Background: an optimization exercise with open tools, aiming at small area, a short achievable clock period and few clock cycles per item. Do not read the settings as production practice. The RTL was checked by simulation tests, not by an equivalence proof against the original design. Some runs may be left out. An edit can pass the tests and still lose a function that they never use.

### flow/run.sh
#!/bin/bash
# synth_recipe.tcl (not shown) runs the flow's synth.tcl, then flattens the netlist and writes it again
# the make line also repeats each setting of config.mk as NAME=value (left out here)
make -C /OpenROAD-flow-scripts/flow DESIGN_CONFIG=/design/flow/config.mk WORK_HOME=/design/flow/orfs CLKGATE_MAP_FILE= SYNTH_SCRIPT=/design/flow/synth_recipe.tcl finish
### flow/constraint.sdc
create_clock -name core_clock -period 5.5 [get_ports {i_clk}]
set_input_delay 1.1000 -clock core_clock [delete_from_list [all_inputs] [get_ports {i_clk}]]
set_output_delay 1.1000 -clock core_clock [all_outputs]
set_load 0.01 [all_outputs]
### flow/config.mk
export PLATFORM = sky130hd
export DESIGN_NAME = aesha_keccak
export DESIGN_NICKNAME = aesha_keccak
export VERILOG_FILES = /design/flow/design.v
export SDC_FILE = /design/flow/constraint.sdc
export NUM_CORES = 4
export LEC_CHECK = 0
export CAP_MARGIN = 40
export CORE_MARGIN = 2
export CORE_UTILIZATION = 35
export PLACE_DENSITY = 0.5
export SLEW_MARGIN = 40
### flow/design.v
module rot(input  logic [63:0] i_lane,
           input  logic [5:0 ] i_r,
           output logic [63:0] o_lane
           );
    always_comb begin
        o_lane = (i_lane << i_r) | (i_lane >> (64 - i_r));
    end
endmodule
module rc (input [4:0] t, output logic [63:0] rct);
	always_comb begin
		case (t)
			5'b00000: rct = 64'h0000000000000001;
			5'b00001: rct = 64'h0000000000008082;
			5'b00010: rct = 64'h800000000000808A;
			5'b00011: rct = 64'h8000000080008000;
			5'b00100: rct = 64'h000000000000808B;
			5'b00101: rct = 64'h0000000080000001;
			5'b00110: rct = 64'h8000000080008081;
			5'b00111: rct = 64'h8000000000008009;
			5'b01000: rct = 64'h000000000000008A;
			5'b01001: rct = 64'h0000000000000088;
			5'b01010: rct = 64'h0000000080008009;
			5'b01011: rct = 64'h000000008000000A;
			5'b01100: rct = 64'h000000008000808B;
			5'b01101: rct = 64'h800000000000008B;
			5'b01110: rct = 64'h8000000000008089;
			5'b01111: rct = 64'h8000000000008003;
			5'b10000: rct = 64'h8000000000008002;
			5'b10001: rct = 64'h8000000000000080;
			5'b10010: rct = 64'h000000000000800A;
			5'b10011: rct = 64'h800000008000000A;
			5'b10100: rct = 64'h8000000080008081;
			5'b10101: rct = 64'h8000000000008080;
			5'b10110: rct = 64'h0000000080000001;
			5'b10111: rct = 64'h8000000080008008;
			default: rct = 64'h0;
		endcase
	end
endmodule
module round_counter_k(input  logic       i_clk, i_reset, i_aes_or_keccak,
                       output logic [4:0] o_round
                      );
    always_ff @(posedge i_clk, negedge i_reset) begin
        if (!i_reset)              o_round <= 0;
        else if (o_round == 24)    o_round <= 0; 
        else if (i_aes_or_keccak)  o_round <= 0;
        else                       o_round <= o_round + 1; 
    end
endmodule
module xor_32_bits (
    input  wire  [0:4][31:0] i_data,
    output logic [31:0] o_data
);
    assign o_data[31:16] = i_data[0][31:16] ^ i_data[1][31:16] ^ i_data[2][31:16] ^ i_data[3][31:16] ^ i_data[4][31:16];
    assign o_data[15:0 ] = i_data[0][15:0 ] ^ i_data[1][15:0 ] ^ i_data[2][15:0 ] ^ i_data[3][15:0 ] ^ i_data[4][15:0 ];
endmodule
module n (
    input  wire  [0:3][0:4][31:0] A_in,
    input  wire  [0:4][31:0] i_K_col_5,
    output logic [0:3][31:0] C,
    output logic [31:0] C_5
);
    xor_32_bits xor1(.i_data(A_in[0]),    .o_data(C[0]));
    xor_32_bits xor2(.i_data(A_in[1]),    .o_data(C[1]));
    xor_32_bits xor3(.i_data(A_in[2]),    .o_data(C[2]));
    xor_32_bits xor4(.i_data(A_in[3]),    .o_data(C[3]));
    xor_32_bits xor5(.i_data(i_K_col_5),  .o_data(C_5));
endmodule
module xor_padding(input  wire  [0:3][31:0] i_data,
                   input  wire  [31:0] i_K_col_5,
                   input  wire  [0:4][31:0] i_C_shifted,
                   output logic [0:3][0:4][31:0] o_data,
                   output logic [0:4][31:0] o_K_col_5
                  );
    assign o_data[0][0] = i_data[0];
    assign o_data[0][1] = i_C_shifted[2];
    assign o_data[0][2] = 32'b0;
    assign o_data[0][3] = 32'b0;
    assign o_data[0][4] = 32'b0;
    assign o_data[1][0] = 32'b0;
    assign o_data[1][1] = 32'b0;
    assign o_data[1][2] = i_data[1];
    assign o_data[1][3] = i_C_shifted[3];
    assign o_data[1][4] = 32'b0;
    assign o_data[2][0] = 32'b0;
    assign o_data[2][1] = 32'b0;
    assign o_data[2][2] = 32'b0;
    assign o_data[2][3] = i_C_shifted[4];
    assign o_data[2][4] = i_data[2];
    assign o_data[3][0] = i_data[3];
    assign o_data[3][1] = i_C_shifted[0];
    assign o_data[3][2] = 32'b0;
    assign o_data[3][3] = 32'b0;
    assign o_data[3][4] = 32'b0;
    assign o_K_col_5[0] = i_C_shifted[1];
    assign o_K_col_5[1] = i_K_col_5;
    assign o_K_col_5[2] = 32'b0;
    assign o_K_col_5[3] = 32'b0;
    assign o_K_col_5[4] = 32'b0;
endmodule
module unified_xor_section(input  logic        i_aes_or_keccak,
                           input  wire  [0:3][0:4][31:0] i_A_1_state,
                           input  wire  [0:3][0:4][31:0] i_A_2_state,
                           input  wire  [0:4][0:4][31:0] i_K_state,
                           input  wire  [0:4][31:0] i_C_shifted,
                           output logic [0:4][31:0] o_C,
                           output logic [0:3][63:0] o_A_state,
                           output logic [0:4][31:0] D
                           );
logic [0:4][31:0] C;
logic [0:4][31:0] o_data;
logic [0:3][0:4][31:0] A_in_n_1;
logic [0:3][0:4][31:0] A_in_n_2;
logic [0:4][0:4][31:0] A_in_n_mid;
assign A_in_n_1 = (i_aes_or_keccak) ? i_A_1_state : i_K_state[0:3];
n n1(.A_in(A_in_n_1), .i_K_col_5(i_K_state[4]), .C(C[0:3]), .C_5(C[4]));
assign o_C[0] = C[0];
assign o_C[1] = C[1];
assign o_C[2] = C[2];
assign o_C[3] = C[3];
assign o_C[4] = C[4];
xor_padding xpad(.i_data(C[0:3]), .i_K_col_5(C[4]), .i_C_shifted(i_C_shifted), .o_data(A_in_n_mid[0:3]), .o_K_col_5(A_in_n_mid[4]));
assign A_in_n_2 = (i_aes_or_keccak) ? i_A_2_state : A_in_n_mid[0:3];
n n2(.A_in(A_in_n_2), .i_K_col_5(A_in_n_mid[4]), .C(o_data[0:3]), .C_5(o_data[4]));
   assign o_A_state[3] = (i_aes_or_keccak) ? {C[2]     , C[3]     } : 64'h0;
   assign o_A_state[2] = (i_aes_or_keccak) ? {C[0]     , C[1]     } : 64'h0;
   assign o_A_state[1] = (i_aes_or_keccak) ? {o_data[2], o_data[3]} : 64'h0;
   assign o_A_state[0] = (i_aes_or_keccak) ? {o_data[0], o_data[1]} : 64'h0;
   assign D[0] = (!i_aes_or_keccak) ? o_data[4] : 32'b0;
   assign D[1] = (!i_aes_or_keccak) ? o_data[0] : 32'b0;
   assign D[2] = (!i_aes_or_keccak) ? o_data[1] : 32'b0;
   assign D[3] = (!i_aes_or_keccak) ? o_data[2] : 32'b0;
   assign D[4] = (!i_aes_or_keccak) ? o_data[3] : 32'b0;
endmodule
module sixie (
  input  wire  [0:4][0:4][63:0] A_in,
  input  wire  [0:4][63:0] D,
  input  wire  [63:0] rc,
  output logic [0:4][0:4][63:0] A_out
);
localparam logic [149:0] rot_constants = {
    6'd0, 6'd36, 6'd3, 6'd41, 6'd18,
    6'd1, 6'd44, 6'd10, 6'd45, 6'd2,
    6'd62, 6'd6, 6'd43, 6'd15, 6'd61,
    6'd28, 6'd55, 6'd25, 6'd21, 6'd56,
    6'd27, 6'd20, 6'd39, 6'd8, 6'd14
};
genvar x, y;
generate
  for(x = 0; x < 5; x++) begin : gen_x
      for(y = 0; y < 5; y++) begin : gen_y
          logic [63:0] theta_3_0, theta_3_1, theta_3_2;
          logic [63:0] o_rot_0, o_rot_1, o_rot_2;
          assign theta_3_0 = A_in[(x + 3 * y) % 5][x] ^ D[(x + 3 * y) % 5];
          assign theta_3_1 = A_in[((x + 1) + 3 * y) % 5][(x + 1) % 5] ^ D[((x + 1) + 3 * y) % 5];
          assign theta_3_2 = A_in[((x + 2) + 3 * y) % 5][(x + 2) % 5] ^ D[((x + 2) + 3 * y) % 5];
          wire [5:0] rot_cons_0 = rot_constants[149 - 6 * (5 * ((x + 3 * y) % 5) + x) -: 6];
          wire [5:0] rot_cons_1 = rot_constants[149 - 6 * (5 * (((x + 1) + 3 * y) % 5) + (x + 1) % 5) -: 6];
          wire [5:0] rot_cons_2 = rot_constants[149 - 6 * (5 * (((x + 2) + 3 * y) % 5) + (x + 2) % 5) -: 6];
          rot rot0_ins(.i_lane(theta_3_0), .i_r(rot_cons_0), .o_lane(o_rot_0));
          rot rot1_ins(.i_lane(theta_3_1), .i_r(rot_cons_1), .o_lane(o_rot_1));
          rot rot2_ins(.i_lane(theta_3_2), .i_r(rot_cons_2), .o_lane(o_rot_2));
          wire [63:0] sixie_result = o_rot_0 ^ ((~o_rot_1) & o_rot_2);
          if (x == 0 && y == 0) begin : g_iota
              assign A_out[x][y] = sixie_result ^ rc;
          end
          else begin : g_pass
              assign A_out[x][y] = sixie_result;
          end
      end
  end
endgenerate
endmodule
module S_to_A (
	input  [1599:0] S,
	output [0:4][0:4][63:0] A
);
	assign A[0][0] = {S[1543:1536], S[1551:1544], S[1559:1552], S[1567:1560], S[1575:1568], S[1583:1576], S[1591:1584], S[1599:1592]};
	assign A[1][0] = {S[1479:1472], S[1487:1480], S[1495:1488], S[1503:1496], S[1511:1504], S[1519:1512], S[1527:1520], S[1535:1528]};
	assign A[2][0] = {S[1415:1408], S[1423:1416], S[1431:1424], S[1439:1432], S[1447:1440], S[1455:1448], S[1463:1456], S[1471:1464]};
	assign A[3][0] = {S[1351:1344], S[1359:1352], S[1367:1360], S[1375:1368], S[1383:1376], S[1391:1384], S[1399:1392], S[1407:1400]};
	assign A[4][0] = {S[1287:1280], S[1295:1288], S[1303:1296], S[1311:1304], S[1319:1312], S[1327:1320], S[1335:1328], S[1343:1336]};
	assign A[0][1] = {S[1223:1216], S[1231:1224], S[1239:1232], S[1247:1240], S[1255:1248], S[1263:1256], S[1271:1264], S[1279:1272]};
	assign A[1][1] = {S[1159:1152], S[1167:1160], S[1175:1168], S[1183:1176], S[1191:1184], S[1199:1192], S[1207:1200], S[1215:1208]};
	assign A[2][1] = {S[1095:1088], S[1103:1096], S[1111:1104], S[1119:1112], S[1127:1120], S[1135:1128], S[1143:1136], S[1151:1144]};
	assign A[3][1] = {S[1031:1024], S[1039:1032], S[1047:1040], S[1055:1048], S[1063:1056], S[1071:1064], S[1079:1072], S[1087:1080]};
	assign A[4][1] = {S[967:960]  , S[975:968]  , S[983:976]  , S[991:984]  , S[999:992]  , S[1007:1000], S[1015:1008], S[1023:1016]};
	assign A[0][2] = {S[903:896]  , S[911:904]  , S[919:912]  , S[927:920]  , S[935:928]  , S[943:936]  , S[951:944]  , S[959:952]  };
	assign A[1][2] = {S[839:832]  , S[847:840]  , S[855:848]  , S[863:856]  , S[871:864]  , S[879:872]  , S[887:880]  , S[895:888]  };
	assign A[2][2] = {S[775:768]  , S[783:776]  , S[791:784]  , S[799:792]  , S[807:800]  , S[815:808]  , S[823:816]  , S[831:824]  };
	assign A[3][2] = {S[711:704]  , S[719:712]  , S[727:720]  , S[735:728]  , S[743:736]  , S[751:744]  , S[759:752]  , S[767:760]  };
	assign A[4][2] = {S[647:640]  , S[655:648]  , S[663:656]  , S[671:664]  , S[679:672]  , S[687:680]  , S[695:688]  , S[703:696]  };
	assign A[0][3] = {S[583:576]  , S[591:584]  , S[599:592]  , S[607:600]  , S[615:608]  , S[623:616]  , S[631:624]  , S[639:632]  };
	assign A[1][3] = {S[519:512]  , S[527:520]  , S[535:528]  , S[543:536]  , S[551:544]  , S[559:552]  , S[567:560]  , S[575:568]  };
	assign A[2][3] = {S[455:448]  , S[463:456]  , S[471:464]  , S[479:472]  , S[487:480]  , S[495:488]  , S[503:496]  , S[511:504]  };
	assign A[3][3] = {S[391:384]  , S[399:392]  , S[407:400]  , S[415:408]  , S[423:416]  , S[431:424]  , S[439:432]  , S[447:440]  };
	assign A[4][3] = {S[327:320]  , S[335:328]  , S[343:336]  , S[351:344]  , S[359:352]  , S[367:360]  , S[375:368]  , S[383:376]  };
	assign A[0][4] = {S[263:256]  , S[271:264]  , S[279:272]  , S[287:280]  , S[295:288]  , S[303:296]  , S[311:304]  , S[319:312]  };
	assign A[1][4] = {S[199:192]  , S[207:200]  , S[215:208]  , S[223:216]  , S[231:224]  , S[239:232]  , S[247:240]  , S[255:248]  };
	assign A[2][4] = {S[135:128]  , S[143:136]  , S[151:144]  , S[159:152]  , S[167:160]  , S[175:168]  , S[183:176]  , S[191:184]  };
	assign A[3][4] = {S[71:64]    , S[79:72]    , S[87:80]    , S[95:88]    , S[103:96]   , S[111:104]  , S[119:112]  , S[127:120]  };
	assign A[4][4] = {S[7:0]      , S[15:8]     , S[23:16]    , S[31:24]    , S[39:32]    , S[47:40]    , S[55:48]    , S[63:56]    };
endmodule
module A_to_S (
	input  [0:4][0:4][63:0] A,
	output [1599:0] S
);
	assign {S[1543:1536], S[1551:1544], S[1559:1552], S[1567:1560], S[1575:1568], S[1583:1576], S[1591:1584], S[1599:1592]} = A[0][0];
	assign {S[1479:1472], S[1487:1480], S[1495:1488], S[1503:1496], S[1511:1504], S[1519:1512], S[1527:1520], S[1535:1528]} = A[1][0];
	assign {S[1415:1408], S[1423:1416], S[1431:1424], S[1439:1432], S[1447:1440], S[1455:1448], S[1463:1456], S[1471:1464]} = A[2][0];
	assign {S[1351:1344], S[1359:1352], S[1367:1360], S[1375:1368], S[1383:1376], S[1391:1384], S[1399:1392], S[1407:1400]} = A[3][0];
	assign {S[1287:1280], S[1295:1288], S[1303:1296], S[1311:1304], S[1319:1312], S[1327:1320], S[1335:1328], S[1343:1336]} = A[4][0];
	assign {S[1223:1216], S[1231:1224], S[1239:1232], S[1247:1240], S[1255:1248], S[1263:1256], S[1271:1264], S[1279:1272]} = A[0][1];
	assign {S[1159:1152], S[1167:1160], S[1175:1168], S[1183:1176], S[1191:1184], S[1199:1192], S[1207:1200], S[1215:1208]} = A[1][1];
	assign {S[1095:1088], S[1103:1096], S[1111:1104], S[1119:1112], S[1127:1120], S[1135:1128], S[1143:1136], S[1151:1144]} = A[2][1];
	assign {S[1031:1024], S[1039:1032], S[1047:1040], S[1055:1048], S[1063:1056], S[1071:1064], S[1079:1072], S[1087:1080]} = A[3][1];
	assign {S[967:960]  , S[975:968]  , S[983:976]  , S[991:984]  , S[999:992]  , S[1007:1000], S[1015:1008], S[1023:1016]} = A[4][1];
	assign {S[903:896]  , S[911:904]  , S[919:912]  , S[927:920]  , S[935:928]  , S[943:936]  , S[951:944]  , S[959:952]  } = A[0][2];
	assign {S[839:832]  , S[847:840]  , S[855:848]  , S[863:856]  , S[871:864]  , S[879:872]  , S[887:880]  , S[895:888]  } = A[1][2];
	assign {S[775:768]  , S[783:776]  , S[791:784]  , S[799:792]  , S[807:800]  , S[815:808]  , S[823:816]  , S[831:824]  } = A[2][2];
	assign {S[711:704]  , S[719:712]  , S[727:720]  , S[735:728]  , S[743:736]  , S[751:744]  , S[759:752]  , S[767:760]  } = A[3][2];
	assign {S[647:640]  , S[655:648]  , S[663:656]  , S[671:664]  , S[679:672]  , S[687:680]  , S[695:688]  , S[703:696]  } = A[4][2];
	assign {S[583:576]  , S[591:584]  , S[599:592]  , S[607:600]  , S[615:608]  , S[623:616]  , S[631:624]  , S[639:632]  } = A[0][3];
	assign {S[519:512]  , S[527:520]  , S[535:528]  , S[543:536]  , S[551:544]  , S[559:552]  , S[567:560]  , S[575:568]  } = A[1][3];
	assign {S[455:448]  , S[463:456]  , S[471:464]  , S[479:472]  , S[487:480]  , S[495:488]  , S[503:496]  , S[511:504]  } = A[2][3];
	assign {S[391:384]  , S[399:392]  , S[407:400]  , S[415:408]  , S[423:416]  , S[431:424]  , S[439:432]  , S[447:440]  } = A[3][3];
	assign {S[327:320]  , S[335:328]  , S[343:336]  , S[351:344]  , S[359:352]  , S[367:360]  , S[375:368]  , S[383:376]  } = A[4][3];
	assign {S[263:256]  , S[271:264]  , S[279:272]  , S[287:280]  , S[295:288]  , S[303:296]  , S[311:304]  , S[319:312]  } = A[0][4];
	assign {S[199:192]  , S[207:200]  , S[215:208]  , S[223:216]  , S[231:224]  , S[239:232]  , S[247:240]  , S[255:248]  } = A[1][4];
	assign {S[135:128]  , S[143:136]  , S[151:144]  , S[159:152]  , S[167:160]  , S[175:168]  , S[183:176]  , S[191:184]  } = A[2][4];
	assign {S[71:64]    , S[79:72]    , S[87:80]    , S[95:88]    , S[103:96]   , S[111:104]  , S[119:112]  , S[127:120]  } = A[3][4];
	assign {S[7:0]      , S[15:8]     , S[23:16]    , S[31:24]    , S[39:32]    , S[47:40]    , S[55:48]    , S[63:56]    } = A[4][4];
endmodule
module aesha_keccak(input  logic         i_clk,
                    input  logic         i_reset,    
                    input  logic         i_start,
                    input  logic [511:0] i_data,
                    output logic [511:0] o_data,
                    output logic         o_busy,
                    output logic         o_done
                   );
    logic         busy, done_k;
    logic [4:0]   round_k;
    logic [511:0] data_reg;
    logic [1599:0] S_in, S_out;
    logic [0:4][0:4][63:0] sha_in;
    logic [0:4][0:4][63:0] sha_in_sie;
    logic [0:1][0:4][0:4][31:0] sha_in_mid;
    logic [0:4][0:4][63:0] sha_mid_out;
    logic [0:4][0:4][63:0] sha_out;
    logic [63:0] round_constant;
    logic [0:1][0:4][31:0] D;
    logic [0:4][63:0] D_in;
    logic [0:3][0:4][31:0] A_zero;
    logic [0:1][0:3][63:0] A_unused;
    logic        ctrl_1;
    always_ff @(posedge i_clk or negedge i_reset) begin
        if (!i_reset)                  busy <= 1'b0;
        else if (!busy && i_start)     busy <= 1'b1;
        else if (busy && done_k)       busy <= 1'b0;
    end
    always_ff @(posedge i_clk) begin
        if (!busy && i_start) data_reg <= i_data;
    end
    round_counter_k round_counter_ins1(.i_clk(i_clk), .i_reset(i_reset), .i_aes_or_keccak(!busy), .o_round(round_k));
    assign ctrl_1 = (round_k == 0) ? 1'b0 : 1'b1;
    assign A_zero = '0;
    assign S_in = {data_reg, 8'h01, 48'h0, 8'h80, 1024'h0};
    S_to_A SA_ins(.S(S_in), .A(sha_in));
    always_comb begin
        for (int x = 0; x < 5; x++) begin
            for (int y = 0; y < 5; y++) begin
                sha_in_mid[0][x][y] = (ctrl_1 == 0) ? sha_in[x][y][63:32] : sha_out[x][y][63:32];
                sha_in_mid[1][x][y] = (ctrl_1 == 0) ? sha_in[x][y][31:0 ] : sha_out[x][y][31:0 ];
            end
        end
    end
    logic [0:4][63:0] C;
    logic [0:4][63:0] C_rot;
    logic [0:1][0:4][31:0] o_C;
    logic [0:1][0:4][31:0] i_C_shifted;
    assign C[0] = {o_C[0][0], o_C[1][0]};
    assign C[1] = {o_C[0][1], o_C[1][1]};
    assign C[2] = {o_C[0][2], o_C[1][2]};
    assign C[3] = {o_C[0][3], o_C[1][3]};
    assign C[4] = {o_C[0][4], o_C[1][4]};
    rot rot_ins0 (.i_lane(C[0]), .i_r(6'b1), .o_lane(C_rot[0]));
    rot rot_ins1 (.i_lane(C[1]), .i_r(6'b1), .o_lane(C_rot[1]));
    rot rot_ins2 (.i_lane(C[2]), .i_r(6'b1), .o_lane(C_rot[2]));
    rot rot_ins3 (.i_lane(C[3]), .i_r(6'b1), .o_lane(C_rot[3]));
    rot rot_ins4 (.i_lane(C[4]), .i_r(6'b1), .o_lane(C_rot[4]));
    always_comb begin
        for (int i = 0; i < 5; i++) begin
            i_C_shifted[0][i] = C_rot[i][63:32];
            i_C_shifted[1][i] = C_rot[i][31:0];
        end
    end
    unified_xor_section  uxs0_ins(.i_aes_or_keccak(1'b0),
                                  .i_A_1_state(A_zero),
                                  .i_A_2_state(A_zero),
                                  .i_K_state(sha_in_mid[0]),
                                  .i_C_shifted(i_C_shifted[0]),
                                  .o_C(o_C[0]),
                                  .o_A_state(A_unused[0]),
                                  .D(D[0])
                                 );
    unified_xor_section  uxs1_ins(.i_aes_or_keccak(1'b0),
                                  .i_A_1_state(A_zero),
                                  .i_A_2_state(A_zero),
                                  .i_K_state(sha_in_mid[1]),
                                  .i_C_shifted(i_C_shifted[1]),
                                  .o_C(o_C[1]),
                                  .o_A_state(A_unused[1]),
                                  .D(D[1])
                                 );
    rc rc_inst (.t(round_k), .rct(round_constant));
    assign D_in[0] = {D[0][0], D[1][0]};
    assign D_in[1] = {D[0][1], D[1][1]};
    assign D_in[2] = {D[0][2], D[1][2]};
    assign D_in[3] = {D[0][3], D[1][3]};
    assign D_in[4] = {D[0][4], D[1][4]};
    assign sha_in_sie = (round_k == 0) ? sha_in : sha_out;
    sixie sixie_ins(.A_in(sha_in_sie), .D(D_in), .rc(round_constant), .A_out(sha_mid_out));
    always_ff @(posedge i_clk, negedge i_reset) begin
        if (!i_reset) begin
            sha_out <= '0;
        end
        else if (round_k == 24 || !busy) begin
            sha_out <= '0;
        end
        else sha_out <= sha_mid_out;
    end
    A_to_S AS_ins(.A(sha_out), .S(S_out));
    assign done_k = busy && (round_k == 24);
    assign o_busy = busy;
    assign o_done = done_k;
    assign o_data = done_k ? S_out[1599:1088] : 512'h0;
endmodule
==> run_1/route_heat.png <==
The bar under the picture is 200 um long. The die is cut into 32 by 32 equal tiles; dark purple is low, yellow is high, scaled to the fullest tile. Values are wire area over tile area, all layers added.
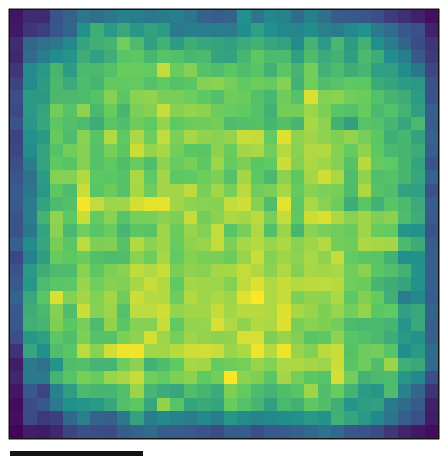
- nearly empty tiles: 0.10%
- mean over tiles: 0.52
- densest ninth of the die: center
- fullest tile: 0.79
- tiles over half the peak: 79%

==> run_1/congestion_map.png <==
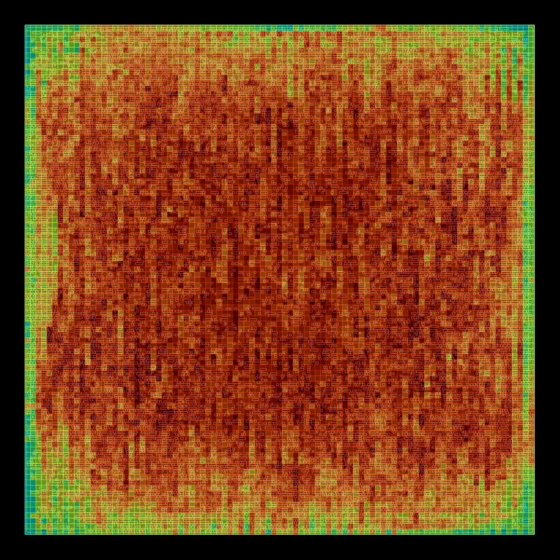
GRT Util Overall: 54.2%
Util after Layout: 44.3%
met2 Use GR: 70.9%
GR Util met3: 26.3%
met1 usage: 63.1%

==> run_1/layers.png <==
Only two layers are drawn.
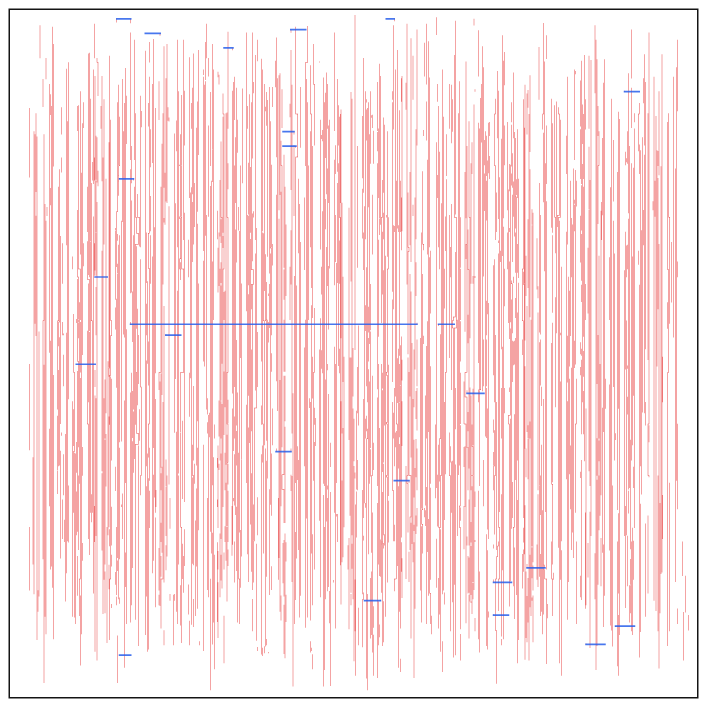
- red: M4 (wire length 138 mm)
- blue: M5 (wire length 580 um)

==> flow_summary.toml, run 1 <==
[floorplanning]
design.portCount = 1029
fp.dieW_um = 642
nWellTaps = 5428

[worst_setup_path]
cp-start-kind = "register"
crit_start = "round_counter_ins1.o_round[1]"
endpoint_kind = "output pin"
critPathRequiredTime_ns = 4.40
crit_path_cell_trace = "inv_1, ha_1, nor2b_4, nand3_4, nor2_4, buf_12, buf_16, buf_16, and2_1, clkdlybuf4s50_1"
critical_path.top_delay_family = "buffers and inverters"

[sta]
timing.final.crit_share_pct = 98.6
rsz0062_at_grt = "no"
max_slew.worst_pin.slew_ns = 1.10
max_freq_ghz = 0.184
final.setup.tns_ns = 0
whs_ns = 0.604

[logic_synthesis]
ys_async_sr_fraction_pct = 75.8
synth-xor-area-share_pct = 33.3
synthesis.area_um2 = 143000
synth_fa_ha_area_share_pct = 0.0614
synth_top_family_by_area = "XOR/XNOR gates"
synth_simple_gate_area_share_pct = 14.3
netlist.area_leader.share_pct = 28.2
synth-main-ff-cell = "dfrtp_1"

[layout]
largest_reg_flops = 1600
multi_input_area_share_pct = 49.1
num-multi-input-gates = 11600
final_common_cell = "xnor2_1"
buffers_excl_clock = 1995
inverters = 5
clk_share_pct = 5.28

[status]
status = "finished clean"

[global_route]
grt.busiest_layer = "met2"
grt_first_pass_wirelength_mm = 1400
antenna_found_initial = 230

[hold_path]
holdPathEnd = "round_counter_ins1.o_round[0]"
worstHoldPathType = "reg2reg"
hold_start = "round_counter_ins1.o_round[0]"

[placed_design]
place_ws_ns = 0.383
placedCellCount = 21200

[route]
drt-total-wl_mm = 1150
wl_met2_mm = 436
drt_pass1_iterations = 8

[clock_network]
cts_max_level = 5
cts_hold_buf = 0
Testbench counts for the RTL of run 1, summed over its fixed seeds: cycles 8,312, items 320.
--- run 2 (diff from run 1) ---
--- a/flow/design.v
+++ b/flow/design.v
@@ -241,35 +241,30 @@
                    );
-    logic         busy, done_k;
-    logic [4:0]   round_k;
-    logic [511:0] data_reg;
-    logic [1599:0] S_in, S_out;
-    logic [0:4][0:4][63:0] sha_in;
-    logic [0:4][0:4][63:0] sha_in_sie;
-    logic [0:1][0:4][0:4][31:0] sha_in_mid;
-    logic [0:4][0:4][63:0] sha_mid_out;
-    logic [0:4][0:4][63:0] sha_out;
-    logic [63:0] round_constant;
-    logic [0:1][0:4][31:0] D;
-    logic [0:4][63:0] D_in;
-    logic [0:3][0:4][31:0] A_zero;
-    logic [0:1][0:3][63:0] A_unused;
-    logic        ctrl_1;
+    localparam logic [149:0] ROT = {
+        6'd14, 6'd56, 6'd61, 6'd2,  6'd18,    
+        6'd8,  6'd21, 6'd15, 6'd45, 6'd41,    
+        6'd39, 6'd25, 6'd43, 6'd10, 6'd3,     
+        6'd20, 6'd55, 6'd6,  6'd44, 6'd36,    
+        6'd27, 6'd28, 6'd62, 6'd1,  6'd0      
+    };
+    logic        busy, done;
+    logic [4:0]  cnt;
+    logic        accept;
+    logic [24:0][63:0] a, a_in, a_nx;
+    logic [4:0][63:0]  c, d;
+    logic [24:0][63:0] b;
+    logic [63:0]       rc;
+    assign accept = i_start && !busy;
     always_ff @(posedge i_clk or negedge i_reset) begin
-        if (!i_reset)                  busy <= 1'b0;
-        else if (!busy && i_start)     busy <= 1'b1;
-        else if (busy && done_k)       busy <= 1'b0;
-    end
-    always_ff @(posedge i_clk) begin
-        if (!busy && i_start) data_reg <= i_data;
-    end
-    round_counter_k round_counter_ins1(.i_clk(i_clk), .i_reset(i_reset), .i_aes_or_keccak(!busy), .o_round(round_k));
-    assign ctrl_1 = (round_k == 0) ? 1'b0 : 1'b1;
-    assign A_zero = '0;
-    assign S_in = {data_reg, 8'h01, 48'h0, 8'h80, 1024'h0};
-    S_to_A SA_ins(.S(S_in), .A(sha_in));
-    always_comb begin
-        for (int x = 0; x < 5; x++) begin
-            for (int y = 0; y < 5; y++) begin
-                sha_in_mid[0][x][y] = (ctrl_1 == 0) ? sha_in[x][y][63:32] : sha_out[x][y][63:32];
-                sha_in_mid[1][x][y] = (ctrl_1 == 0) ? sha_in[x][y][31:0 ] : sha_out[x][y][31:0 ];
+        if (!i_reset) begin
+            busy <= 1'b0;
+            done <= 1'b0;
+            cnt  <= 5'd0;
+        end else begin
+            done <= busy && (cnt == 5'd23);
+            if (accept) begin
+                busy <= 1'b1;
+                cnt  <= 5'd0;
+            end else if (busy) begin
+                if (cnt == 5'd23) busy <= 1'b0;
+                cnt <= cnt + 5'd1;
             end
@@ -277,62 +272,86 @@
     end
-    logic [0:4][63:0] C;
-    logic [0:4][63:0] C_rot;
-    logic [0:1][0:4][31:0] o_C;
-    logic [0:1][0:4][31:0] i_C_shifted;
-    assign C[0] = {o_C[0][0], o_C[1][0]};
-    assign C[1] = {o_C[0][1], o_C[1][1]};
-    assign C[2] = {o_C[0][2], o_C[1][2]};
-    assign C[3] = {o_C[0][3], o_C[1][3]};
-    assign C[4] = {o_C[0][4], o_C[1][4]};
-    rot rot_ins0 (.i_lane(C[0]), .i_r(6'b1), .o_lane(C_rot[0]));
-    rot rot_ins1 (.i_lane(C[1]), .i_r(6'b1), .o_lane(C_rot[1]));
-    rot rot_ins2 (.i_lane(C[2]), .i_r(6'b1), .o_lane(C_rot[2]));
-    rot rot_ins3 (.i_lane(C[3]), .i_r(6'b1), .o_lane(C_rot[3]));
-    rot rot_ins4 (.i_lane(C[4]), .i_r(6'b1), .o_lane(C_rot[4]));
-    always_comb begin
-        for (int i = 0; i < 5; i++) begin
-            i_C_shifted[0][i] = C_rot[i][63:32];
-            i_C_shifted[1][i] = C_rot[i][31:0];
+    genvar l, k, x, y;
+    generate
+        for (l = 0; l < 25; l++) begin : g_in
+            if (l < 8) begin : g_msg
+                for (k = 0; k < 8; k++) begin : g_byte
+                    assign a_in[l][8*k +: 8] = i_data[511 - 8*(8*l + k) -: 8];
+                end
+            end else if (l == 8) begin : g_pad
+                assign a_in[l] = 64'h8000000000000001;
+            end else begin : g_zero
+                assign a_in[l] = 64'h0;
+            end
         end
-    end
-    unified_xor_section  uxs0_ins(.i_aes_or_keccak(1'b0),
-                                  .i_A_1_state(A_zero),
-                                  .i_A_2_state(A_zero),
-                                  .i_K_state(sha_in_mid[0]),
-                                  .i_C_shifted(i_C_shifted[0]),
-                                  .o_C(o_C[0]),
-                                  .o_A_state(A_unused[0]),
-                                  .D(D[0])
-                                 );
-    unified_xor_section  uxs1_ins(.i_aes_or_keccak(1'b0),
-                                  .i_A_1_state(A_zero),
-                                  .i_A_2_state(A_zero),
-                                  .i_K_state(sha_in_mid[1]),
-                                  .i_C_shifted(i_C_shifted[1]),
-                                  .o_C(o_C[1]),
-                                  .o_A_state(A_unused[1]),
-                                  .D(D[1])
-                                 );
-    rc rc_inst (.t(round_k), .rct(round_constant));
-    assign D_in[0] = {D[0][0], D[1][0]};
-    assign D_in[1] = {D[0][1], D[1][1]};
-    assign D_in[2] = {D[0][2], D[1][2]};
-    assign D_in[3] = {D[0][3], D[1][3]};
-    assign D_in[4] = {D[0][4], D[1][4]};
-    assign sha_in_sie = (round_k == 0) ? sha_in : sha_out;
-    sixie sixie_ins(.A_in(sha_in_sie), .D(D_in), .rc(round_constant), .A_out(sha_mid_out));
-    always_ff @(posedge i_clk, negedge i_reset) begin
-        if (!i_reset) begin
-            sha_out <= '0;
+    endgenerate
+    generate
+        for (x = 0; x < 5; x++) begin : g_c
+            assign c[x] = a[x] ^ a[x+5] ^ a[x+10] ^ a[x+15] ^ a[x+20];
         end
-        else if (round_k == 24 || !busy) begin
-            sha_out <= '0;
+        for (x = 0; x < 5; x++) begin : g_d
+            assign d[x] = c[(x+4)%5] ^ {c[(x+1)%5][62:0], c[(x+1)%5][63]};
         end
-        else sha_out <= sha_mid_out;
+        for (x = 0; x < 5; x++) begin : g_rx
+            for (y = 0; y < 5; y++) begin : g_ry
+                localparam int R = ROT[6*(x+5*y) +: 6];
+                logic [63:0] t;
+                assign t = a[x+5*y] ^ d[x];
+                if (R == 0) begin : g_r0
+                    assign b[y + 5*((2*x+3*y)%5)] = t;
+                end else begin : g_rn
+                    assign b[y + 5*((2*x+3*y)%5)] = {t[63-R:0], t[63:64-R]};
+                end
+            end
+        end
+        for (x = 0; x < 5; x++) begin : g_chx
+            for (y = 0; y < 5; y++) begin : g_chy
+                if (x == 0 && y == 0) begin : g_iota
+                    assign a_nx[0] = b[0] ^ (~b[1] & b[2]) ^ rc;
+                end else begin : g_chi
+                    assign a_nx[x+5*y] = b[x+5*y] ^ (~b[(x+1)%5+5*y] & b[(x+2)%5+5*y]);
+                end
+            end
+        end
+    endgenerate
+    always_comb begin
+        case (cnt)
+            5'd0:  rc = 64'h0000000000000001;
+            5'd1:  rc = 64'h0000000000008082;
+            5'd2:  rc = 64'h800000000000808A;
+            5'd3:  rc = 64'h8000000080008000;
+            5'd4:  rc = 64'h000000000000808B;
+            5'd5:  rc = 64'h0000000080000001;
+            5'd6:  rc = 64'h8000000080008081;
+            5'd7:  rc = 64'h8000000000008009;
+            5'd8:  rc = 64'h000000000000008A;
+            5'd9:  rc = 64'h0000000000000088;
+            5'd10: rc = 64'h0000000080008009;
+            5'd11: rc = 64'h000000008000000A;
+            5'd12: rc = 64'h000000008000808B;
+            5'd13: rc = 64'h800000000000008B;
+            5'd14: rc = 64'h8000000000008089;
+            5'd15: rc = 64'h8000000000008003;
+            5'd16: rc = 64'h8000000000008002;
+            5'd17: rc = 64'h8000000000000080;
+            5'd18: rc = 64'h000000000000800A;
+            5'd19: rc = 64'h800000008000000A;
+            5'd20: rc = 64'h8000000080008081;
+            5'd21: rc = 64'h8000000000008080;
+            5'd22: rc = 64'h0000000080000001;
+            5'd23: rc = 64'h8000000080008008;
+            default: rc = 64'h0;
+        endcase
     end
-    A_to_S AS_ins(.A(sha_out), .S(S_out));
-    assign done_k = busy && (round_k == 24);
+    always_ff @(posedge i_clk) begin
+        a <= accept ? a_in : a_nx;
+    end
+    generate
+        for (l = 0; l < 8; l++) begin : g_out
+            for (k = 0; k < 8; k++) begin : g_obyte
+                assign o_data[511 - 8*(8*l + k) -: 8] = a[l][8*k +: 8];
+            end
+        end
+    endgenerate
     assign o_busy = busy;
-    assign o_done = done_k;
-    assign o_data = done_k ? S_out[1599:1088] : 512'h0;
+    assign o_done = done;
 endmodule
==> run_2/critical_path.png <==
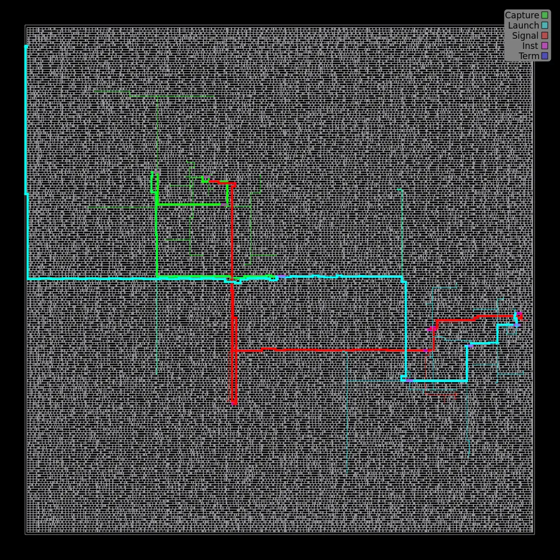
setup_tns: 0 ns
final instance count without filler cells: 16000
slack of the critical path: 1.57 ns
fin crit period: 3.93 ns

==> run_2/util_map.png <==
The die is cut into 30 by 30 equal tiles; dark purple is low, yellow is high, 0 to 100% covered.
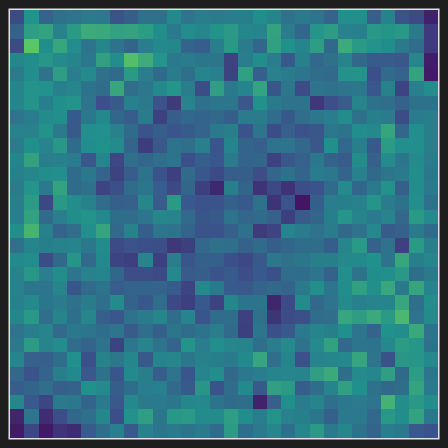
- mean over tiles: 39%
- emptiest ninth of the die: center
- fullest tile: 74%

==> run_2/congestion_map.png <==
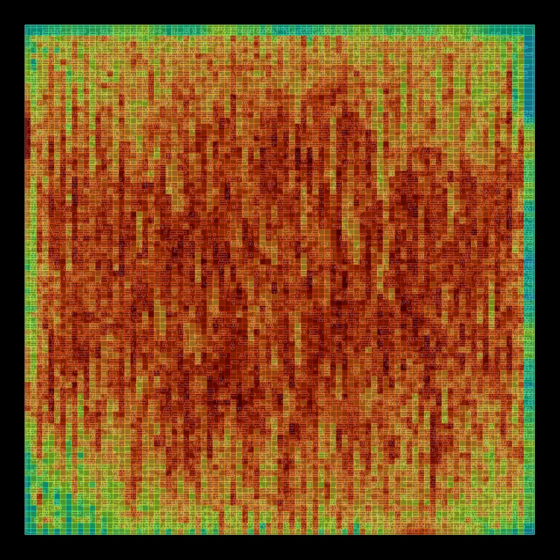
Util after Layout: 41.3%
GR Util met3: 16.2%
met1 usage: 55.7%
GRT Util Overall: 47.1%
grt peak-use layer: met2

==> run 2 against run 1 <==
Effect of this change:
- global-route usage decreased by 7.1 points
- cell area decreased by 19%
- setup slack improved by 1.5 ns
- synthesized cell count decreased by 28%
- critical path depth decreased by 4
- hold slack got worse by 0.12 ns
- critical endpoint is now a[201]
- core utilization decreased by 3.0 points
==> flow_summary.toml, run 2 <==
[logic_synthesis]
synth-main-ff-cell = "dfxtp_1"
synth-xor-area-share_pct = 55.1
ys_async_sr_fraction_pct = 0.436
ys_top_cells_by_count = "xnor2_1 (1856), xnor3_1 (1848), dfxtp_1 (1600)"
synth_fa_ha_area_share_pct = 0.0606
synth_top_family_by_area = "XOR/XNOR gates"
synth_simple_gate_area_share_pct = 12.8
synthesis.area_um2 = 124000
netlist.area_leader.share_pct = 33.6

[floorplanning]
design.portCount = 1029
fp.dieW_um = 599
nWellTaps = 4730

[layout]
multi_input_area_share_pct = 60.1
final_common_cell = "xnor2_1"
fin_area_um2 = 146000
largest_reg_flops = 1600
inverters = 4
num-multi-input-gates = 7936
n_antenna_cell = 91
clk_share_pct = 5.26

[global_route]
grt_overflow = 0
grt_first_pass_wirelength_mm = 1030
grt_pass1_vias = 80900
use_met2_pct = 66.1

[worst_setup_path]
worstPathMaxFanout = 10
crit_path_cell_trace = "xnor3_1, xnor2_4, xnor3_1, nand2b_1, xnor2_2, o21ai_1"
critical_path.top_delay_family = "XOR/XNOR gates"
endpoint_kind = "register"
critPathRequiredTime_ns = 6.33

[sta]
drv_slew = 0
rsz0062_at_grt = "no"
timing.final.crit_share_pct = 71.4
whs_ns = 0.487
max_freq_ghz = 0.254
max_slew.worst_pin.slew_ns = 1.10

[route]
wl_met2_mm = 348
drt-total-wl_mm = 861
drt_pass1_iterations = 5

[status]
status = "finished clean"

[clock_network]
cts_hold_buf = 0
cts_max_level = 4

[placed_design]
placedCellCount = 15500
place_ws_ns = 1.52

[hold_path]
worstHoldPathType = "in2async"
Testbench counts for the RTL of run 2, summed over its fixed seeds: cycles 8,000, items 320.
--- run 3 (diff from run 2) ---
--- a/flow/design.v
+++ b/flow/design.v
@@ -286,8 +286,15 @@
     endgenerate
+    logic [4:0][63:0]  p01, p23, p0123;
+    logic [24:0][63:0] t;
+    logic [63:0]       ldv;
+    assign ldv = {64{accept}};
     generate
         for (x = 0; x < 5; x++) begin : g_c
-            assign c[x] = a[x] ^ a[x+5] ^ a[x+10] ^ a[x+15] ^ a[x+20];
+            kx2 u_p01  (.a(a[x]),     .b(a[x+5]),  .y(p01[x]));
+            kx2 u_p23  (.a(a[x+10]),  .b(a[x+15]), .y(p23[x]));
+            kx2 u_p0123(.a(p01[x]),   .b(p23[x]),  .y(p0123[x]));
+            kx2 u_c    (.a(p0123[x]), .b(a[x+20]), .y(c[x]));
         end
         for (x = 0; x < 5; x++) begin : g_d
-            assign d[x] = c[(x+4)%5] ^ {c[(x+1)%5][62:0], c[(x+1)%5][63]};
+            kx2 u_d(.a(c[(x+4)%5]), .b({c[(x+1)%5][62:0], c[(x+1)%5][63]}), .y(d[x]));
         end
@@ -296,8 +303,7 @@
                 localparam int R = ROT[6*(x+5*y) +: 6];
-                logic [63:0] t;
-                assign t = a[x+5*y] ^ d[x];
+                kx2 u_t(.a(a[x+5*y]), .b(d[x]), .y(t[x+5*y]));
                 if (R == 0) begin : g_r0
-                    assign b[y + 5*((2*x+3*y)%5)] = t;
+                    assign b[y + 5*((2*x+3*y)%5)] = t[x+5*y];
                 end else begin : g_rn
-                    assign b[y + 5*((2*x+3*y)%5)] = {t[63-R:0], t[63:64-R]};
+                    assign b[y + 5*((2*x+3*y)%5)] = {t[x+5*y][63-R:0], t[x+5*y][63:64-R]};
                 end
@@ -305,8 +311,21 @@
         end
-        for (x = 0; x < 5; x++) begin : g_chx
-            for (y = 0; y < 5; y++) begin : g_chy
-                if (x == 0 && y == 0) begin : g_iota
-                    assign a_nx[0] = b[0] ^ (~b[1] & b[2]) ^ rc;
-                end else begin : g_chi
-                    assign a_nx[x+5*y] = b[x+5*y] ^ (~b[(x+1)%5+5*y] & b[(x+2)%5+5*y]);
+        for (l = 0; l < 25; l++) begin : g_chi
+            logic [63:0] b0, nb, xn, x1;
+            if (l == 0) begin : g_iota
+                assign b0 = b[0] ^ rc;
+            end else begin : g_pass
+                assign b0 = b[l];
+            end
+            kornb u_nb(.a(b[(l%5+2)%5 + 5*(l/5)]), .b(b[(l%5+1)%5 + 5*(l/5)]), .y(nb));
+            if (l < 8) begin : g_msg
+                kxn2 u_x (.a(b0), .b(nb), .y(x1));
+                kmux u_ld(.s(ldv), .a(x1), .b(a_in[l]), .y(a_nx[l]));
+            end else begin : g_clr
+                logic [63:0] z;
+                kx2  u_xn(.a(b0), .b(nb), .y(xn));
+                knor u_ld(.a(ldv), .b(xn), .y(z));
+                if (l == 8) begin : g_pad
+                    assign a_nx[l] = z | {accept, 62'h0, accept};
+                end else begin : g_zero
+                    assign a_nx[l] = z;
                 end
@@ -345,3 +364,3 @@
     always_ff @(posedge i_clk) begin
-        a <= accept ? a_in : a_nx;
+        a <= a_nx;
     end
@@ -357 +376,18 @@
 endmodule
+module kx2(input  logic [63:0] a, b, output logic [63:0] y);
+    assign y = a ^ b;
+endmodule
+module kxn2(input  logic [63:0] a, b, output logic [63:0] y);
+    assign y = ~(a ^ b);
+endmodule
+module kornb(input  logic [63:0] a, b, output logic [63:0] y);
+    assign y = b | ~a;
+endmodule
+module knor(input  logic [63:0] a, b, output logic [63:0] y);
+    assign y = ~(a | b);
+endmodule
+module kmux(input  logic [63:0] s, a, b, output logic [63:0] y);
+    for (genvar i = 0; i < 64; i++) begin : g_bit
+        assign y[i] = s[i] ? b[i] : a[i];
+    end
+endmodule
--- a/flow/config.mk
+++ b/flow/config.mk
@@ -11,2 +11,4 @@
 export PLACE_DENSITY = 0.5
+export SETUP_SLACK_MARGIN = 2.0
 export SLEW_MARGIN = 40
+export SYNTH_HIERARCHICAL = 1
==> run_3/layers.png <==
Only two layers are drawn.
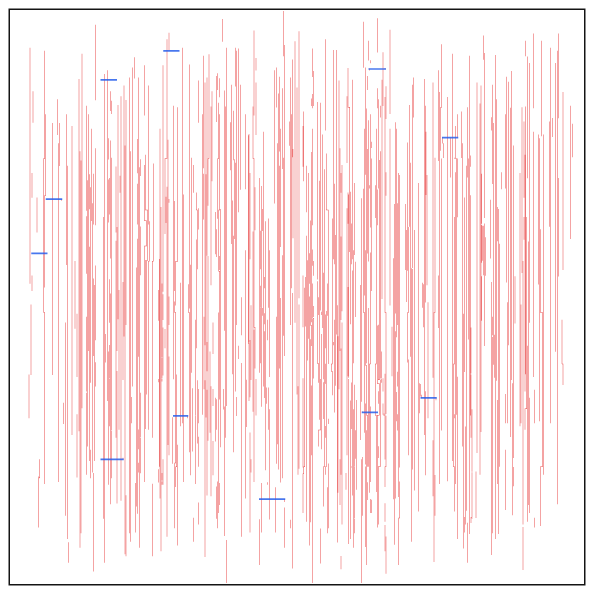
- blue: M5 (wire length 167 um)
- red: M4 (wire length 70.2 mm)

==> run_3/critical_path.png <==
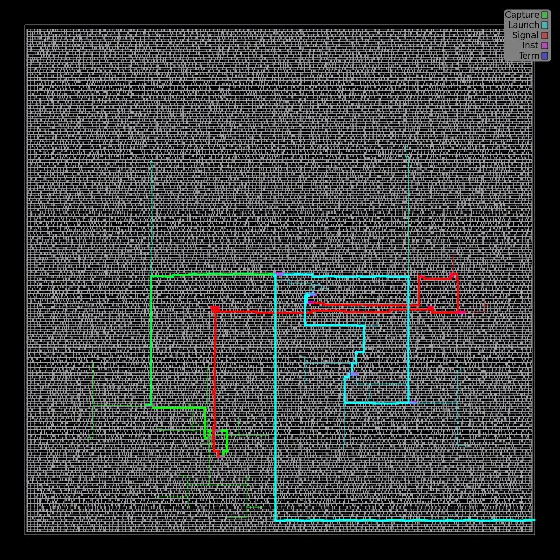
final instance count without filler cells: 15400
slack of the critical path: 1.74 ns

==> run_3/congestion_map.png <==
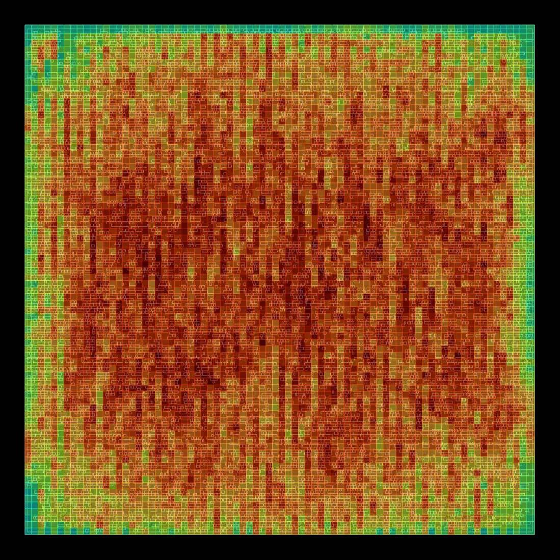
met2 Use GR: 66.4%
routed wire length per instance: 46.3 um
Util after Layout: 47.1%
GRT Util Overall: 47.5%

==> run 3 against run 2 <==
Effect of this change:
- setup slack gained 0.17 ns
- global-route usage up 0.43 points
- core utilization up 5.8 points
- critical path depth increased by 2
- cell area is 7.7% lower
- hold slack got worse by 0.027 ns
- wire length decreased by 17%
- sequential cell count unchanged
- count of clock-buffer cells in the layout down 22
- register-to-register slack improved by 0.17 ns
- fmax grew 4.4%
- critical path type unchanged
==> flow_summary.toml, run 3 <==
[status]
status = "finished clean"

[worst_setup_path]
cp-start-kind = "register"
critPathRequiredTime_ns = 6.31
endpoint_kind = "register"
critical_path.top_delay_family = "XOR/XNOR gates"
crit_start = "a[1080]"
worstPathMaxFanout = 5
crit_path_frequent_cell = "xor2_1"
slowest_delay_ns = 0.73
r2r_start = "a[1080]"

[sta]
drv_slew = 0
max_slew.worst_pin.slew_ns = 1.06
max_freq_ghz = 0.266
whs_ns = 0.461
rsz0062_at_grt = "yes"
final.setup.tns_ns = 0
min_period_ns = 3.76
final-setup-viol-count = 0
timing.final.crit_share_pct = 68.4

[route]
met1_length_mm = 280
wl_met2_mm = 285
drt-total-wl_mm = 714
drt_pass1_iterations = 6

[layout]
final_common_cell = "xor2_1"
largest_reg_flops = 1600
num-multi-input-gates = 8080
multi_input_area_share_pct = 56.2
seq_cells = 1607
clk_share_pct = 5.45
fin_area_um2 = 134000

[floorplanning]
nWellTaps = 3762
fp.dieW_um = 540
design.portCount = 1029

[clock_network]
cts_hold_buf = 0
cts_max_level = 4

[logic_synthesis]
synth-xor-area-share_pct = 41.9
synthesis.area_um2 = 101000
ys_async_sr_fraction_pct = 0.436
synth_top_family_by_area = "XOR/XNOR gates"
netlist.area_leader.share_pct = 37.4
synth-main-ff-cell = "dfxtp_1"
ys_top_cells_by_count = "xor2_1 (4291), nand2b_1 (1602), dfxtp_1 (1600)"

[global_route]
grt.busiest_layer = "met2"
grt_overflow = 0
grt_use_met1_pct = 59.1
antenna_found_initial = 79
grt_use_met3_pct = 15.7
grt_first_pass_wirelength_mm = 874
grt_pass1_vias = 76600

[hold_path]
worstHoldPathType = "in2async"

[placed_design]
placedCellCount = 14900
Testbench counts for the RTL of run 3, summed over its fixed seeds: cycles 8,000, items 320.
--- run 4 (diff from run 3) ---
--- a/flow/config.mk
+++ b/flow/config.mk
@@ -11,3 +11,2 @@
 export PLACE_DENSITY = 0.5
-export SETUP_SLACK_MARGIN = 2.0
 export SLEW_MARGIN = 40
==> run_4/layers.png <==
Only two layers are drawn.
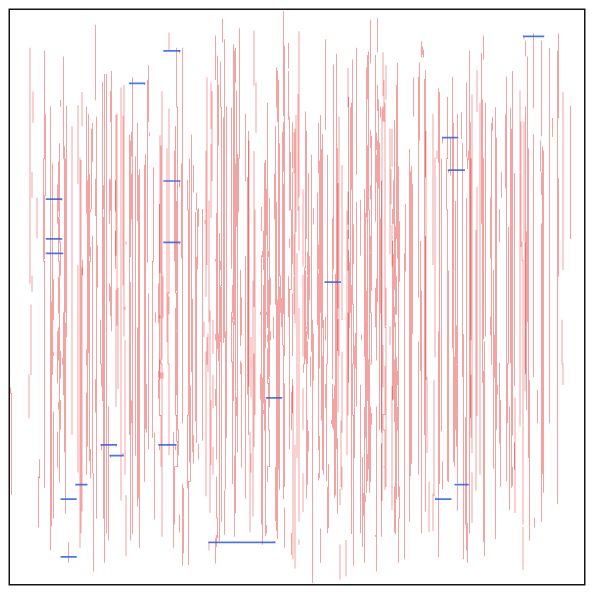
- red: M4 (wire length 69.2 mm)
- blue: M5 (wire length 341 um)

==> run_4/critical_path.png <==
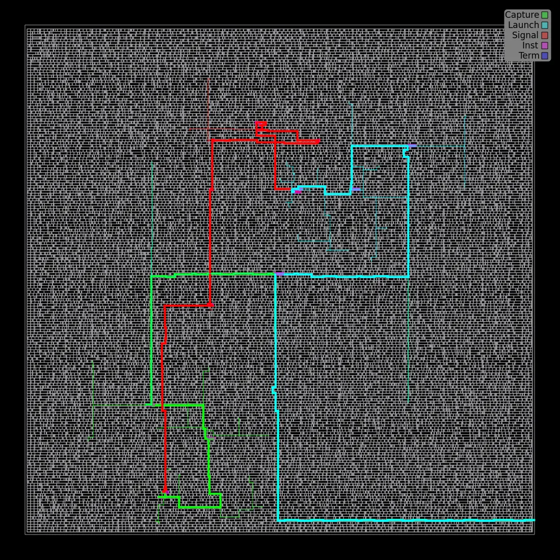
Util after Layout: 45.7%
fin crit period: 4.29 ns
slack of the critical path: 1.21 ns

==> run_4/congestion_map.png <==
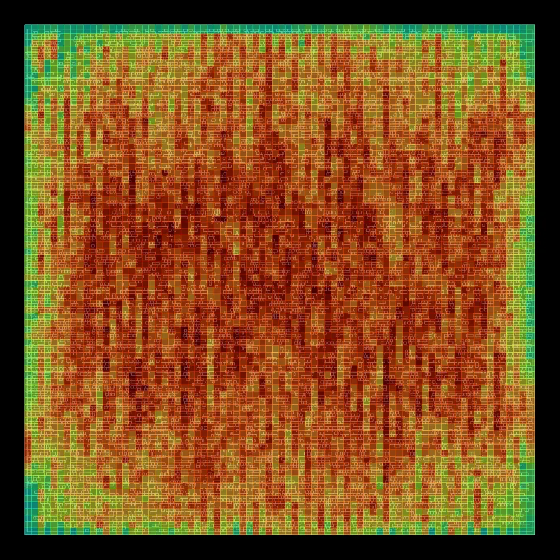
GRT Util Overall: 47.4%
routed wire length per instance: 46.3 um
met1 usage: 57.7%
GR Util met3: 17.5%
met2 Use GR: 66.4%

==> run 4 against run 3 <==
Effect of this change:
- fmax fell by 12%
- die area did not move
- sequential share of layout area rose by 0.70 points
- register-to-register slack got worse by 0.52 ns
- sequential cell count stayed put
- clock skew shrank 0.0016 ns
- first-iteration DRC count decreased by 3.5%
- critical path depth increased by 1
- largest cell class unchanged
==> flow_summary.toml, run 4 <==
[logic_synthesis]
synth_simple_gate_area_share_pct = 14.2
ys.warnings.count = 7
synth-xor-area-share_pct = 41.9
ys_async_sr_fraction_pct = 0.436
seq_area_frac_synth_pct = 32.0
netlist.area_leader.share_pct = 37.4
ys_top_cells_by_count = "xor2_1 (4291), nand2b_1 (1602), dfxtp_1 (1600)"
synthesis.area_um2 = 101000
synth-main-ff-cell = "dfxtp_1"

[layout]
multi_input_area_share_pct = 55.1
inverters = 6
seq_cells = 1607
largest_reg_flops = 1600
final-nonclk-buf-share_pct = 10.8
clk_share_pct = 5.61
num-multi-input-gates = 8080
final_cells = 15400
buffers_excl_clock = 1474
final_common_cell = "xor2_1"

[route]
drt_pass1_iterations = 7
wl_met2_mm = 285

[worst_setup_path]
crit_path_frequent_cell = "xor2_1"
critPathRequiredTime_ns = 6.29
r2r_start = "a[701]"
ff2ff_path_depth = 9
worstPathMaxFanout = 5
crit_start = "a[701]"
endpoint_kind = "register"
crit_path_cell_trace = "xor2_1, xor2_1, xor2_1, xor2_1, buf_4, xor2_1, nand2b_1, xor2_1, nor2_1"
cp-start-kind = "register"
slowest_delay_ns = 0.76
cp_num_buf_inv = 1
critical_path.top_delay_family = "XOR/XNOR gates"

[clock_network]
cts_hold_buf = 0
cts_max_level = 4

[sta]
timing.final.crit_share_pct = 77.9
drv_slew = 0
final-setup-viol-count = 0
rsz0062_at_grt = "no"
whs_ns = 0.454
max_freq_ghz = 0.233
max_slew.worst_pin.slew_ns = 1.06

[hold_path]
worstHoldPathType = "in2async"

[placed_design]
placedCellCount = 14900
place_ws_ns = 1.42

[global_route]
grt_pass1_vias = 76400
grt.busiest_layer = "met2"
antenna_found_initial = 88
grt_first_pass_wirelength_mm = 872
grt_overflow = 0

[status]
status = "finished clean"

[floorplanning]
nWellTaps = 3762
fp.dieW_um = 540
design.portCount = 1029
--- run 5 (diff from run 4) ---
--- a/flow/design.v
+++ b/flow/design.v
@@ -241,17 +241,11 @@
                    );
-    localparam logic [149:0] ROT = {
-        6'd14, 6'd56, 6'd61, 6'd2,  6'd18,    
-        6'd8,  6'd21, 6'd15, 6'd45, 6'd41,    
-        6'd39, 6'd25, 6'd43, 6'd10, 6'd3,     
-        6'd20, 6'd55, 6'd6,  6'd44, 6'd36,    
-        6'd27, 6'd28, 6'd62, 6'd1,  6'd0      
-    };
     logic        busy, done;
     logic [4:0]  cnt;
-    logic        accept;
+    logic        ld;
     logic [24:0][63:0] a, a_in, a_nx;
-    logic [4:0][63:0]  c, d;
-    logic [24:0][63:0] b;
+    logic [4:0][63:0]  p01, p23, p0123, c, d;
+    logic [24:0][63:0] t;       
+    logic [24:0][63:0] b;       
     logic [63:0]       rc;
-    assign accept = i_start && !busy;
+    logic [63:0]       ldv;
     always_ff @(posedge i_clk or negedge i_reset) begin
@@ -263,6 +257,6 @@
             done <= busy && (cnt == 5'd23);
-            if (accept) begin
-                busy <= 1'b1;
+            if (!busy) begin
+                busy <= i_start;
                 cnt  <= 5'd0;
-            end else if (busy) begin
+            end else begin
                 if (cnt == 5'd23) busy <= 1'b0;
@@ -272,3 +266,5 @@
     end
-    genvar l, k, x, y;
+    assign ld  = !busy;
+    assign ldv = {64{ld}};
+    genvar l, k;
     generate
@@ -286,62 +282,167 @@
     endgenerate
-    logic [4:0][63:0]  p01, p23, p0123;
-    logic [24:0][63:0] t;
-    logic [63:0]       ldv;
-    assign ldv = {64{accept}};
-    generate
-        for (x = 0; x < 5; x++) begin : g_c
-            kx2 u_p01  (.a(a[x]),     .b(a[x+5]),  .y(p01[x]));
-            kx2 u_p23  (.a(a[x+10]),  .b(a[x+15]), .y(p23[x]));
-            kx2 u_p0123(.a(p01[x]),   .b(p23[x]),  .y(p0123[x]));
-            kx2 u_c    (.a(p0123[x]), .b(a[x+20]), .y(c[x]));
-        end
-        for (x = 0; x < 5; x++) begin : g_d
-            kx2 u_d(.a(c[(x+4)%5]), .b({c[(x+1)%5][62:0], c[(x+1)%5][63]}), .y(d[x]));
-        end
-        for (x = 0; x < 5; x++) begin : g_rx
-            for (y = 0; y < 5; y++) begin : g_ry
-                localparam int R = ROT[6*(x+5*y) +: 6];
-                kx2 u_t(.a(a[x+5*y]), .b(d[x]), .y(t[x+5*y]));
-                if (R == 0) begin : g_r0
-                    assign b[y + 5*((2*x+3*y)%5)] = t[x+5*y];
-                end else begin : g_rn
-                    assign b[y + 5*((2*x+3*y)%5)] = {t[x+5*y][63-R:0], t[x+5*y][63:64-R]};
-                end
-            end
-        end
-        for (l = 0; l < 25; l++) begin : g_chi
-            logic [63:0] b0, nb, xn, x1;
-            if (l == 0) begin : g_iota
-                assign b0 = b[0] ^ rc;
-            end else begin : g_pass
-                assign b0 = b[l];
-            end
-            kornb u_nb(.a(b[(l%5+2)%5 + 5*(l/5)]), .b(b[(l%5+1)%5 + 5*(l/5)]), .y(nb));
-            if (l < 8) begin : g_msg
-                kxn2 u_x (.a(b0), .b(nb), .y(x1));
-                kmux u_ld(.s(ldv), .a(x1), .b(a_in[l]), .y(a_nx[l]));
-            end else begin : g_clr
-                logic [63:0] z;
-                kx2  u_xn(.a(b0), .b(nb), .y(xn));
-                knor u_ld(.a(ldv), .b(xn), .y(z));
-                if (l == 8) begin : g_pad
-                    assign a_nx[l] = z | {accept, 62'h0, accept};
-                end else begin : g_zero
-                    assign a_nx[l] = z;
-                end
-            end
-        end
-    endgenerate
+    kx2 u_p01_0  (.a(a[0]), .b(a[5]), .y(p01[0]));
+    kx2 u_p23_0  (.a(a[10]), .b(a[15]), .y(p23[0]));
+    kx2 u_p0123_0(.a(p01[0]), .b(p23[0]), .y(p0123[0]));
+    kx2 u_c_0    (.a(p0123[0]), .b(a[20]), .y(c[0]));
+    kx2 u_p01_1  (.a(a[1]), .b(a[6]), .y(p01[1]));
+    kx2 u_p23_1  (.a(a[11]), .b(a[16]), .y(p23[1]));
+    kx2 u_p0123_1(.a(p01[1]), .b(p23[1]), .y(p0123[1]));
+    kx2 u_c_1    (.a(p0123[1]), .b(a[21]), .y(c[1]));
+    kx2 u_p01_2  (.a(a[2]), .b(a[7]), .y(p01[2]));
+    kx2 u_p23_2  (.a(a[12]), .b(a[17]), .y(p23[2]));
+    kx2 u_p0123_2(.a(p01[2]), .b(p23[2]), .y(p0123[2]));
+    kx2 u_c_2    (.a(p0123[2]), .b(a[22]), .y(c[2]));
+    kx2 u_p01_3  (.a(a[3]), .b(a[8]), .y(p01[3]));
+    kx2 u_p23_3  (.a(a[13]), .b(a[18]), .y(p23[3]));
+    kx2 u_p0123_3(.a(p01[3]), .b(p23[3]), .y(p0123[3]));
+    kx2 u_c_3    (.a(p0123[3]), .b(a[23]), .y(c[3]));
+    kx2 u_p01_4  (.a(a[4]), .b(a[9]), .y(p01[4]));
+    kx2 u_p23_4  (.a(a[14]), .b(a[19]), .y(p23[4]));
+    kx2 u_p0123_4(.a(p01[4]), .b(p23[4]), .y(p0123[4]));
+    kx2 u_c_4    (.a(p0123[4]), .b(a[24]), .y(c[4]));
+    kx2 u_d_0(.a(c[4]), .b({c[1][62:0], c[1][63]}), .y(d[0]));
+    kx2 u_d_1(.a(c[0]), .b({c[2][62:0], c[2][63]}), .y(d[1]));
+    kx2 u_d_2(.a(c[1]), .b({c[3][62:0], c[3][63]}), .y(d[2]));
+    kx2 u_d_3(.a(c[2]), .b({c[4][62:0], c[4][63]}), .y(d[3]));
+    kx2 u_d_4(.a(c[3]), .b({c[0][62:0], c[0][63]}), .y(d[4]));
+    kx2  u_t_0(.a(a[0]), .b(d[0]), .y(t[0]));
+    assign b[0] = t[0];
+    kxn2 u_t_5(.a(a[5]), .b(d[0]), .y(t[5]));
+    assign b[16] = {t[5][27:0], t[5][63:28]};
+    kx2  u_t_10(.a(a[10]), .b(d[0]), .y(t[10]));
+    assign b[7] = {t[10][60:0], t[10][63:61]};
+    kxn2 u_t_15(.a(a[15]), .b(d[0]), .y(t[15]));
+    assign b[23] = {t[15][22:0], t[15][63:23]};
+    kx2  u_t_20(.a(a[20]), .b(d[0]), .y(t[20]));
+    assign b[14] = {t[20][45:0], t[20][63:46]};
+    kx2  u_t_1(.a(a[1]), .b(d[1]), .y(t[1]));
+    assign b[10] = {t[1][62:0], t[1][63:63]};
+    kxn2 u_t_6(.a(a[6]), .b(d[1]), .y(t[6]));
+    assign b[1] = {t[6][19:0], t[6][63:20]};
+    kx2  u_t_11(.a(a[11]), .b(d[1]), .y(t[11]));
+    assign b[17] = {t[11][53:0], t[11][63:54]};
+    kxn2 u_t_16(.a(a[16]), .b(d[1]), .y(t[16]));
+    assign b[8] = {t[16][18:0], t[16][63:19]};
+    kx2  u_t_21(.a(a[21]), .b(d[1]), .y(t[21]));
+    assign b[24] = {t[21][61:0], t[21][63:62]};
+    kx2  u_t_2(.a(a[2]), .b(d[2]), .y(t[2]));
+    assign b[20] = {t[2][1:0], t[2][63:2]};
+    kxn2 u_t_7(.a(a[7]), .b(d[2]), .y(t[7]));
+    assign b[11] = {t[7][57:0], t[7][63:58]};
+    kx2  u_t_12(.a(a[12]), .b(d[2]), .y(t[12]));
+    assign b[2] = {t[12][20:0], t[12][63:21]};
+    kxn2 u_t_17(.a(a[17]), .b(d[2]), .y(t[17]));
+    assign b[18] = {t[17][48:0], t[17][63:49]};
+    kx2  u_t_22(.a(a[22]), .b(d[2]), .y(t[22]));
+    assign b[9] = {t[22][2:0], t[22][63:3]};
+    kx2  u_t_3(.a(a[3]), .b(d[3]), .y(t[3]));
+    assign b[5] = {t[3][35:0], t[3][63:36]};
+    kxn2 u_t_8(.a(a[8]), .b(d[3]), .y(t[8]));
+    assign b[21] = {t[8][8:0], t[8][63:9]};
+    kx2  u_t_13(.a(a[13]), .b(d[3]), .y(t[13]));
+    assign b[12] = {t[13][38:0], t[13][63:39]};
+    kxn2 u_t_18(.a(a[18]), .b(d[3]), .y(t[18]));
+    assign b[3] = {t[18][42:0], t[18][63:43]};
+    kx2  u_t_23(.a(a[23]), .b(d[3]), .y(t[23]));
+    assign b[19] = {t[23][7:0], t[23][63:8]};
+    kx2  u_t_4(.a(a[4]), .b(d[4]), .y(t[4]));
+    assign b[15] = {t[4][36:0], t[4][63:37]};
+    kxn2 u_t_9(.a(a[9]), .b(d[4]), .y(t[9]));
+    assign b[6] = {t[9][43:0], t[9][63:44]};
+    kx2  u_t_14(.a(a[14]), .b(d[4]), .y(t[14]));
+    assign b[22] = {t[14][24:0], t[14][63:25]};
+    kxn2 u_t_19(.a(a[19]), .b(d[4]), .y(t[19]));
+    assign b[13] = {t[19][55:0], t[19][63:56]};
+    kx2  u_t_24(.a(a[24]), .b(d[4]), .y(t[24]));
+    assign b[4] = {t[24][49:0], t[24][63:50]};
+    logic [63:0] b0;
+    assign b0 = b[0] ^ rc;
+    logic [63:0] g0; knand u_g0(.a(b[1]), .b(b[2]), .y(g0));
+    logic [63:0] z0; kxn2 u_z0(.a(b0), .b(g0), .y(z0));
+    kmux u_ld0(.s(ldv), .a(z0), .b(a_in[0]), .y(a_nx[0]));
+    logic [63:0] g1; knor  u_g1(.a(b[2]), .b(b[3]), .y(g1));
+    logic [63:0] z1; kxn2 u_z1(.a(b[1]), .b(g1), .y(z1));
+    kmux u_ld1(.s(ldv), .a(z1), .b(a_in[1]), .y(a_nx[1]));
+    logic [63:0] g2; knand u_g2(.a(b[3]), .b(b[4]), .y(g2));
+    logic [63:0] z2; kxn2 u_z2(.a(b[2]), .b(g2), .y(z2));
+    kmux u_ld2(.s(ldv), .a(z2), .b(a_in[2]), .y(a_nx[2]));
+    logic [63:0] g3; kornb u_g3(.a(b[0]), .b(b[4]), .y(g3));
+    logic [63:0] z3; kx2  u_z3(.a(b[3]), .b(g3), .y(z3));
+    kmux u_ld3(.s(ldv), .a(z3), .b(a_in[3]), .y(a_nx[3]));
+    logic [63:0] g4; knor  u_g4(.a(b[0]), .b(b[1]), .y(g4));
+    logic [63:0] z4; kx2  u_z4(.a(b[4]), .b(g4), .y(z4));
+    kmux u_ld4(.s(ldv), .a(z4), .b(a_in[4]), .y(a_nx[4]));
+    logic [63:0] g5; knand u_g5(.a(b[6]), .b(b[7]), .y(g5));
+    logic [63:0] z5; kxn2 u_z5(.a(b[5]), .b(g5), .y(z5));
+    kmux u_ld5(.s(ldv), .a(z5), .b(a_in[5]), .y(a_nx[5]));
+    logic [63:0] g6; knor  u_g6(.a(b[7]), .b(b[8]), .y(g6));
+    logic [63:0] z6; kxn2 u_z6(.a(b[6]), .b(g6), .y(z6));
+    kmux u_ld6(.s(ldv), .a(z6), .b(a_in[6]), .y(a_nx[6]));
+    logic [63:0] g7; knand u_g7(.a(b[8]), .b(b[9]), .y(g7));
+    logic [63:0] z7; kxn2 u_z7(.a(b[7]), .b(g7), .y(z7));
+    kmux u_ld7(.s(ldv), .a(z7), .b(a_in[7]), .y(a_nx[7]));
+    logic [63:0] g8; kornb u_g8(.a(b[5]), .b(b[9]), .y(g8));
+    logic [63:0] zn8; kxn2 u_z8(.a(b[8]), .b(g8), .y(zn8));
+    logic [63:0] y8; knor u_ld8(.a(ldv), .b(zn8), .y(y8));
+    assign a_nx[8] = y8 | {ld, 62'h0, ld};
+    logic [63:0] g9; knor  u_g9(.a(b[5]), .b(b[6]), .y(g9));
+    logic [63:0] zn9; kxn2 u_z9(.a(b[9]), .b(g9), .y(zn9));
+    knor u_ld9(.a(ldv), .b(zn9), .y(a_nx[9]));
+    logic [63:0] g10; knand u_g10(.a(b[11]), .b(b[12]), .y(g10));
+    logic [63:0] zn10; kx2  u_z10(.a(b[10]), .b(g10), .y(zn10));
+    knor u_ld10(.a(ldv), .b(zn10), .y(a_nx[10]));
+    logic [63:0] g11; knor  u_g11(.a(b[12]), .b(b[13]), .y(g11));
+    logic [63:0] zn11; kx2  u_z11(.a(b[11]), .b(g11), .y(zn11));
+    knor u_ld11(.a(ldv), .b(zn11), .y(a_nx[11]));
+    logic [63:0] g12; knand u_g12(.a(b[13]), .b(b[14]), .y(g12));
+    logic [63:0] zn12; kx2  u_z12(.a(b[12]), .b(g12), .y(zn12));
+    knor u_ld12(.a(ldv), .b(zn12), .y(a_nx[12]));
+    logic [63:0] g13; kornb u_g13(.a(b[10]), .b(b[14]), .y(g13));
+    logic [63:0] zn13; kxn2 u_z13(.a(b[13]), .b(g13), .y(zn13));
+    knor u_ld13(.a(ldv), .b(zn13), .y(a_nx[13]));
+    logic [63:0] g14; knor  u_g14(.a(b[10]), .b(b[11]), .y(g14));
+    logic [63:0] zn14; kxn2 u_z14(.a(b[14]), .b(g14), .y(zn14));
+    knor u_ld14(.a(ldv), .b(zn14), .y(a_nx[14]));
+    logic [63:0] g15; knand u_g15(.a(b[16]), .b(b[17]), .y(g15));
+    logic [63:0] zn15; kx2  u_z15(.a(b[15]), .b(g15), .y(zn15));
+    knor u_ld15(.a(ldv), .b(zn15), .y(a_nx[15]));
+    logic [63:0] g16; knor  u_g16(.a(b[17]), .b(b[18]), .y(g16));
+    logic [63:0] zn16; kx2  u_z16(.a(b[16]), .b(g16), .y(zn16));
+    knor u_ld16(.a(ldv), .b(zn16), .y(a_nx[16]));
+    logic [63:0] g17; knand u_g17(.a(b[18]), .b(b[19]), .y(g17));
+    logic [63:0] zn17; kx2  u_z17(.a(b[17]), .b(g17), .y(zn17));
+    knor u_ld17(.a(ldv), .b(zn17), .y(a_nx[17]));
+    logic [63:0] g18; kornb u_g18(.a(b[15]), .b(b[19]), .y(g18));
+    logic [63:0] zn18; kxn2 u_z18(.a(b[18]), .b(g18), .y(zn18));
+    knor u_ld18(.a(ldv), .b(zn18), .y(a_nx[18]));
+    logic [63:0] g19; knor  u_g19(.a(b[15]), .b(b[16]), .y(g19));
+    logic [63:0] zn19; kxn2 u_z19(.a(b[19]), .b(g19), .y(zn19));
+    knor u_ld19(.a(ldv), .b(zn19), .y(a_nx[19]));
+    logic [63:0] g20; knand u_g20(.a(b[21]), .b(b[22]), .y(g20));
+    logic [63:0] zn20; kx2  u_z20(.a(b[20]), .b(g20), .y(zn20));
+    knor u_ld20(.a(ldv), .b(zn20), .y(a_nx[20]));
+    logic [63:0] g21; knor  u_g21(.a(b[22]), .b(b[23]), .y(g21));
+    logic [63:0] zn21; kx2  u_z21(.a(b[21]), .b(g21), .y(zn21));
+    knor u_ld21(.a(ldv), .b(zn21), .y(a_nx[21]));
+    logic [63:0] g22; knand u_g22(.a(b[23]), .b(b[24]), .y(g22));
+    logic [63:0] zn22; kx2  u_z22(.a(b[22]), .b(g22), .y(zn22));
+    knor u_ld22(.a(ldv), .b(zn22), .y(a_nx[22]));
+    logic [63:0] g23; kornb u_g23(.a(b[20]), .b(b[24]), .y(g23));
+    logic [63:0] zn23; kxn2 u_z23(.a(b[23]), .b(g23), .y(zn23));
+    knor u_ld23(.a(ldv), .b(zn23), .y(a_nx[23]));
+    logic [63:0] g24; knor  u_g24(.a(b[20]), .b(b[21]), .y(g24));
+    logic [63:0] zn24; kxn2 u_z24(.a(b[24]), .b(g24), .y(zn24));
+    knor u_ld24(.a(ldv), .b(zn24), .y(a_nx[24]));
     always_comb begin
         case (cnt)
-            5'd0:  rc = 64'h0000000000000001;
-            5'd1:  rc = 64'h0000000000008082;
-            5'd2:  rc = 64'h800000000000808A;
-            5'd3:  rc = 64'h8000000080008000;
-            5'd4:  rc = 64'h000000000000808B;
-            5'd5:  rc = 64'h0000000080000001;
-            5'd6:  rc = 64'h8000000080008081;
-            5'd7:  rc = 64'h8000000000008009;
-            5'd8:  rc = 64'h000000000000008A;
-            5'd9:  rc = 64'h0000000000000088;
+            5'd0: rc = 64'h0000000000000001;
+            5'd1: rc = 64'h0000000000008082;
+            5'd2: rc = 64'h800000000000808A;
+            5'd3: rc = 64'h8000000080008000;
+            5'd4: rc = 64'h000000000000808B;
+            5'd5: rc = 64'h0000000080000001;
+            5'd6: rc = 64'h8000000080008081;
+            5'd7: rc = 64'h8000000000008009;
+            5'd8: rc = 64'h000000000000008A;
+            5'd9: rc = 64'h0000000000000088;
             5'd10: rc = 64'h0000000080008009;
@@ -382,4 +483,4 @@
 endmodule
-module kornb(input  logic [63:0] a, b, output logic [63:0] y);
-    assign y = b | ~a;
+module knand(input  logic [63:0] a, b, output logic [63:0] y);
+    assign y = ~(a & b);
 endmodule
@@ -388,2 +489,5 @@
 endmodule
+module kornb(input  logic [63:0] a, b, output logic [63:0] y);
+    assign y = b | ~a;
+endmodule
 module kmux(input  logic [63:0] s, a, b, output logic [63:0] y);
--- a/flow/config.mk
+++ b/flow/config.mk
@@ -9,4 +9,5 @@
 export CORE_MARGIN = 2
-export CORE_UTILIZATION = 35
-export PLACE_DENSITY = 0.5
+export CORE_UTILIZATION = 55
+export PLACE_DENSITY = 0.65
+export SETUP_SLACK_MARGIN = 2.0
 export SLEW_MARGIN = 40
==> run_5/congestion_map.png <==
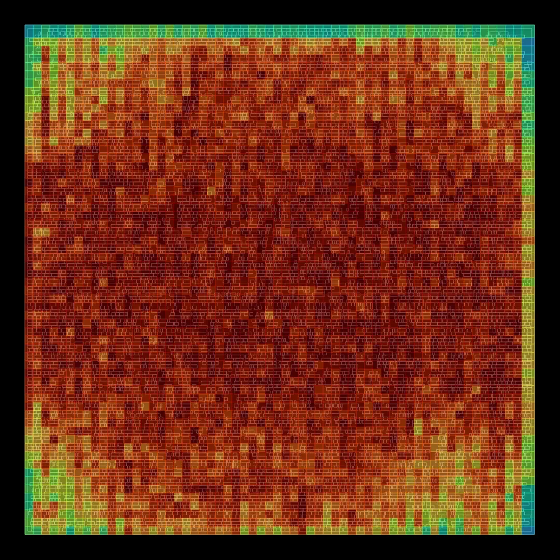
GRT Util Overall: 62.5%
routed wire length per instance: 42.7 um
met2 Use GR: 82.0%
met1 usage: 64.8%

==> run_5/layers.png <==
Only two layers are drawn.
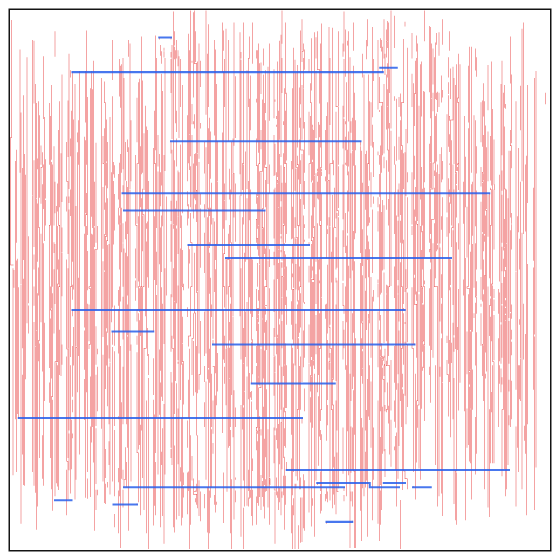
- blue: M5 (wire length 2320 um)
- red: M4 (wire length 80.6 mm)

==> run_5/util_map.png <==
The die is cut into 21 by 21 equal tiles; dark purple is low, yellow is high, 0 to 100% covered.
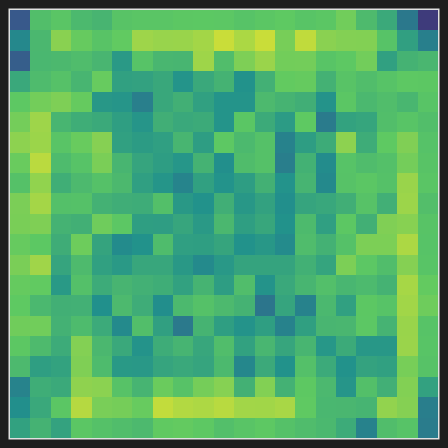
- tiles over 75% full: 22%
- fullest tile: 92%
- emptiest ninth of the die: center

==> run 5 against run 4 <==
Effect of this change:
- wire length fell by 18%
- via count increased by 5.4%
- global-route usage increased by 15 points
- critical path type unchanged
- largest cell class unchanged
- highest routed layer unchanged
==> flow_summary.toml, run 5 <==
[status]
status = "finished clean"

[worst_setup_path]
slowest_delay_ns = 0.77
crit_path_cell_trace = "xor2_1, xor2_1, xor2_1, xor2_1, buf_4, xor2_1, nand2b_1, xnor2_1, nor2_1"
critPathRequiredTime_ns = 6.24
worstPathMaxFanout = 5
endpoint_kind = "register"
crit_path_frequent_cell = "xor2_1"
cp-start-kind = "register"

[logic_synthesis]
synth_simple_gate_area_share_pct = 11.4
synth-main-ff-cell = "dfxtp_1"
netlist.area_leader.share_pct = 32.9

[layout]
buffers_excl_clock = 1294
clk_share_pct = 5.19
largest_reg_flops = 1600
n_antenna_cell = 49
seq_cells = 1607

[route]
met1_length_mm = 184

[floorplanning]
nWellTaps = 2340

[global_route]
grt_overflow = 0
grt_first_pass_wirelength_mm = 734

[sta]
final-setup-viol-count = 0
whs_ns = 0.469
drv_slew = 0
max_freq_ghz = 0.245

[placed_design]
place_ws_ns = 1.66
Testbench counts for the RTL of run 5, summed over its fixed seeds: cycles 8,000, items 320.
--- run 6 (diff from run 5) ---
==> flow/config.mk (replaced) <==
export PLATFORM = sky130hd
export DESIGN_NAME = aesha_keccak
export DESIGN_NICKNAME = aesha_keccak
export VERILOG_FILES = /design/flow/design.v
export SDC_FILE = /design/flow/constraint.sdc
export NUM_CORES = 4
export LEC_CHECK = 0
export CAP_MARGIN = 10
export CORE_MARGIN = 2
export CORE_UTILIZATION = 60
export CTS_BUF_LIST = sky130_fd_sc_hd__clkbuf_8
export CTS_CLUSTER_DIAMETER = 100
export CTS_CLUSTER_SIZE = 30
export PLACE_DENSITY = 0.7
export SETUP_SLACK_MARGIN = 2.3
export SLEW_MARGIN = 10
export SYNTH_HIERARCHICAL = 1
==> run 6 against run 5 <==
Effect of this change:
- the flow now stops in 5_1_grt
- synthesized cell count stayed put
- synthesized area unchanged
==> flow_summary.toml, run 6 <==
[logic_synthesis]
netlist.area_leader.share_pct = 32.9
synth_nets = 10700
yosysMostFrequentCell = "xor2_1"
seq_area_frac_synth_pct = 33.1
ys.warnings.count = 7
synth-edff-count = 0
synth-xor-area-share_pct = 43.3
synth-main-ff-cell = "dfxtp_1"
avgSynthCellArea_um2 = 9.53
ys_top_cells_by_count = "xor2_1 (3269), nor2_1 (1739), dfxtp_1 (1600)"
ys_async_sr_fraction_pct = 0.436
synthesis.area_um2 = 97300
synth_simple_gate_area_share_pct = 11.4
synth_top_family_by_area = "XOR/XNOR gates"

[global_route]
use_met2_pct = 88.6
grt.busiest_layer = "met2"
grt_use_total_pct = 71.6
grt_use_met3_pct = 55.6
grt_use_met1_pct = 71.8
grt_max_degree = 139
grt_overflow = 43

[status]
status = "stopped before the end"
lastStage = "5_1_grt"
firstError = "[ERROR GRT-0232] Routing congestion too high. Check the congestion heatmap in the GUI."

[floorplanning]
fp.dieW_um = 407
design.portCount = 1029

[sta]
endpoint_type = "register input"

[clock_network]
cts_max_level = 2
cts_hold_buf = 0

[placed_design]
place_ws_ns = 1.53
placedCellCount = 13100
--- run 7 (diff from run 6) ---
==> flow/flow/run.sh (new file) <==
#!/bin/bash
# The standard ORFS layout (standard.sh), with faster, smaller port buffers
# (buffer_ports -buffer_cell) and sizing not tied to cell footprints.
set -euo pipefail
bash standard.sh \
  "BUFFER_PORTS_ARGS=-buffer_cell sky130_fd_sc_hd__buf_2" \
  MATCH_CELL_FOOTPRINT=0 \
  finish > standard_sh.log 2>&1
==> flow/standard.sh (new file) <==
#!/bin/bash
# synth_recipe.tcl (not shown) runs the flow's synth.tcl, then flattens the netlist and writes it again
# the make line also repeats each setting of config.mk as NAME=value (left out here)
make -C /OpenROAD-flow-scripts/flow DESIGN_CONFIG=/design/flow/config.mk WORK_HOME=/design/flow/orfs CLKGATE_MAP_FILE= SYNTH_SCRIPT=/design/flow/synth_recipe.tcl "${@:-finish}"
==> flow/config.mk (replaced) <==
export PLATFORM = sky130hd
export DESIGN_NAME = aesha_keccak
export DESIGN_NICKNAME = aesha_keccak
export VERILOG_FILES = /design/flow/design.v
export SDC_FILE = /design/flow/constraint.sdc
export NUM_CORES = 4
export LEC_CHECK = 0
export CAP_MARGIN = 20
export CORE_MARGIN = 2
export CORE_UTILIZATION = 50
export CTS_BUF_LIST = sky130_fd_sc_hd__clkbuf_16
export CTS_CLUSTER_DIAMETER = 60
export CTS_CLUSTER_SIZE = 20
export PLACE_DENSITY = 0.6
export SETUP_SLACK_MARGIN = 2.5
export SLEW_MARGIN = 20
export SYNTH_HIERARCHICAL = 1
removed: flow/run.sh
==> run_7/route_heat.png <==
The bar under the picture is 100 um long. The die is cut into 22 by 22 equal tiles; dark purple is low, yellow is high, scaled to the fullest tile. Values are wire area over tile area, all layers added.
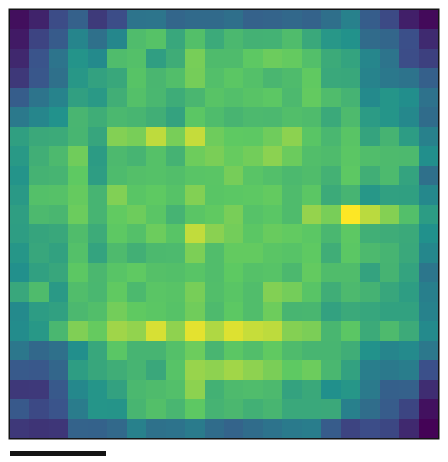
- fullest tile: 1.1
- mean over tiles: 0.63
- nearly empty tiles: 0.20%
- tiles over half the peak: 75%

==> run_7/layers.png <==
Only two layers are drawn.
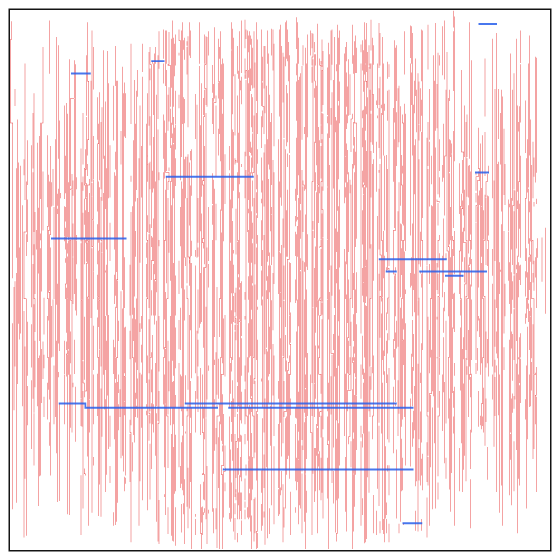
- blue: M5 (wire length 936 um)
- red: M4 (wire length 88.2 mm)

==> run_7/util_map.png <==
The die is cut into 22 by 22 equal tiles; dark purple is low, yellow is high, 0 to 100% covered.
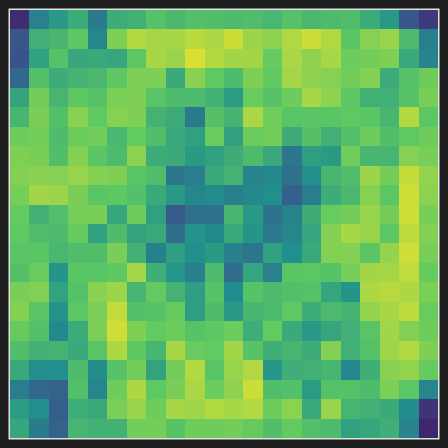
- emptiest ninth of the die: center
- fullest tile: 94%
- tiles over 75% full: 39%
- mean over tiles: 69%

==> run 7 against run 6 <==
Effect of this change:
- the run now finishes clean
- synthesized area unchanged
- synthesized cell count unchanged
==> flow_summary.toml, run 7 <==
[global_route]
grt_overflow = 0
grt_use_met3_pct = 35.4
grt_max_degree = 145

[logic_synthesis]
synthesis.area_um2 = 97300
synth_nets = 10700
ys_async_sr_fraction_pct = 0.436
synth-xor-area-share_pct = 43.3
synth_top_family_by_area = "XOR/XNOR gates"
avgSynthCellArea_um2 = 9.53

[sta]
drv_slew = 0
min_period_ns = 3.38
final.setup.tns_ns = 0
max_slew.worst_pin.slew_ns = 1.15

[worst_setup_path]
crit_start = "a[1089]"
crit_path_cell_trace = "xor2_1, xor2_1, xor2_2, xor2_2, buf_4, xor2_2, xnor2_1, mux2_4"
r2r_start = "a[1089]"

[route]
wl_per_cell_um = 43.3
wl_met2_mm = 237
met1_length_mm = 199

[hold_path]
worstHoldPathType = "in2async"

[layout]
inverters = 5
num-multi-input-gates = 8073
final_cells = 14600
multi_input_area_share_pct = 59.3

[floorplanning]
nWellTaps = 2526

[status]
status = "finished clean"

[clock_network]
cts_hold_buf = 0

[placed_design]
place_ws_ns = 1.34
--- run 8 (diff from run 7) ---
--- a/flow/config.mk
+++ b/flow/config.mk
@@ -14,3 +14,3 @@
 export PLACE_DENSITY = 0.6
-export SETUP_SLACK_MARGIN = 2.5
+export SETUP_SLACK_MARGIN = 2.0
 export SLEW_MARGIN = 20
==> run_8/util_map.png <==
The die is cut into 22 by 22 equal tiles; dark purple is low, yellow is high, 0 to 100% covered.
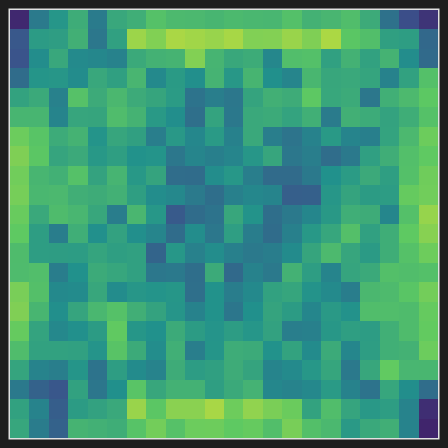
- emptiest ninth of the die: center
- tiles over 75% full: 9.9%
- mean over tiles: 57%
- fullest tile: 87%

==> run_8/congestion_map.png <==
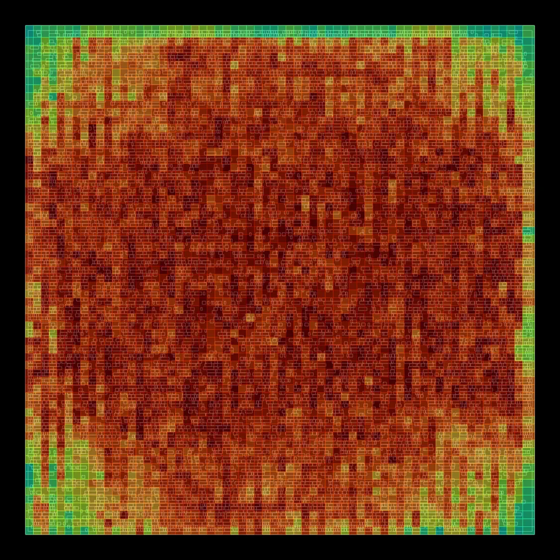
GR Util met3: 31.2%
GRT Util Overall: 59.2%
met1 usage: 64.9%

==> run_8/critical_path.png <==
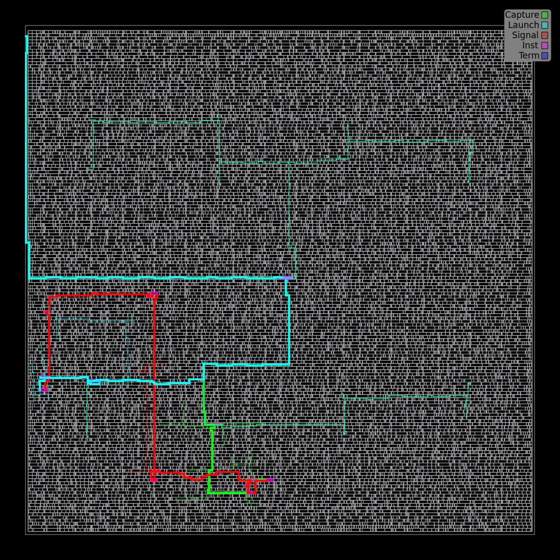
Util after Layout: 59.9%
slack of the critical path: 1.69 ns
final instance count without filler cells: 13900

==> run 8 against run 7 <==
Effect of this change:
- still clean on timing, DRC and antenna
- hold slack improved by 0.0071 ns
- via count decreased by 6.6%
- core utilization decreased by 12 points
- cell area is 17% lower
- non-clock buffer count is 721 lower
- global-route usage decreased by 1.6 points
- cell count is 5.0% lower
- critical path type unchanged
- largest cell class unchanged
==> flow_summary.toml, run 8 <==
[sta]
final.setup.tns_ns = 0
max_freq_ghz = 0.262
max_slew.worst_pin.slew_ns = 1.41
whs_ns = 0.0690
drv_slew = 0
final-setup-viol-count = 0
min_period_ns = 3.81
timing.final.crit_share_pct = 69.4

[logic_synthesis]
synth_top_family_by_area = "XOR/XNOR gates"
seq_area_frac_synth_pct = 33.1
ys_top_cells_by_count = "xor2_1 (3269), nor2_1 (1739), dfxtp_1 (1600)"
netlist.area_leader.share_pct = 32.9
avgSynthCellArea_um2 = 9.53
synth_fa_ha_area_share_pct = 0.103
ys.warnings.count = 7
synth-main-ff-cell = "dfxtp_1"
yosysMostFrequentCell = "xor2_1"
synthesis.area_um2 = 97300

[layout]
buffers_excl_clock = 1351
seq_cells = 1607
final_common_cell = "xor2_1"
n_antenna_cell = 38
inverters = 5
fin_area_um2 = 116000

[route]
wl_met2_mm = 228
drt-total-wl_mm = 607
drt_pass1_iterations = 8

[global_route]
antenna_found_initial = 61
use_met2_pct = 78.8
grt_first_pass_wirelength_mm = 756
grt_max_degree = 145
grt.busiest_layer = "met2"

[placed_design]
placedCellCount = 13600

[worst_setup_path]
critical_path.top_delay_family = "XOR/XNOR gates"
endpoint_kind = "register"
crit_path_cell_trace = "xor2_1, xor2_1, xor2_2, xor2_2, xor2_1, nand2_1, xnor2_1, mux2_4"
worstPathMaxFanout = 5
cp-start-kind = "register"

[floorplanning]
nWellTaps = 2526

[status]
status = "finished clean"

[clock_network]
cts_max_level = 4
--- run 9 (diff from run 8) ---
--- a/flow/config.mk
+++ b/flow/config.mk
@@ -9,3 +9,3 @@
 export CORE_MARGIN = 2
-export CORE_UTILIZATION = 50
+export CORE_UTILIZATION = 40
 export CTS_BUF_LIST = sky130_fd_sc_hd__clkbuf_16
@@ -13,3 +13,3 @@
 export CTS_CLUSTER_SIZE = 20
-export PLACE_DENSITY = 0.6
+export PLACE_DENSITY = 0.5
 export SETUP_SLACK_MARGIN = 2.0
==> run_9/layers.png <==
Only two layers are drawn.
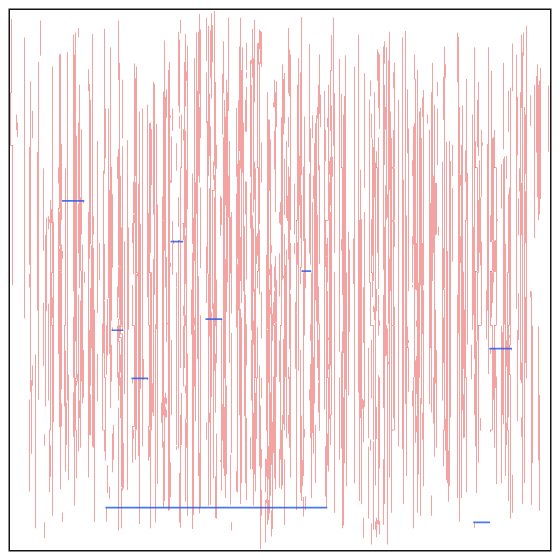
- blue: M5 (wire length 309 um)
- red: M4 (wire length 75.4 mm)

==> run_9/critical_path.png <==
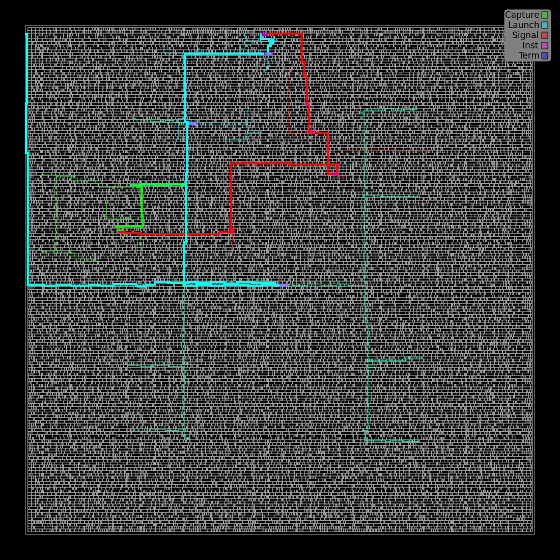
slack of the critical path: 1.72 ns
fin crit period: 3.78 ns
final instance count without filler cells: 14700
Util after Layout: 49.5%

==> run_9/sizing.png <==
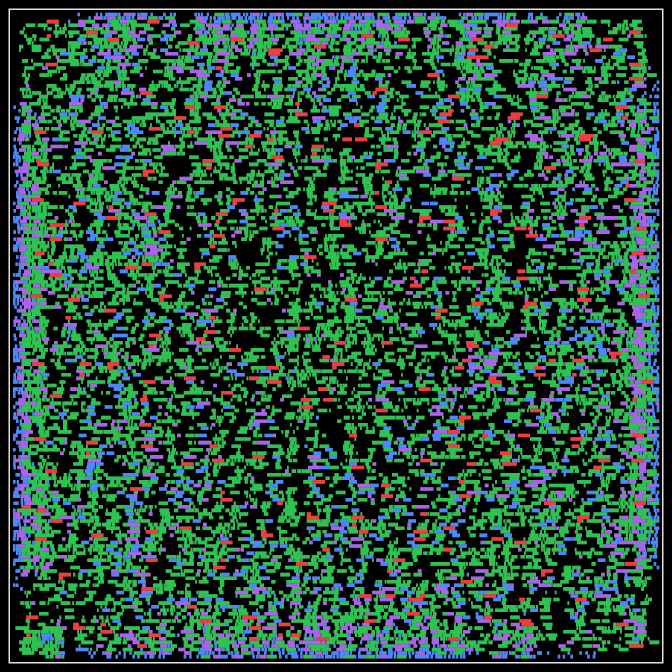
- purple: x3 and x4 (cells 1067)
- blue: x2 (cells 1725)
- green: x1 and smaller (cells 8349)
- red: x6 and larger (cells 302)

==> run 9 against run 8 <==
Effect of this change:
- sequential cell count unchanged
- clock skew is 0.0094 ns lower
- sequential share of layout area down 1.1 points
- count of clock-buffer cells in the layout is 18 higher
- cell area is 4.0% higher
- hold slack got worse by 0.0029 ns
- wire length increased by 9.5%
- first-iteration DRC count down 6.9%
- critical path depth decreased by 1
- setup slack better by 0.035 ns
- via count is 1.2% lower
- critical endpoint is now a[1028]
==> flow_summary.toml, run 9 <==
[logic_synthesis]
netlist.area_leader.share_pct = 32.9
ys_async_sr_fraction_pct = 0.436
ys.warnings.count = 7
seq_area_frac_synth_pct = 33.1
synthesis.area_um2 = 97300
ys_top_cells_by_count = "xor2_1 (3269), nor2_1 (1739), dfxtp_1 (1600)"
synth_fa_ha_area_share_pct = 0.103
synth_simple_gate_area_share_pct = 11.4
synth-edff-count = 0

[global_route]
grt_use_total_pct = 52.0
use_met2_pct = 70.1
grt_use_met1_pct = 62.6
grt_first_pass_wirelength_mm = 820

[layout]
multi_input_area_share_pct = 57.5
num-multi-input-gates = 8073
n_antenna_cell = 45
seq_cells = 1607
inverters = 5
buffers_excl_clock = 1432

[placed_design]
placedCellCount = 14300
place_ws_ns = 1.28

[worst_setup_path]
slowest_delay_ns = 0.91
ff2ff_path_depth = 7
critPathRequiredTime_ns = 6.23
worstPathMaxFanout = 5
endpoint_kind = "register"

[floorplanning]
nWellTaps = 3202
fp.dieW_um = 497
design.portCount = 1029

[sta]
max_slew.worst_pin.slew_ns = 1.34
final.setup.tns_ns = 0
final-setup-viol-count = 0

[route]
drt_pass1_iterations = 6

[status]
status = "finished clean"
--- run 10 (diff from run 9) ---
--- a/flow/design.v
+++ b/flow/design.v
@@ -360,25 +360,33 @@
     logic [63:0] g0; knand u_g0(.a(b[1]), .b(b[2]), .y(g0));
-    logic [63:0] z0; kxn2 u_z0(.a(b0), .b(g0), .y(z0));
-    kmux u_ld0(.s(ldv), .a(z0), .b(a_in[0]), .y(a_nx[0]));
+    logic [63:0] zn0; kx2  u_z0(.a(b0), .b(g0), .y(zn0));
+    logic [63:0] y0; knor u_ldz0(.a(ldv), .b(zn0), .y(y0));
+    ka21o u_ld0(.a1(a_in[0]), .a2(ldv), .b1(y0), .y(a_nx[0]));
     logic [63:0] g1; knor  u_g1(.a(b[2]), .b(b[3]), .y(g1));
-    logic [63:0] z1; kxn2 u_z1(.a(b[1]), .b(g1), .y(z1));
-    kmux u_ld1(.s(ldv), .a(z1), .b(a_in[1]), .y(a_nx[1]));
+    logic [63:0] zn1; kx2  u_z1(.a(b[1]), .b(g1), .y(zn1));
+    logic [63:0] y1; knor u_ldz1(.a(ldv), .b(zn1), .y(y1));
+    ka21o u_ld1(.a1(a_in[1]), .a2(ldv), .b1(y1), .y(a_nx[1]));
     logic [63:0] g2; knand u_g2(.a(b[3]), .b(b[4]), .y(g2));
-    logic [63:0] z2; kxn2 u_z2(.a(b[2]), .b(g2), .y(z2));
-    kmux u_ld2(.s(ldv), .a(z2), .b(a_in[2]), .y(a_nx[2]));
+    logic [63:0] zn2; kx2  u_z2(.a(b[2]), .b(g2), .y(zn2));
+    logic [63:0] y2; knor u_ldz2(.a(ldv), .b(zn2), .y(y2));
+    ka21o u_ld2(.a1(a_in[2]), .a2(ldv), .b1(y2), .y(a_nx[2]));
     logic [63:0] g3; kornb u_g3(.a(b[0]), .b(b[4]), .y(g3));
-    logic [63:0] z3; kx2  u_z3(.a(b[3]), .b(g3), .y(z3));
-    kmux u_ld3(.s(ldv), .a(z3), .b(a_in[3]), .y(a_nx[3]));
+    logic [63:0] zn3; kxn2 u_z3(.a(b[3]), .b(g3), .y(zn3));
+    logic [63:0] y3; knor u_ldz3(.a(ldv), .b(zn3), .y(y3));
+    ka21o u_ld3(.a1(a_in[3]), .a2(ldv), .b1(y3), .y(a_nx[3]));
     logic [63:0] g4; knor  u_g4(.a(b[0]), .b(b[1]), .y(g4));
-    logic [63:0] z4; kx2  u_z4(.a(b[4]), .b(g4), .y(z4));
-    kmux u_ld4(.s(ldv), .a(z4), .b(a_in[4]), .y(a_nx[4]));
+    logic [63:0] zn4; kxn2 u_z4(.a(b[4]), .b(g4), .y(zn4));
+    logic [63:0] y4; knor u_ldz4(.a(ldv), .b(zn4), .y(y4));
+    ka21o u_ld4(.a1(a_in[4]), .a2(ldv), .b1(y4), .y(a_nx[4]));
     logic [63:0] g5; knand u_g5(.a(b[6]), .b(b[7]), .y(g5));
-    logic [63:0] z5; kxn2 u_z5(.a(b[5]), .b(g5), .y(z5));
-    kmux u_ld5(.s(ldv), .a(z5), .b(a_in[5]), .y(a_nx[5]));
+    logic [63:0] zn5; kx2  u_z5(.a(b[5]), .b(g5), .y(zn5));
+    logic [63:0] y5; knor u_ldz5(.a(ldv), .b(zn5), .y(y5));
+    ka21o u_ld5(.a1(a_in[5]), .a2(ldv), .b1(y5), .y(a_nx[5]));
     logic [63:0] g6; knor  u_g6(.a(b[7]), .b(b[8]), .y(g6));
-    logic [63:0] z6; kxn2 u_z6(.a(b[6]), .b(g6), .y(z6));
-    kmux u_ld6(.s(ldv), .a(z6), .b(a_in[6]), .y(a_nx[6]));
+    logic [63:0] zn6; kx2  u_z6(.a(b[6]), .b(g6), .y(zn6));
+    logic [63:0] y6; knor u_ldz6(.a(ldv), .b(zn6), .y(y6));
+    ka21o u_ld6(.a1(a_in[6]), .a2(ldv), .b1(y6), .y(a_nx[6]));
     logic [63:0] g7; knand u_g7(.a(b[8]), .b(b[9]), .y(g7));
-    logic [63:0] z7; kxn2 u_z7(.a(b[7]), .b(g7), .y(z7));
-    kmux u_ld7(.s(ldv), .a(z7), .b(a_in[7]), .y(a_nx[7]));
+    logic [63:0] zn7; kx2  u_z7(.a(b[7]), .b(g7), .y(zn7));
+    logic [63:0] y7; knor u_ldz7(.a(ldv), .b(zn7), .y(y7));
+    ka21o u_ld7(.a1(a_in[7]), .a2(ldv), .b1(y7), .y(a_nx[7]));
     logic [63:0] g8; kornb u_g8(.a(b[5]), .b(b[9]), .y(g8));
@@ -492,6 +500,4 @@
 endmodule
-module kmux(input  logic [63:0] s, a, b, output logic [63:0] y);
-    for (genvar i = 0; i < 64; i++) begin : g_bit
-        assign y[i] = s[i] ? b[i] : a[i];
-    end
+module ka21o(input  logic [63:0] a1, a2, b1, output logic [63:0] y);
+    assign y = (a1 & a2) | b1;
 endmodule
--- a/flow/config.mk
+++ b/flow/config.mk
@@ -7,5 +7,5 @@
 export LEC_CHECK = 0
-export CAP_MARGIN = 20
+export CAP_MARGIN = 40
 export CORE_MARGIN = 2
-export CORE_UTILIZATION = 40
+export CORE_UTILIZATION = 50
 export CTS_BUF_LIST = sky130_fd_sc_hd__clkbuf_16
@@ -13,3 +13,4 @@
 export CTS_CLUSTER_SIZE = 20
-export PLACE_DENSITY = 0.5
+export GPL_ROUTABILITY_DRIVEN = 0
+export PLACE_DENSITY = 0.6
 export SETUP_SLACK_MARGIN = 2.0
==> run_10/route_heat.png <==
The bar under the picture is 100 um long. The die is cut into 22 by 22 equal tiles; dark purple is low, yellow is high, scaled to the fullest tile. Values are wire area over tile area, all layers added.
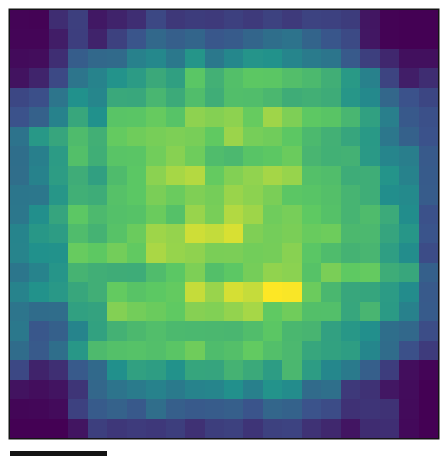
- tiles over half the peak: 55%
- nearly empty tiles: 3.9%
- fullest tile: 1.2
- mean over tiles: 0.59

==> run_10/critical_path.png <==
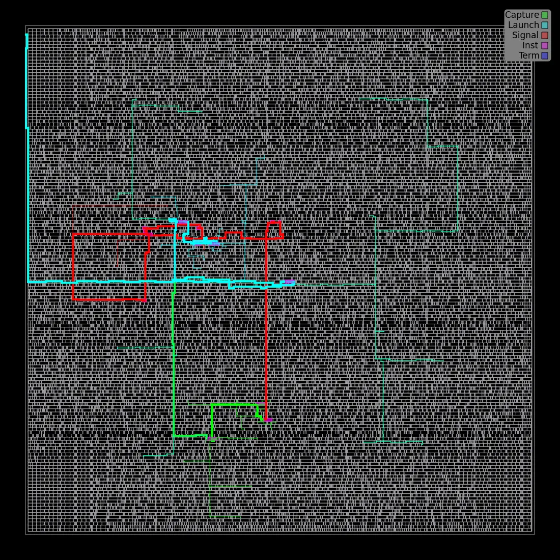
slack of the critical path: 1.02 ns
fin crit period: 4.48 ns
Util after Layout: 59.1%
final instance count without filler cells: 14700

==> run_10/congestion_map.png <==
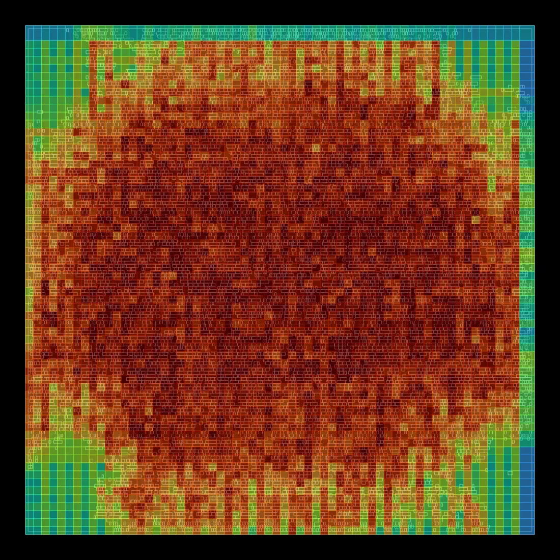
met1 usage: 57.2%
GRT Util Overall: 55.6%
met2 Use GR: 72.4%
routed wire length per instance: 38.4 um
GR Util met3: 36.5%

==> run 10 against run 9 <==
Effect of this change:
- now fails the layout checks on max-capacitance violations, max-slew violations
- wire length is 15% lower
- cell count is 0.14% lower
- largest cell class unchanged
- synthesized cell count is 5.0% higher
- highest routed layer unchanged
- count of clock-buffer cells in the layout is 34 lower
- non-clock buffer count is 231 higher
- fmax is 16% lower
- sequential cell count stayed put
==> flow_summary.toml, run 10 <==
[sta]
drv_slew = 3
rsz0062_at_grt = "yes"
final.setup.tns_ns = 0
final-setup-viol-count = 0

[layout]
num-multi-input-gates = 8585
multi_input_area_share_pct = 54.6
clk_share_pct = 4.29
fin_area_um2 = 112000
inverters = 5

[job]
maxCapViolations = 1

[global_route]
grt_pass1_vias = 78200
grt_max_degree = 160
grt_first_pass_wirelength_mm = 709

[worst_setup_path]
crit_path_cell_trace = "xor2_1, xor2_1, xor2_1, xor2_1, xnor2_2, nor2_1, xor2_1, nor2_1"
cp_num_buf_inv = 0
slowest_delay_ns = 1.17
crit_path_frequent_cell = "xor2_1"
endpoint_kind = "register"
critical_path.top_delay_family = "XOR/XNOR gates"
r2r_start = "a[709]"
crit_start = "a[709]"

[status]
status = "complete, but fails checks"
violatedChecks = "max-capacitance violations, max-slew violations"

[route]
met1_length_mm = 177
drt-total-wl_mm = 564
drt_pass1_iterations = 13
wl_met2_mm = 205

[hold_path]
worstHoldPathType = "in2async"

[clock_network]
cts_max_level = 4

[logic_synthesis]
ys_async_sr_fraction_pct = 0.436
ys_top_cells_by_count = "xor2_1 (3525), nor2_1 (2251), dfxtp_1 (1600)"
seq_area_frac_synth_pct = 33.8
synth-xor-area-share_pct = 44.2
synth_top_family_by_area = "XOR/XNOR gates"
ys.warnings.count = 7
synth_nets = 11200
synthesis.area_um2 = 95300
synth-main-ff-cell = "dfxtp_1"

[placed_design]
placedCellCount = 14300

[floorplanning]
design.portCount = 1029
fp.dieW_um = 441
Testbench counts for the RTL of run 10, summed over its fixed seeds: cycles 8,000, items 320.
--- run 11 (diff from run 10) ---
--- a/flow/config.mk
+++ b/flow/config.mk
@@ -13,3 +13,2 @@
 export CTS_CLUSTER_SIZE = 20
-export GPL_ROUTABILITY_DRIVEN = 0
 export PLACE_DENSITY = 0.6
==> run_11/critical_path.png <==
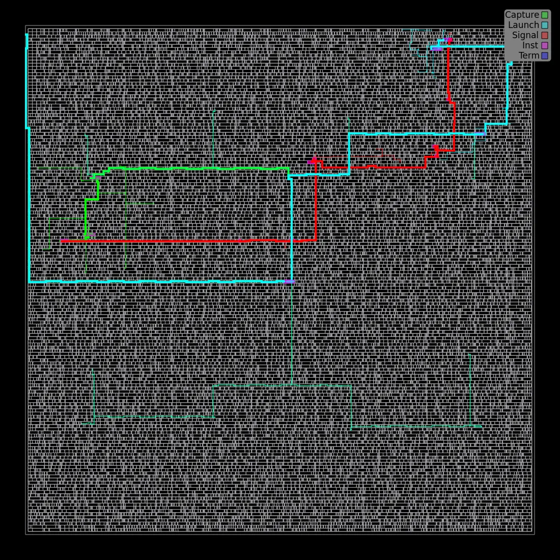
fin crit period: 3.93 ns
final instance count without filler cells: 14800
Util after Layout: 60.5%
slack of the critical path: 1.57 ns

==> run_11/sizing.png <==
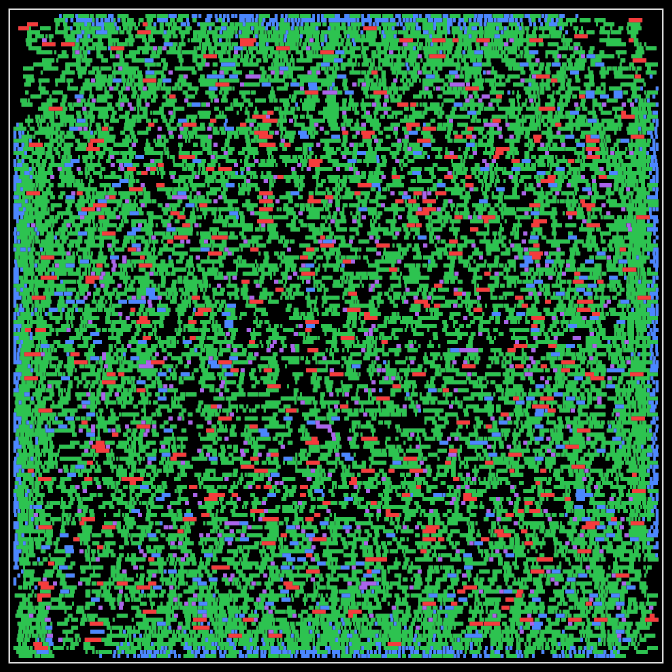
- green: x1 and smaller (cells 9878)
- blue: x2 (cells 1367)
- purple: x3 and x4 (cells 630)
- red: x6 and larger (cells 409)

==> run_11/route_heat.png <==
The bar under the picture is 100 um long. The die is cut into 22 by 22 equal tiles; dark purple is low, yellow is high, scaled to the fullest tile. Values are wire area over tile area, all layers added.
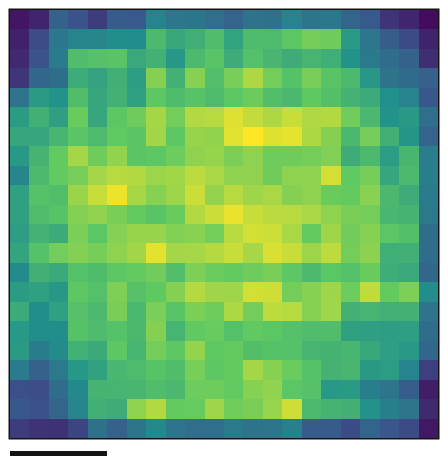
- tiles over half the peak: 77%
- mean over tiles: 0.59
- fullest tile: 0.91
- densest ninth of the die: center

==> run 11 against run 10 <==
Effect of this change:
- now clean on timing, DRC and antenna
- synthesized cell count unchanged
- cell area grew 2.5%
- die area unchanged
- first-iteration DRC count is 14% lower
==> flow_summary.toml, run 11 <==
[status]
status = "finished clean"

[logic_synthesis]
ys_async_sr_fraction_pct = 0.436
synth-edff-count = 0
seq_area_frac_synth_pct = 33.8
netlist.area_leader.share_pct = 33.6
synth_simple_gate_area_share_pct = 13.6
synth-main-ff-cell = "dfxtp_1"
synth_fa_ha_area_share_pct = 0.105

[global_route]
grt_use_met3_pct = 32.1
use_met2_pct = 77.9
grt_pass1_vias = 78200
grt_first_pass_wirelength_mm = 741
grt_use_met1_pct = 64.3

[worst_setup_path]
critical_path.top_delay_family = "XOR/XNOR gates"
slowest_delay_ns = 0.78
cp-start-kind = "register"
ff2ff_path_depth = 8
cp_num_buf_inv = 0
endpoint_kind = "register"
crit_start = "a[75]"
worstPathMaxFanout = 5
critPathRequiredTime_ns = 6.20

[layout]
fin_area_um2 = 115000
num-multi-input-gates = 8585
seq_cells = 1607
largest_reg_flops = 1600
buffers_excl_clock = 1791
clk_share_pct = 4.98
final-nonclk-buf-share_pct = 10.4
n_antenna_cell = 32

[hold_path]
worstHoldPathType = "in2async"

[floorplanning]
fp.dieW_um = 441

[sta]
whs_ns = 0.0869
final-setup-viol-count = 0
max_freq_ghz = 0.254
final.setup.tns_ns = 0

[route]
drt-total-wl_mm = 593
wl_met2_mm = 222
wl_per_cell_um = 40.0
drt_pass1_iterations = 7

[job]
maxCapViolations = 0

[placed_design]
place_ws_ns = 1.68

[clock_network]
cts_max_level = 4
--- run 12 (diff from run 11) ---
--- a/flow/config.mk
+++ b/flow/config.mk
@@ -7,3 +7,3 @@
 export LEC_CHECK = 0
-export CAP_MARGIN = 40
+export CAP_MARGIN = 30
 export CORE_MARGIN = 2
@@ -14,3 +14,3 @@
 export PLACE_DENSITY = 0.6
-export SETUP_SLACK_MARGIN = 2.0
+export SETUP_SLACK_MARGIN = 1.75
 export SLEW_MARGIN = 20
==> run_12/critical_path.png <==
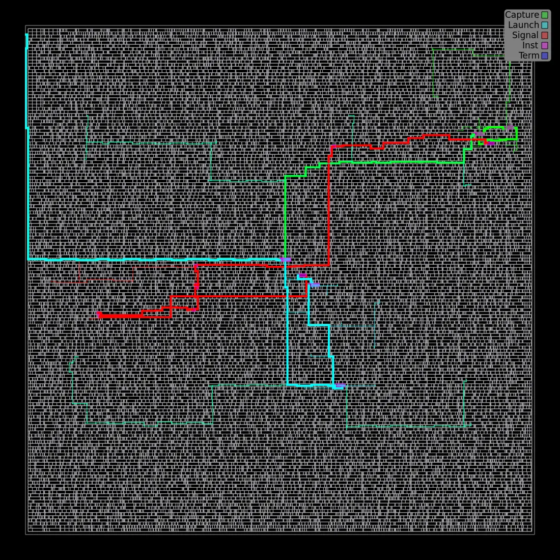
slack of the critical path: 1.43 ns
fin crit period: 4.07 ns
final instance count without filler cells: 14600
Util after Layout: 59.0%

==> run_12/util_map.png <==
The die is cut into 22 by 22 equal tiles; dark purple is low, yellow is high, 0 to 100% covered.
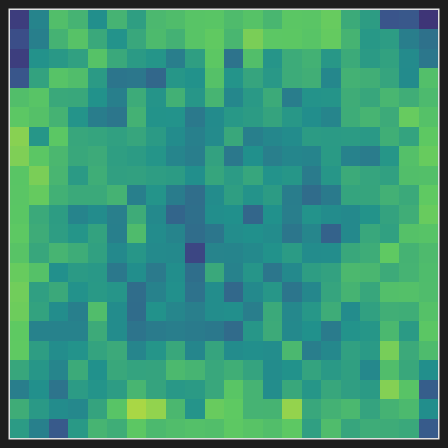
- fullest tile: 87%
- tiles over 75% full: 4.8%
- emptiest ninth of the die: center
- mean over tiles: 56%

==> run_12/layers.png <==
Only two layers are drawn.
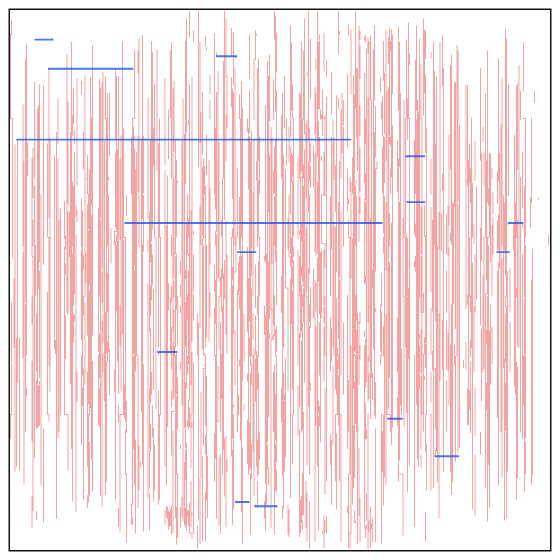
- blue: M5 (wire length 712 um)
- red: M4 (wire length 74.2 mm)

==> run 12 against run 11 <==
Effect of this change:
- die area is the same
- first-iteration DRC count up 2.1%
- synthesized cell count stayed put
- still clean
- non-clock buffer count down 241
- critical path type unchanged
- cell area decreased by 2.5%
- critical path depth increased by 1
- clock skew fell by 0.012 ns
- highest routed layer unchanged
==> flow_summary.toml, run 12 <==
[global_route]
grt_first_pass_wirelength_mm = 737
grt_max_degree = 221
grt_use_met3_pct = 31.3
grt_pass1_vias = 76900
antenna_found_initial = 47
grt_overflow = 0
grt.busiest_layer = "met2"

[layout]
final-nonclk-buf-share_pct = 8.69
inverters = 5
buffers_excl_clock = 1550
seq_cells = 1607
num-multi-input-gates = 8585
clk_share_pct = 4.98
largest_reg_flops = 1600

[sta]
rsz0062_at_grt = "yes"
final-setup-viol-count = 0
drv_slew = 0
timing.final.crit_share_pct = 74.1
max_slew.worst_pin.slew_ns = 1.27
whs_ns = 0.0869
max_freq_ghz = 0.245

[logic_synthesis]
netlist.area_leader.share_pct = 33.6
avgSynthCellArea_um2 = 8.90
ys.warnings.count = 7
synthesis.area_um2 = 95300
synth-xor-area-share_pct = 44.2
synth_simple_gate_area_share_pct = 13.6
synth-edff-count = 0
synth_fa_ha_area_share_pct = 0.105
synth-main-ff-cell = "dfxtp_1"
synth_top_family_by_area = "XOR/XNOR gates"
synth_nets = 11200

[route]
wl_per_cell_um = 40.6
met1_length_mm = 201
wl_met2_mm = 223

[floorplanning]
design.portCount = 1029
nWellTaps = 2511
fp.dieW_um = 441

[worst_setup_path]
slowest_delay_ns = 0.81
crit_path_frequent_cell = "xor2_1"
critPathRequiredTime_ns = 6.20
crit_start = "a[1006]"
critical_path.top_delay_family = "XOR/XNOR gates"
cp-start-kind = "register"
cp_num_buf_inv = 1
endpoint_kind = "register"

[placed_design]
placedCellCount = 14200
place_ws_ns = 1.54

[status]
status = "finished clean"

[hold_path]
worstHoldPathType = "in2async"

[clock_network]
cts_hold_buf = 0
--- run 13 (diff from run 12) ---
--- a/flow/config.mk
+++ b/flow/config.mk
@@ -14,3 +14,3 @@
 export PLACE_DENSITY = 0.6
-export SETUP_SLACK_MARGIN = 1.75
+export SETUP_SLACK_MARGIN = 2.25
 export SLEW_MARGIN = 20
==> run_13/critical_path.png <==
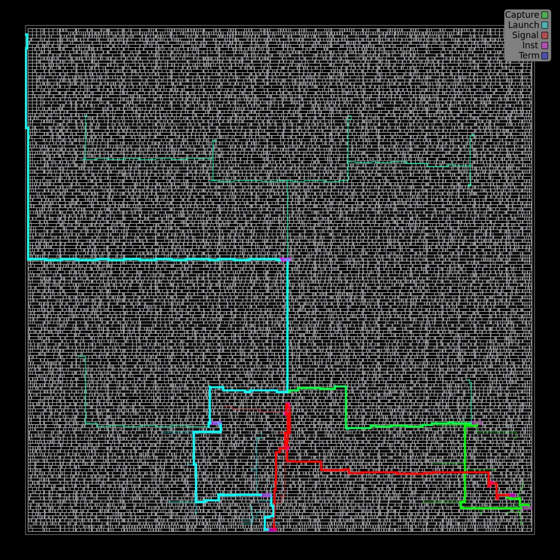
fin crit period: 3.66 ns
Util after Layout: 63.4%
slack of the critical path: 1.84 ns
final instance count without filler cells: 14600

==> run_13/util_map.png <==
The die is cut into 22 by 22 equal tiles; dark purple is low, yellow is high, 0 to 100% covered.
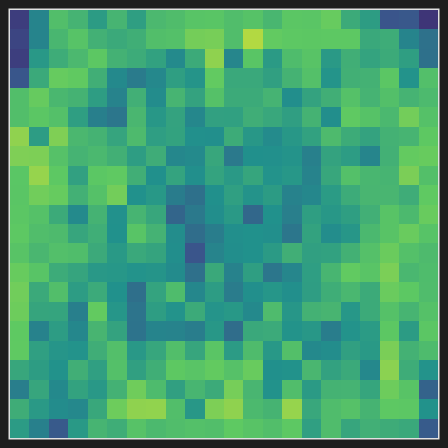
- fullest tile: 88%
- mean over tiles: 60%
- emptiest ninth of the die: center

==> run_13/congestion_map.png <==
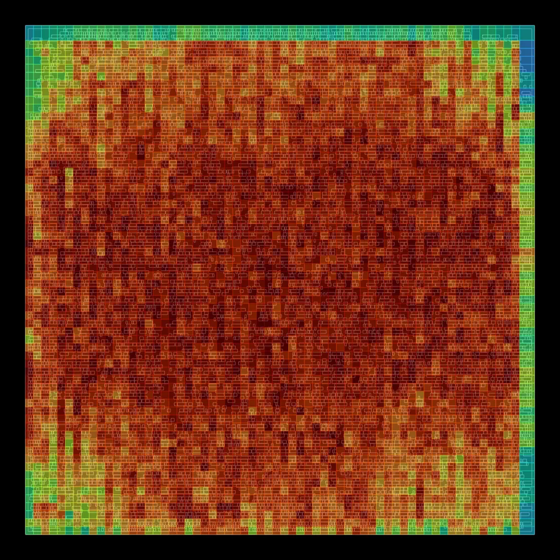
met1 usage: 64.6%
routed wire length per instance: 40.9 um
GR Util met3: 32.4%
GRT Util Overall: 59.2%
met2 Use GR: 78.2%

==> run 13 against run 12 <==
Effect of this change:
- hold slack worse by 0.00085 ns
- non-clock buffer count increased by 4
- via count increased by 0.50%
- cell area increased by 7.3%
- highest routed layer unchanged
- sequential share of layout area shrank 2.0 points
- still clean
==> flow_summary.toml, run 13 <==
[sta]
max_freq_ghz = 0.273
timing.final.crit_share_pct = 66.6
whs_ns = 0.0860
final.setup.tns_ns = 0
final-setup-viol-count = 0
rsz0062_at_grt = "yes"

[logic_synthesis]
synth_fa_ha_area_share_pct = 0.105
synth-xor-area-share_pct = 44.2
synth-edff-count = 0
synth-main-ff-cell = "dfxtp_1"
ys.warnings.count = 7
avgSynthCellArea_um2 = 8.90
ys_async_sr_fraction_pct = 0.436
synth_top_family_by_area = "XOR/XNOR gates"
netlist.area_leader.share_pct = 33.6
synthesis.area_um2 = 95300
synth_nets = 11200
yosysMostFrequentCell = "xor2_1"

[worst_setup_path]
crit_path_cell_trace = "xor2_1, xor2_1, xor2_1, xor2_1, xor2_1, nand2b_1, xnor2_1, nor2_1"
cp-start-kind = "register"
critPathRequiredTime_ns = 6.20
slowest_delay_ns = 0.86
ff2ff_path_depth = 8
crit_path_frequent_cell = "xor2_1"
r2r_start = "a[298]"
worstPathMaxFanout = 5
cp_num_buf_inv = 0
critical_path.top_delay_family = "XOR/XNOR gates"

[route]
drt-total-wl_mm = 597
wl_met2_mm = 224
met1_length_mm = 197

[placed_design]
placedCellCount = 14200
place_ws_ns = 1.54

[layout]
clk_share_pct = 4.64
seq_cells = 1607
n_antenna_cell = 44
final_common_cell = "xor2_1"
final-nonclk-buf-share_pct = 8.29
buffers_excl_clock = 1554

[clock_network]
cts_hold_buf = 0
cts_max_level = 4

[global_route]
grt_first_pass_wirelength_mm = 742
grt_pass1_vias = 77600

[floorplanning]
design.portCount = 1029
nWellTaps = 2511

[status]
status = "finished clean"

[hold_path]
worstHoldPathType = "in2async"
--- run 14 (diff from run 13) ---
--- a/flow/config.mk
+++ b/flow/config.mk
@@ -14,3 +14,3 @@
 export PLACE_DENSITY = 0.6
-export SETUP_SLACK_MARGIN = 2.25
+export SETUP_SLACK_MARGIN = 2.0
 export SLEW_MARGIN = 20
==> run_14/critical_path.png <==
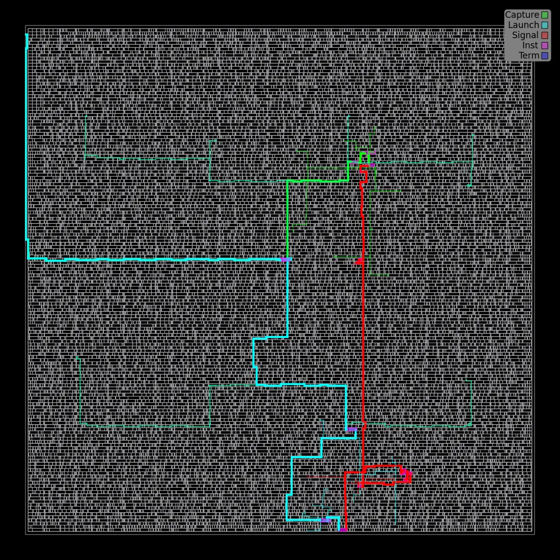
slack of the critical path: 1.70 ns
final instance count without filler cells: 14600
fin crit period: 3.80 ns

==> run_14/util_map.png <==
The die is cut into 22 by 22 equal tiles; dark purple is low, yellow is high, 0 to 100% covered.
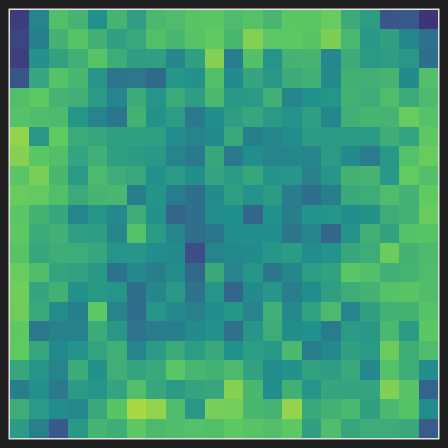
- emptiest ninth of the die: center
- mean over tiles: 57%
- fullest tile: 87%
- tiles over 75% full: 6.0%

==> run_14/layers.png <==
Only two layers are drawn.
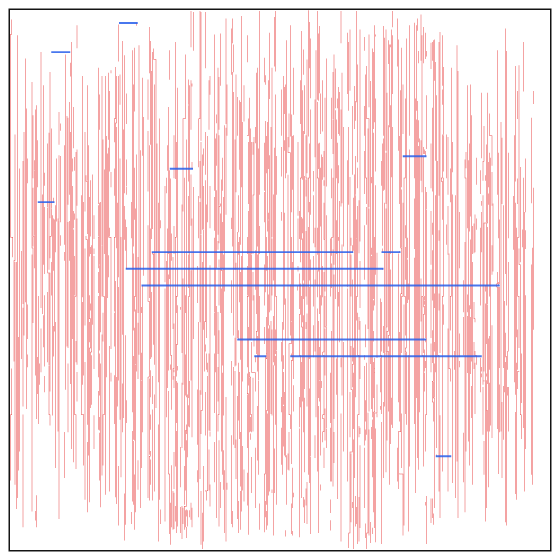
- red: M4 (wire length 75.7 mm)
- blue: M5 (wire length 1080 um)

==> run 14 against run 13 <==
Effect of this change:
- critical path depth did not move
- core utilization fell by 3.3 points
- highest routed layer unchanged
- via count decreased by 0.41%
- wire length shrank 0.57%
- critical endpoint is now a[994]
- sequential cell count unchanged
- largest cell class unchanged
- still clean on timing, DRC and antenna
- first-iteration DRC count down 4.2%
- cell count about the same
==> flow_summary.toml, run 14 <==
[worst_setup_path]
slowest_delay_ns = 0.91
ff2ff_path_depth = 8
crit_path_cell_trace = "xor2_1, xor2_1, xor2_1, xor2_2, xnor2_1, nand2_1, xor2_1, nor2_1"
cp-start-kind = "register"
critPathRequiredTime_ns = 6.25
crit_path_frequent_cell = "xor2_1"
crit_start = "a[318]"
cp_num_buf_inv = 0
worstPathMaxFanout = 5

[global_route]
grt_use_total_pct = 58.9
antenna_found_initial = 50
grt.busiest_layer = "met2"
grt_max_degree = 221
grt_use_met1_pct = 64.1
use_met2_pct = 78.2
grt_first_pass_wirelength_mm = 739

[layout]
inverters = 5
seq_cells = 1607
num-multi-input-gates = 8585
utilization_pct = 60.0
clk_share_pct = 4.90

[logic_synthesis]
ys_top_cells_by_count = "xor2_1 (3525), nor2_1 (2251), dfxtp_1 (1600)"
synthesis.area_um2 = 95300
synth_top_family_by_area = "XOR/XNOR gates"
synth_simple_gate_area_share_pct = 13.6
synth_nets = 11200

[sta]
timing.final.crit_share_pct = 69.0
max_slew.worst_pin.slew_ns = 1.30

[clock_network]
cts_max_level = 4

[route]
met1_length_mm = 198
drt-total-wl_mm = 593
wl_met2_mm = 222
drt_pass1_iterations = 7

[hold_path]
worstHoldPathType = "in2async"

[status]
status = "finished clean"

[placed_design]
place_ws_ns = 1.54
placedCellCount = 14200

## afterwards: timing with drivers on the ports
In the flow no input, the clock included, has a driving cell. The finished layouts below were timed again as built, in two steps. Step 1 sets driving cells, clkbuf_16 on the clock port and buf_2 on the other inputs (assumed; they add their load-dependent delay and slew). Step 2 also shifts input and output timing later by t, the mid clock arrival at the registers, as if the neighbouring blocks saw the same clock. Slacks: ideal ports / drivers / drivers and shift; pairs: ideal ports / drivers.
| run | t (ns) | setup WS [ns] | worst hold slack (ns) | slew at the worst register clock pin (ns) |
|---|---|---|---|---|
| run 1 | 1.127 | 0.080 / -0.052 / 0.925 | 0.604 / 0.508 / 0.604 | 0.07 / 0.07 |
| run 2 | 1.097 | 1.571 / 1.571 / 1.450 | 0.487 / 0.383 / 0.751 | 0.07 / 0.07 |
| run 3 | 1.043 | 1.738 / 1.738 / 1.284 | 0.461 / 0.403 / 0.612 | 0.07 / 0.07 |
| run 4 | 1.035 | 1.213 / 1.213 / 1.213 | 0.454 / 0.407 / 0.609 | 0.07 / 0.07 |
| run 5 | 0.992 | 1.417 / 1.417 / 1.417 | 0.469 / 0.389 / 0.662 | 0.07 / 0.07 |
| run 7 | 0.995 | 2.118 / 2.118 / 2.118 | 0.062 / -0.027 / 0.664 | 0.09 / 0.09 |
| run 8 | 0.974 | 1.685 / 1.685 / 1.685 | 0.069 / -0.015 / 0.670 | 0.09 / 0.09 |
| run 9 | 0.989 | 1.720 / 1.720 / 1.720 | 0.066 / -0.011 / 0.659 | 0.08 / 0.08 |
| run 10 | 0.982 | 1.020 / 1.020 / 1.020 | 0.067 / -0.024 / 0.647 | 0.09 / 0.09 |
| run 11 | 0.974 | 1.567 / 1.567 / 1.567 | 0.087 / 0.007 / 0.665 | 0.09 / 0.09 |
| run 12 | 0.950 | 1.427 / 1.427 / 1.427 | 0.087 / 0.020 / 0.668 | 0.09 / 0.09 |
| run 13 | 0.969 | 1.836 / 1.836 / 1.836 | 0.086 / 0.014 / 0.664 | 0.09 / 0.09 |
| run 14 | 0.964 | 1.704 / 1.704 / 1.704 | 0.080 / 0.013 / 0.663 | 0.09 / 0.09 |
For run 3, which loses most, drivers alone change the setup slack by 0.000 ns; drivers and shift together by -0.454 ns.
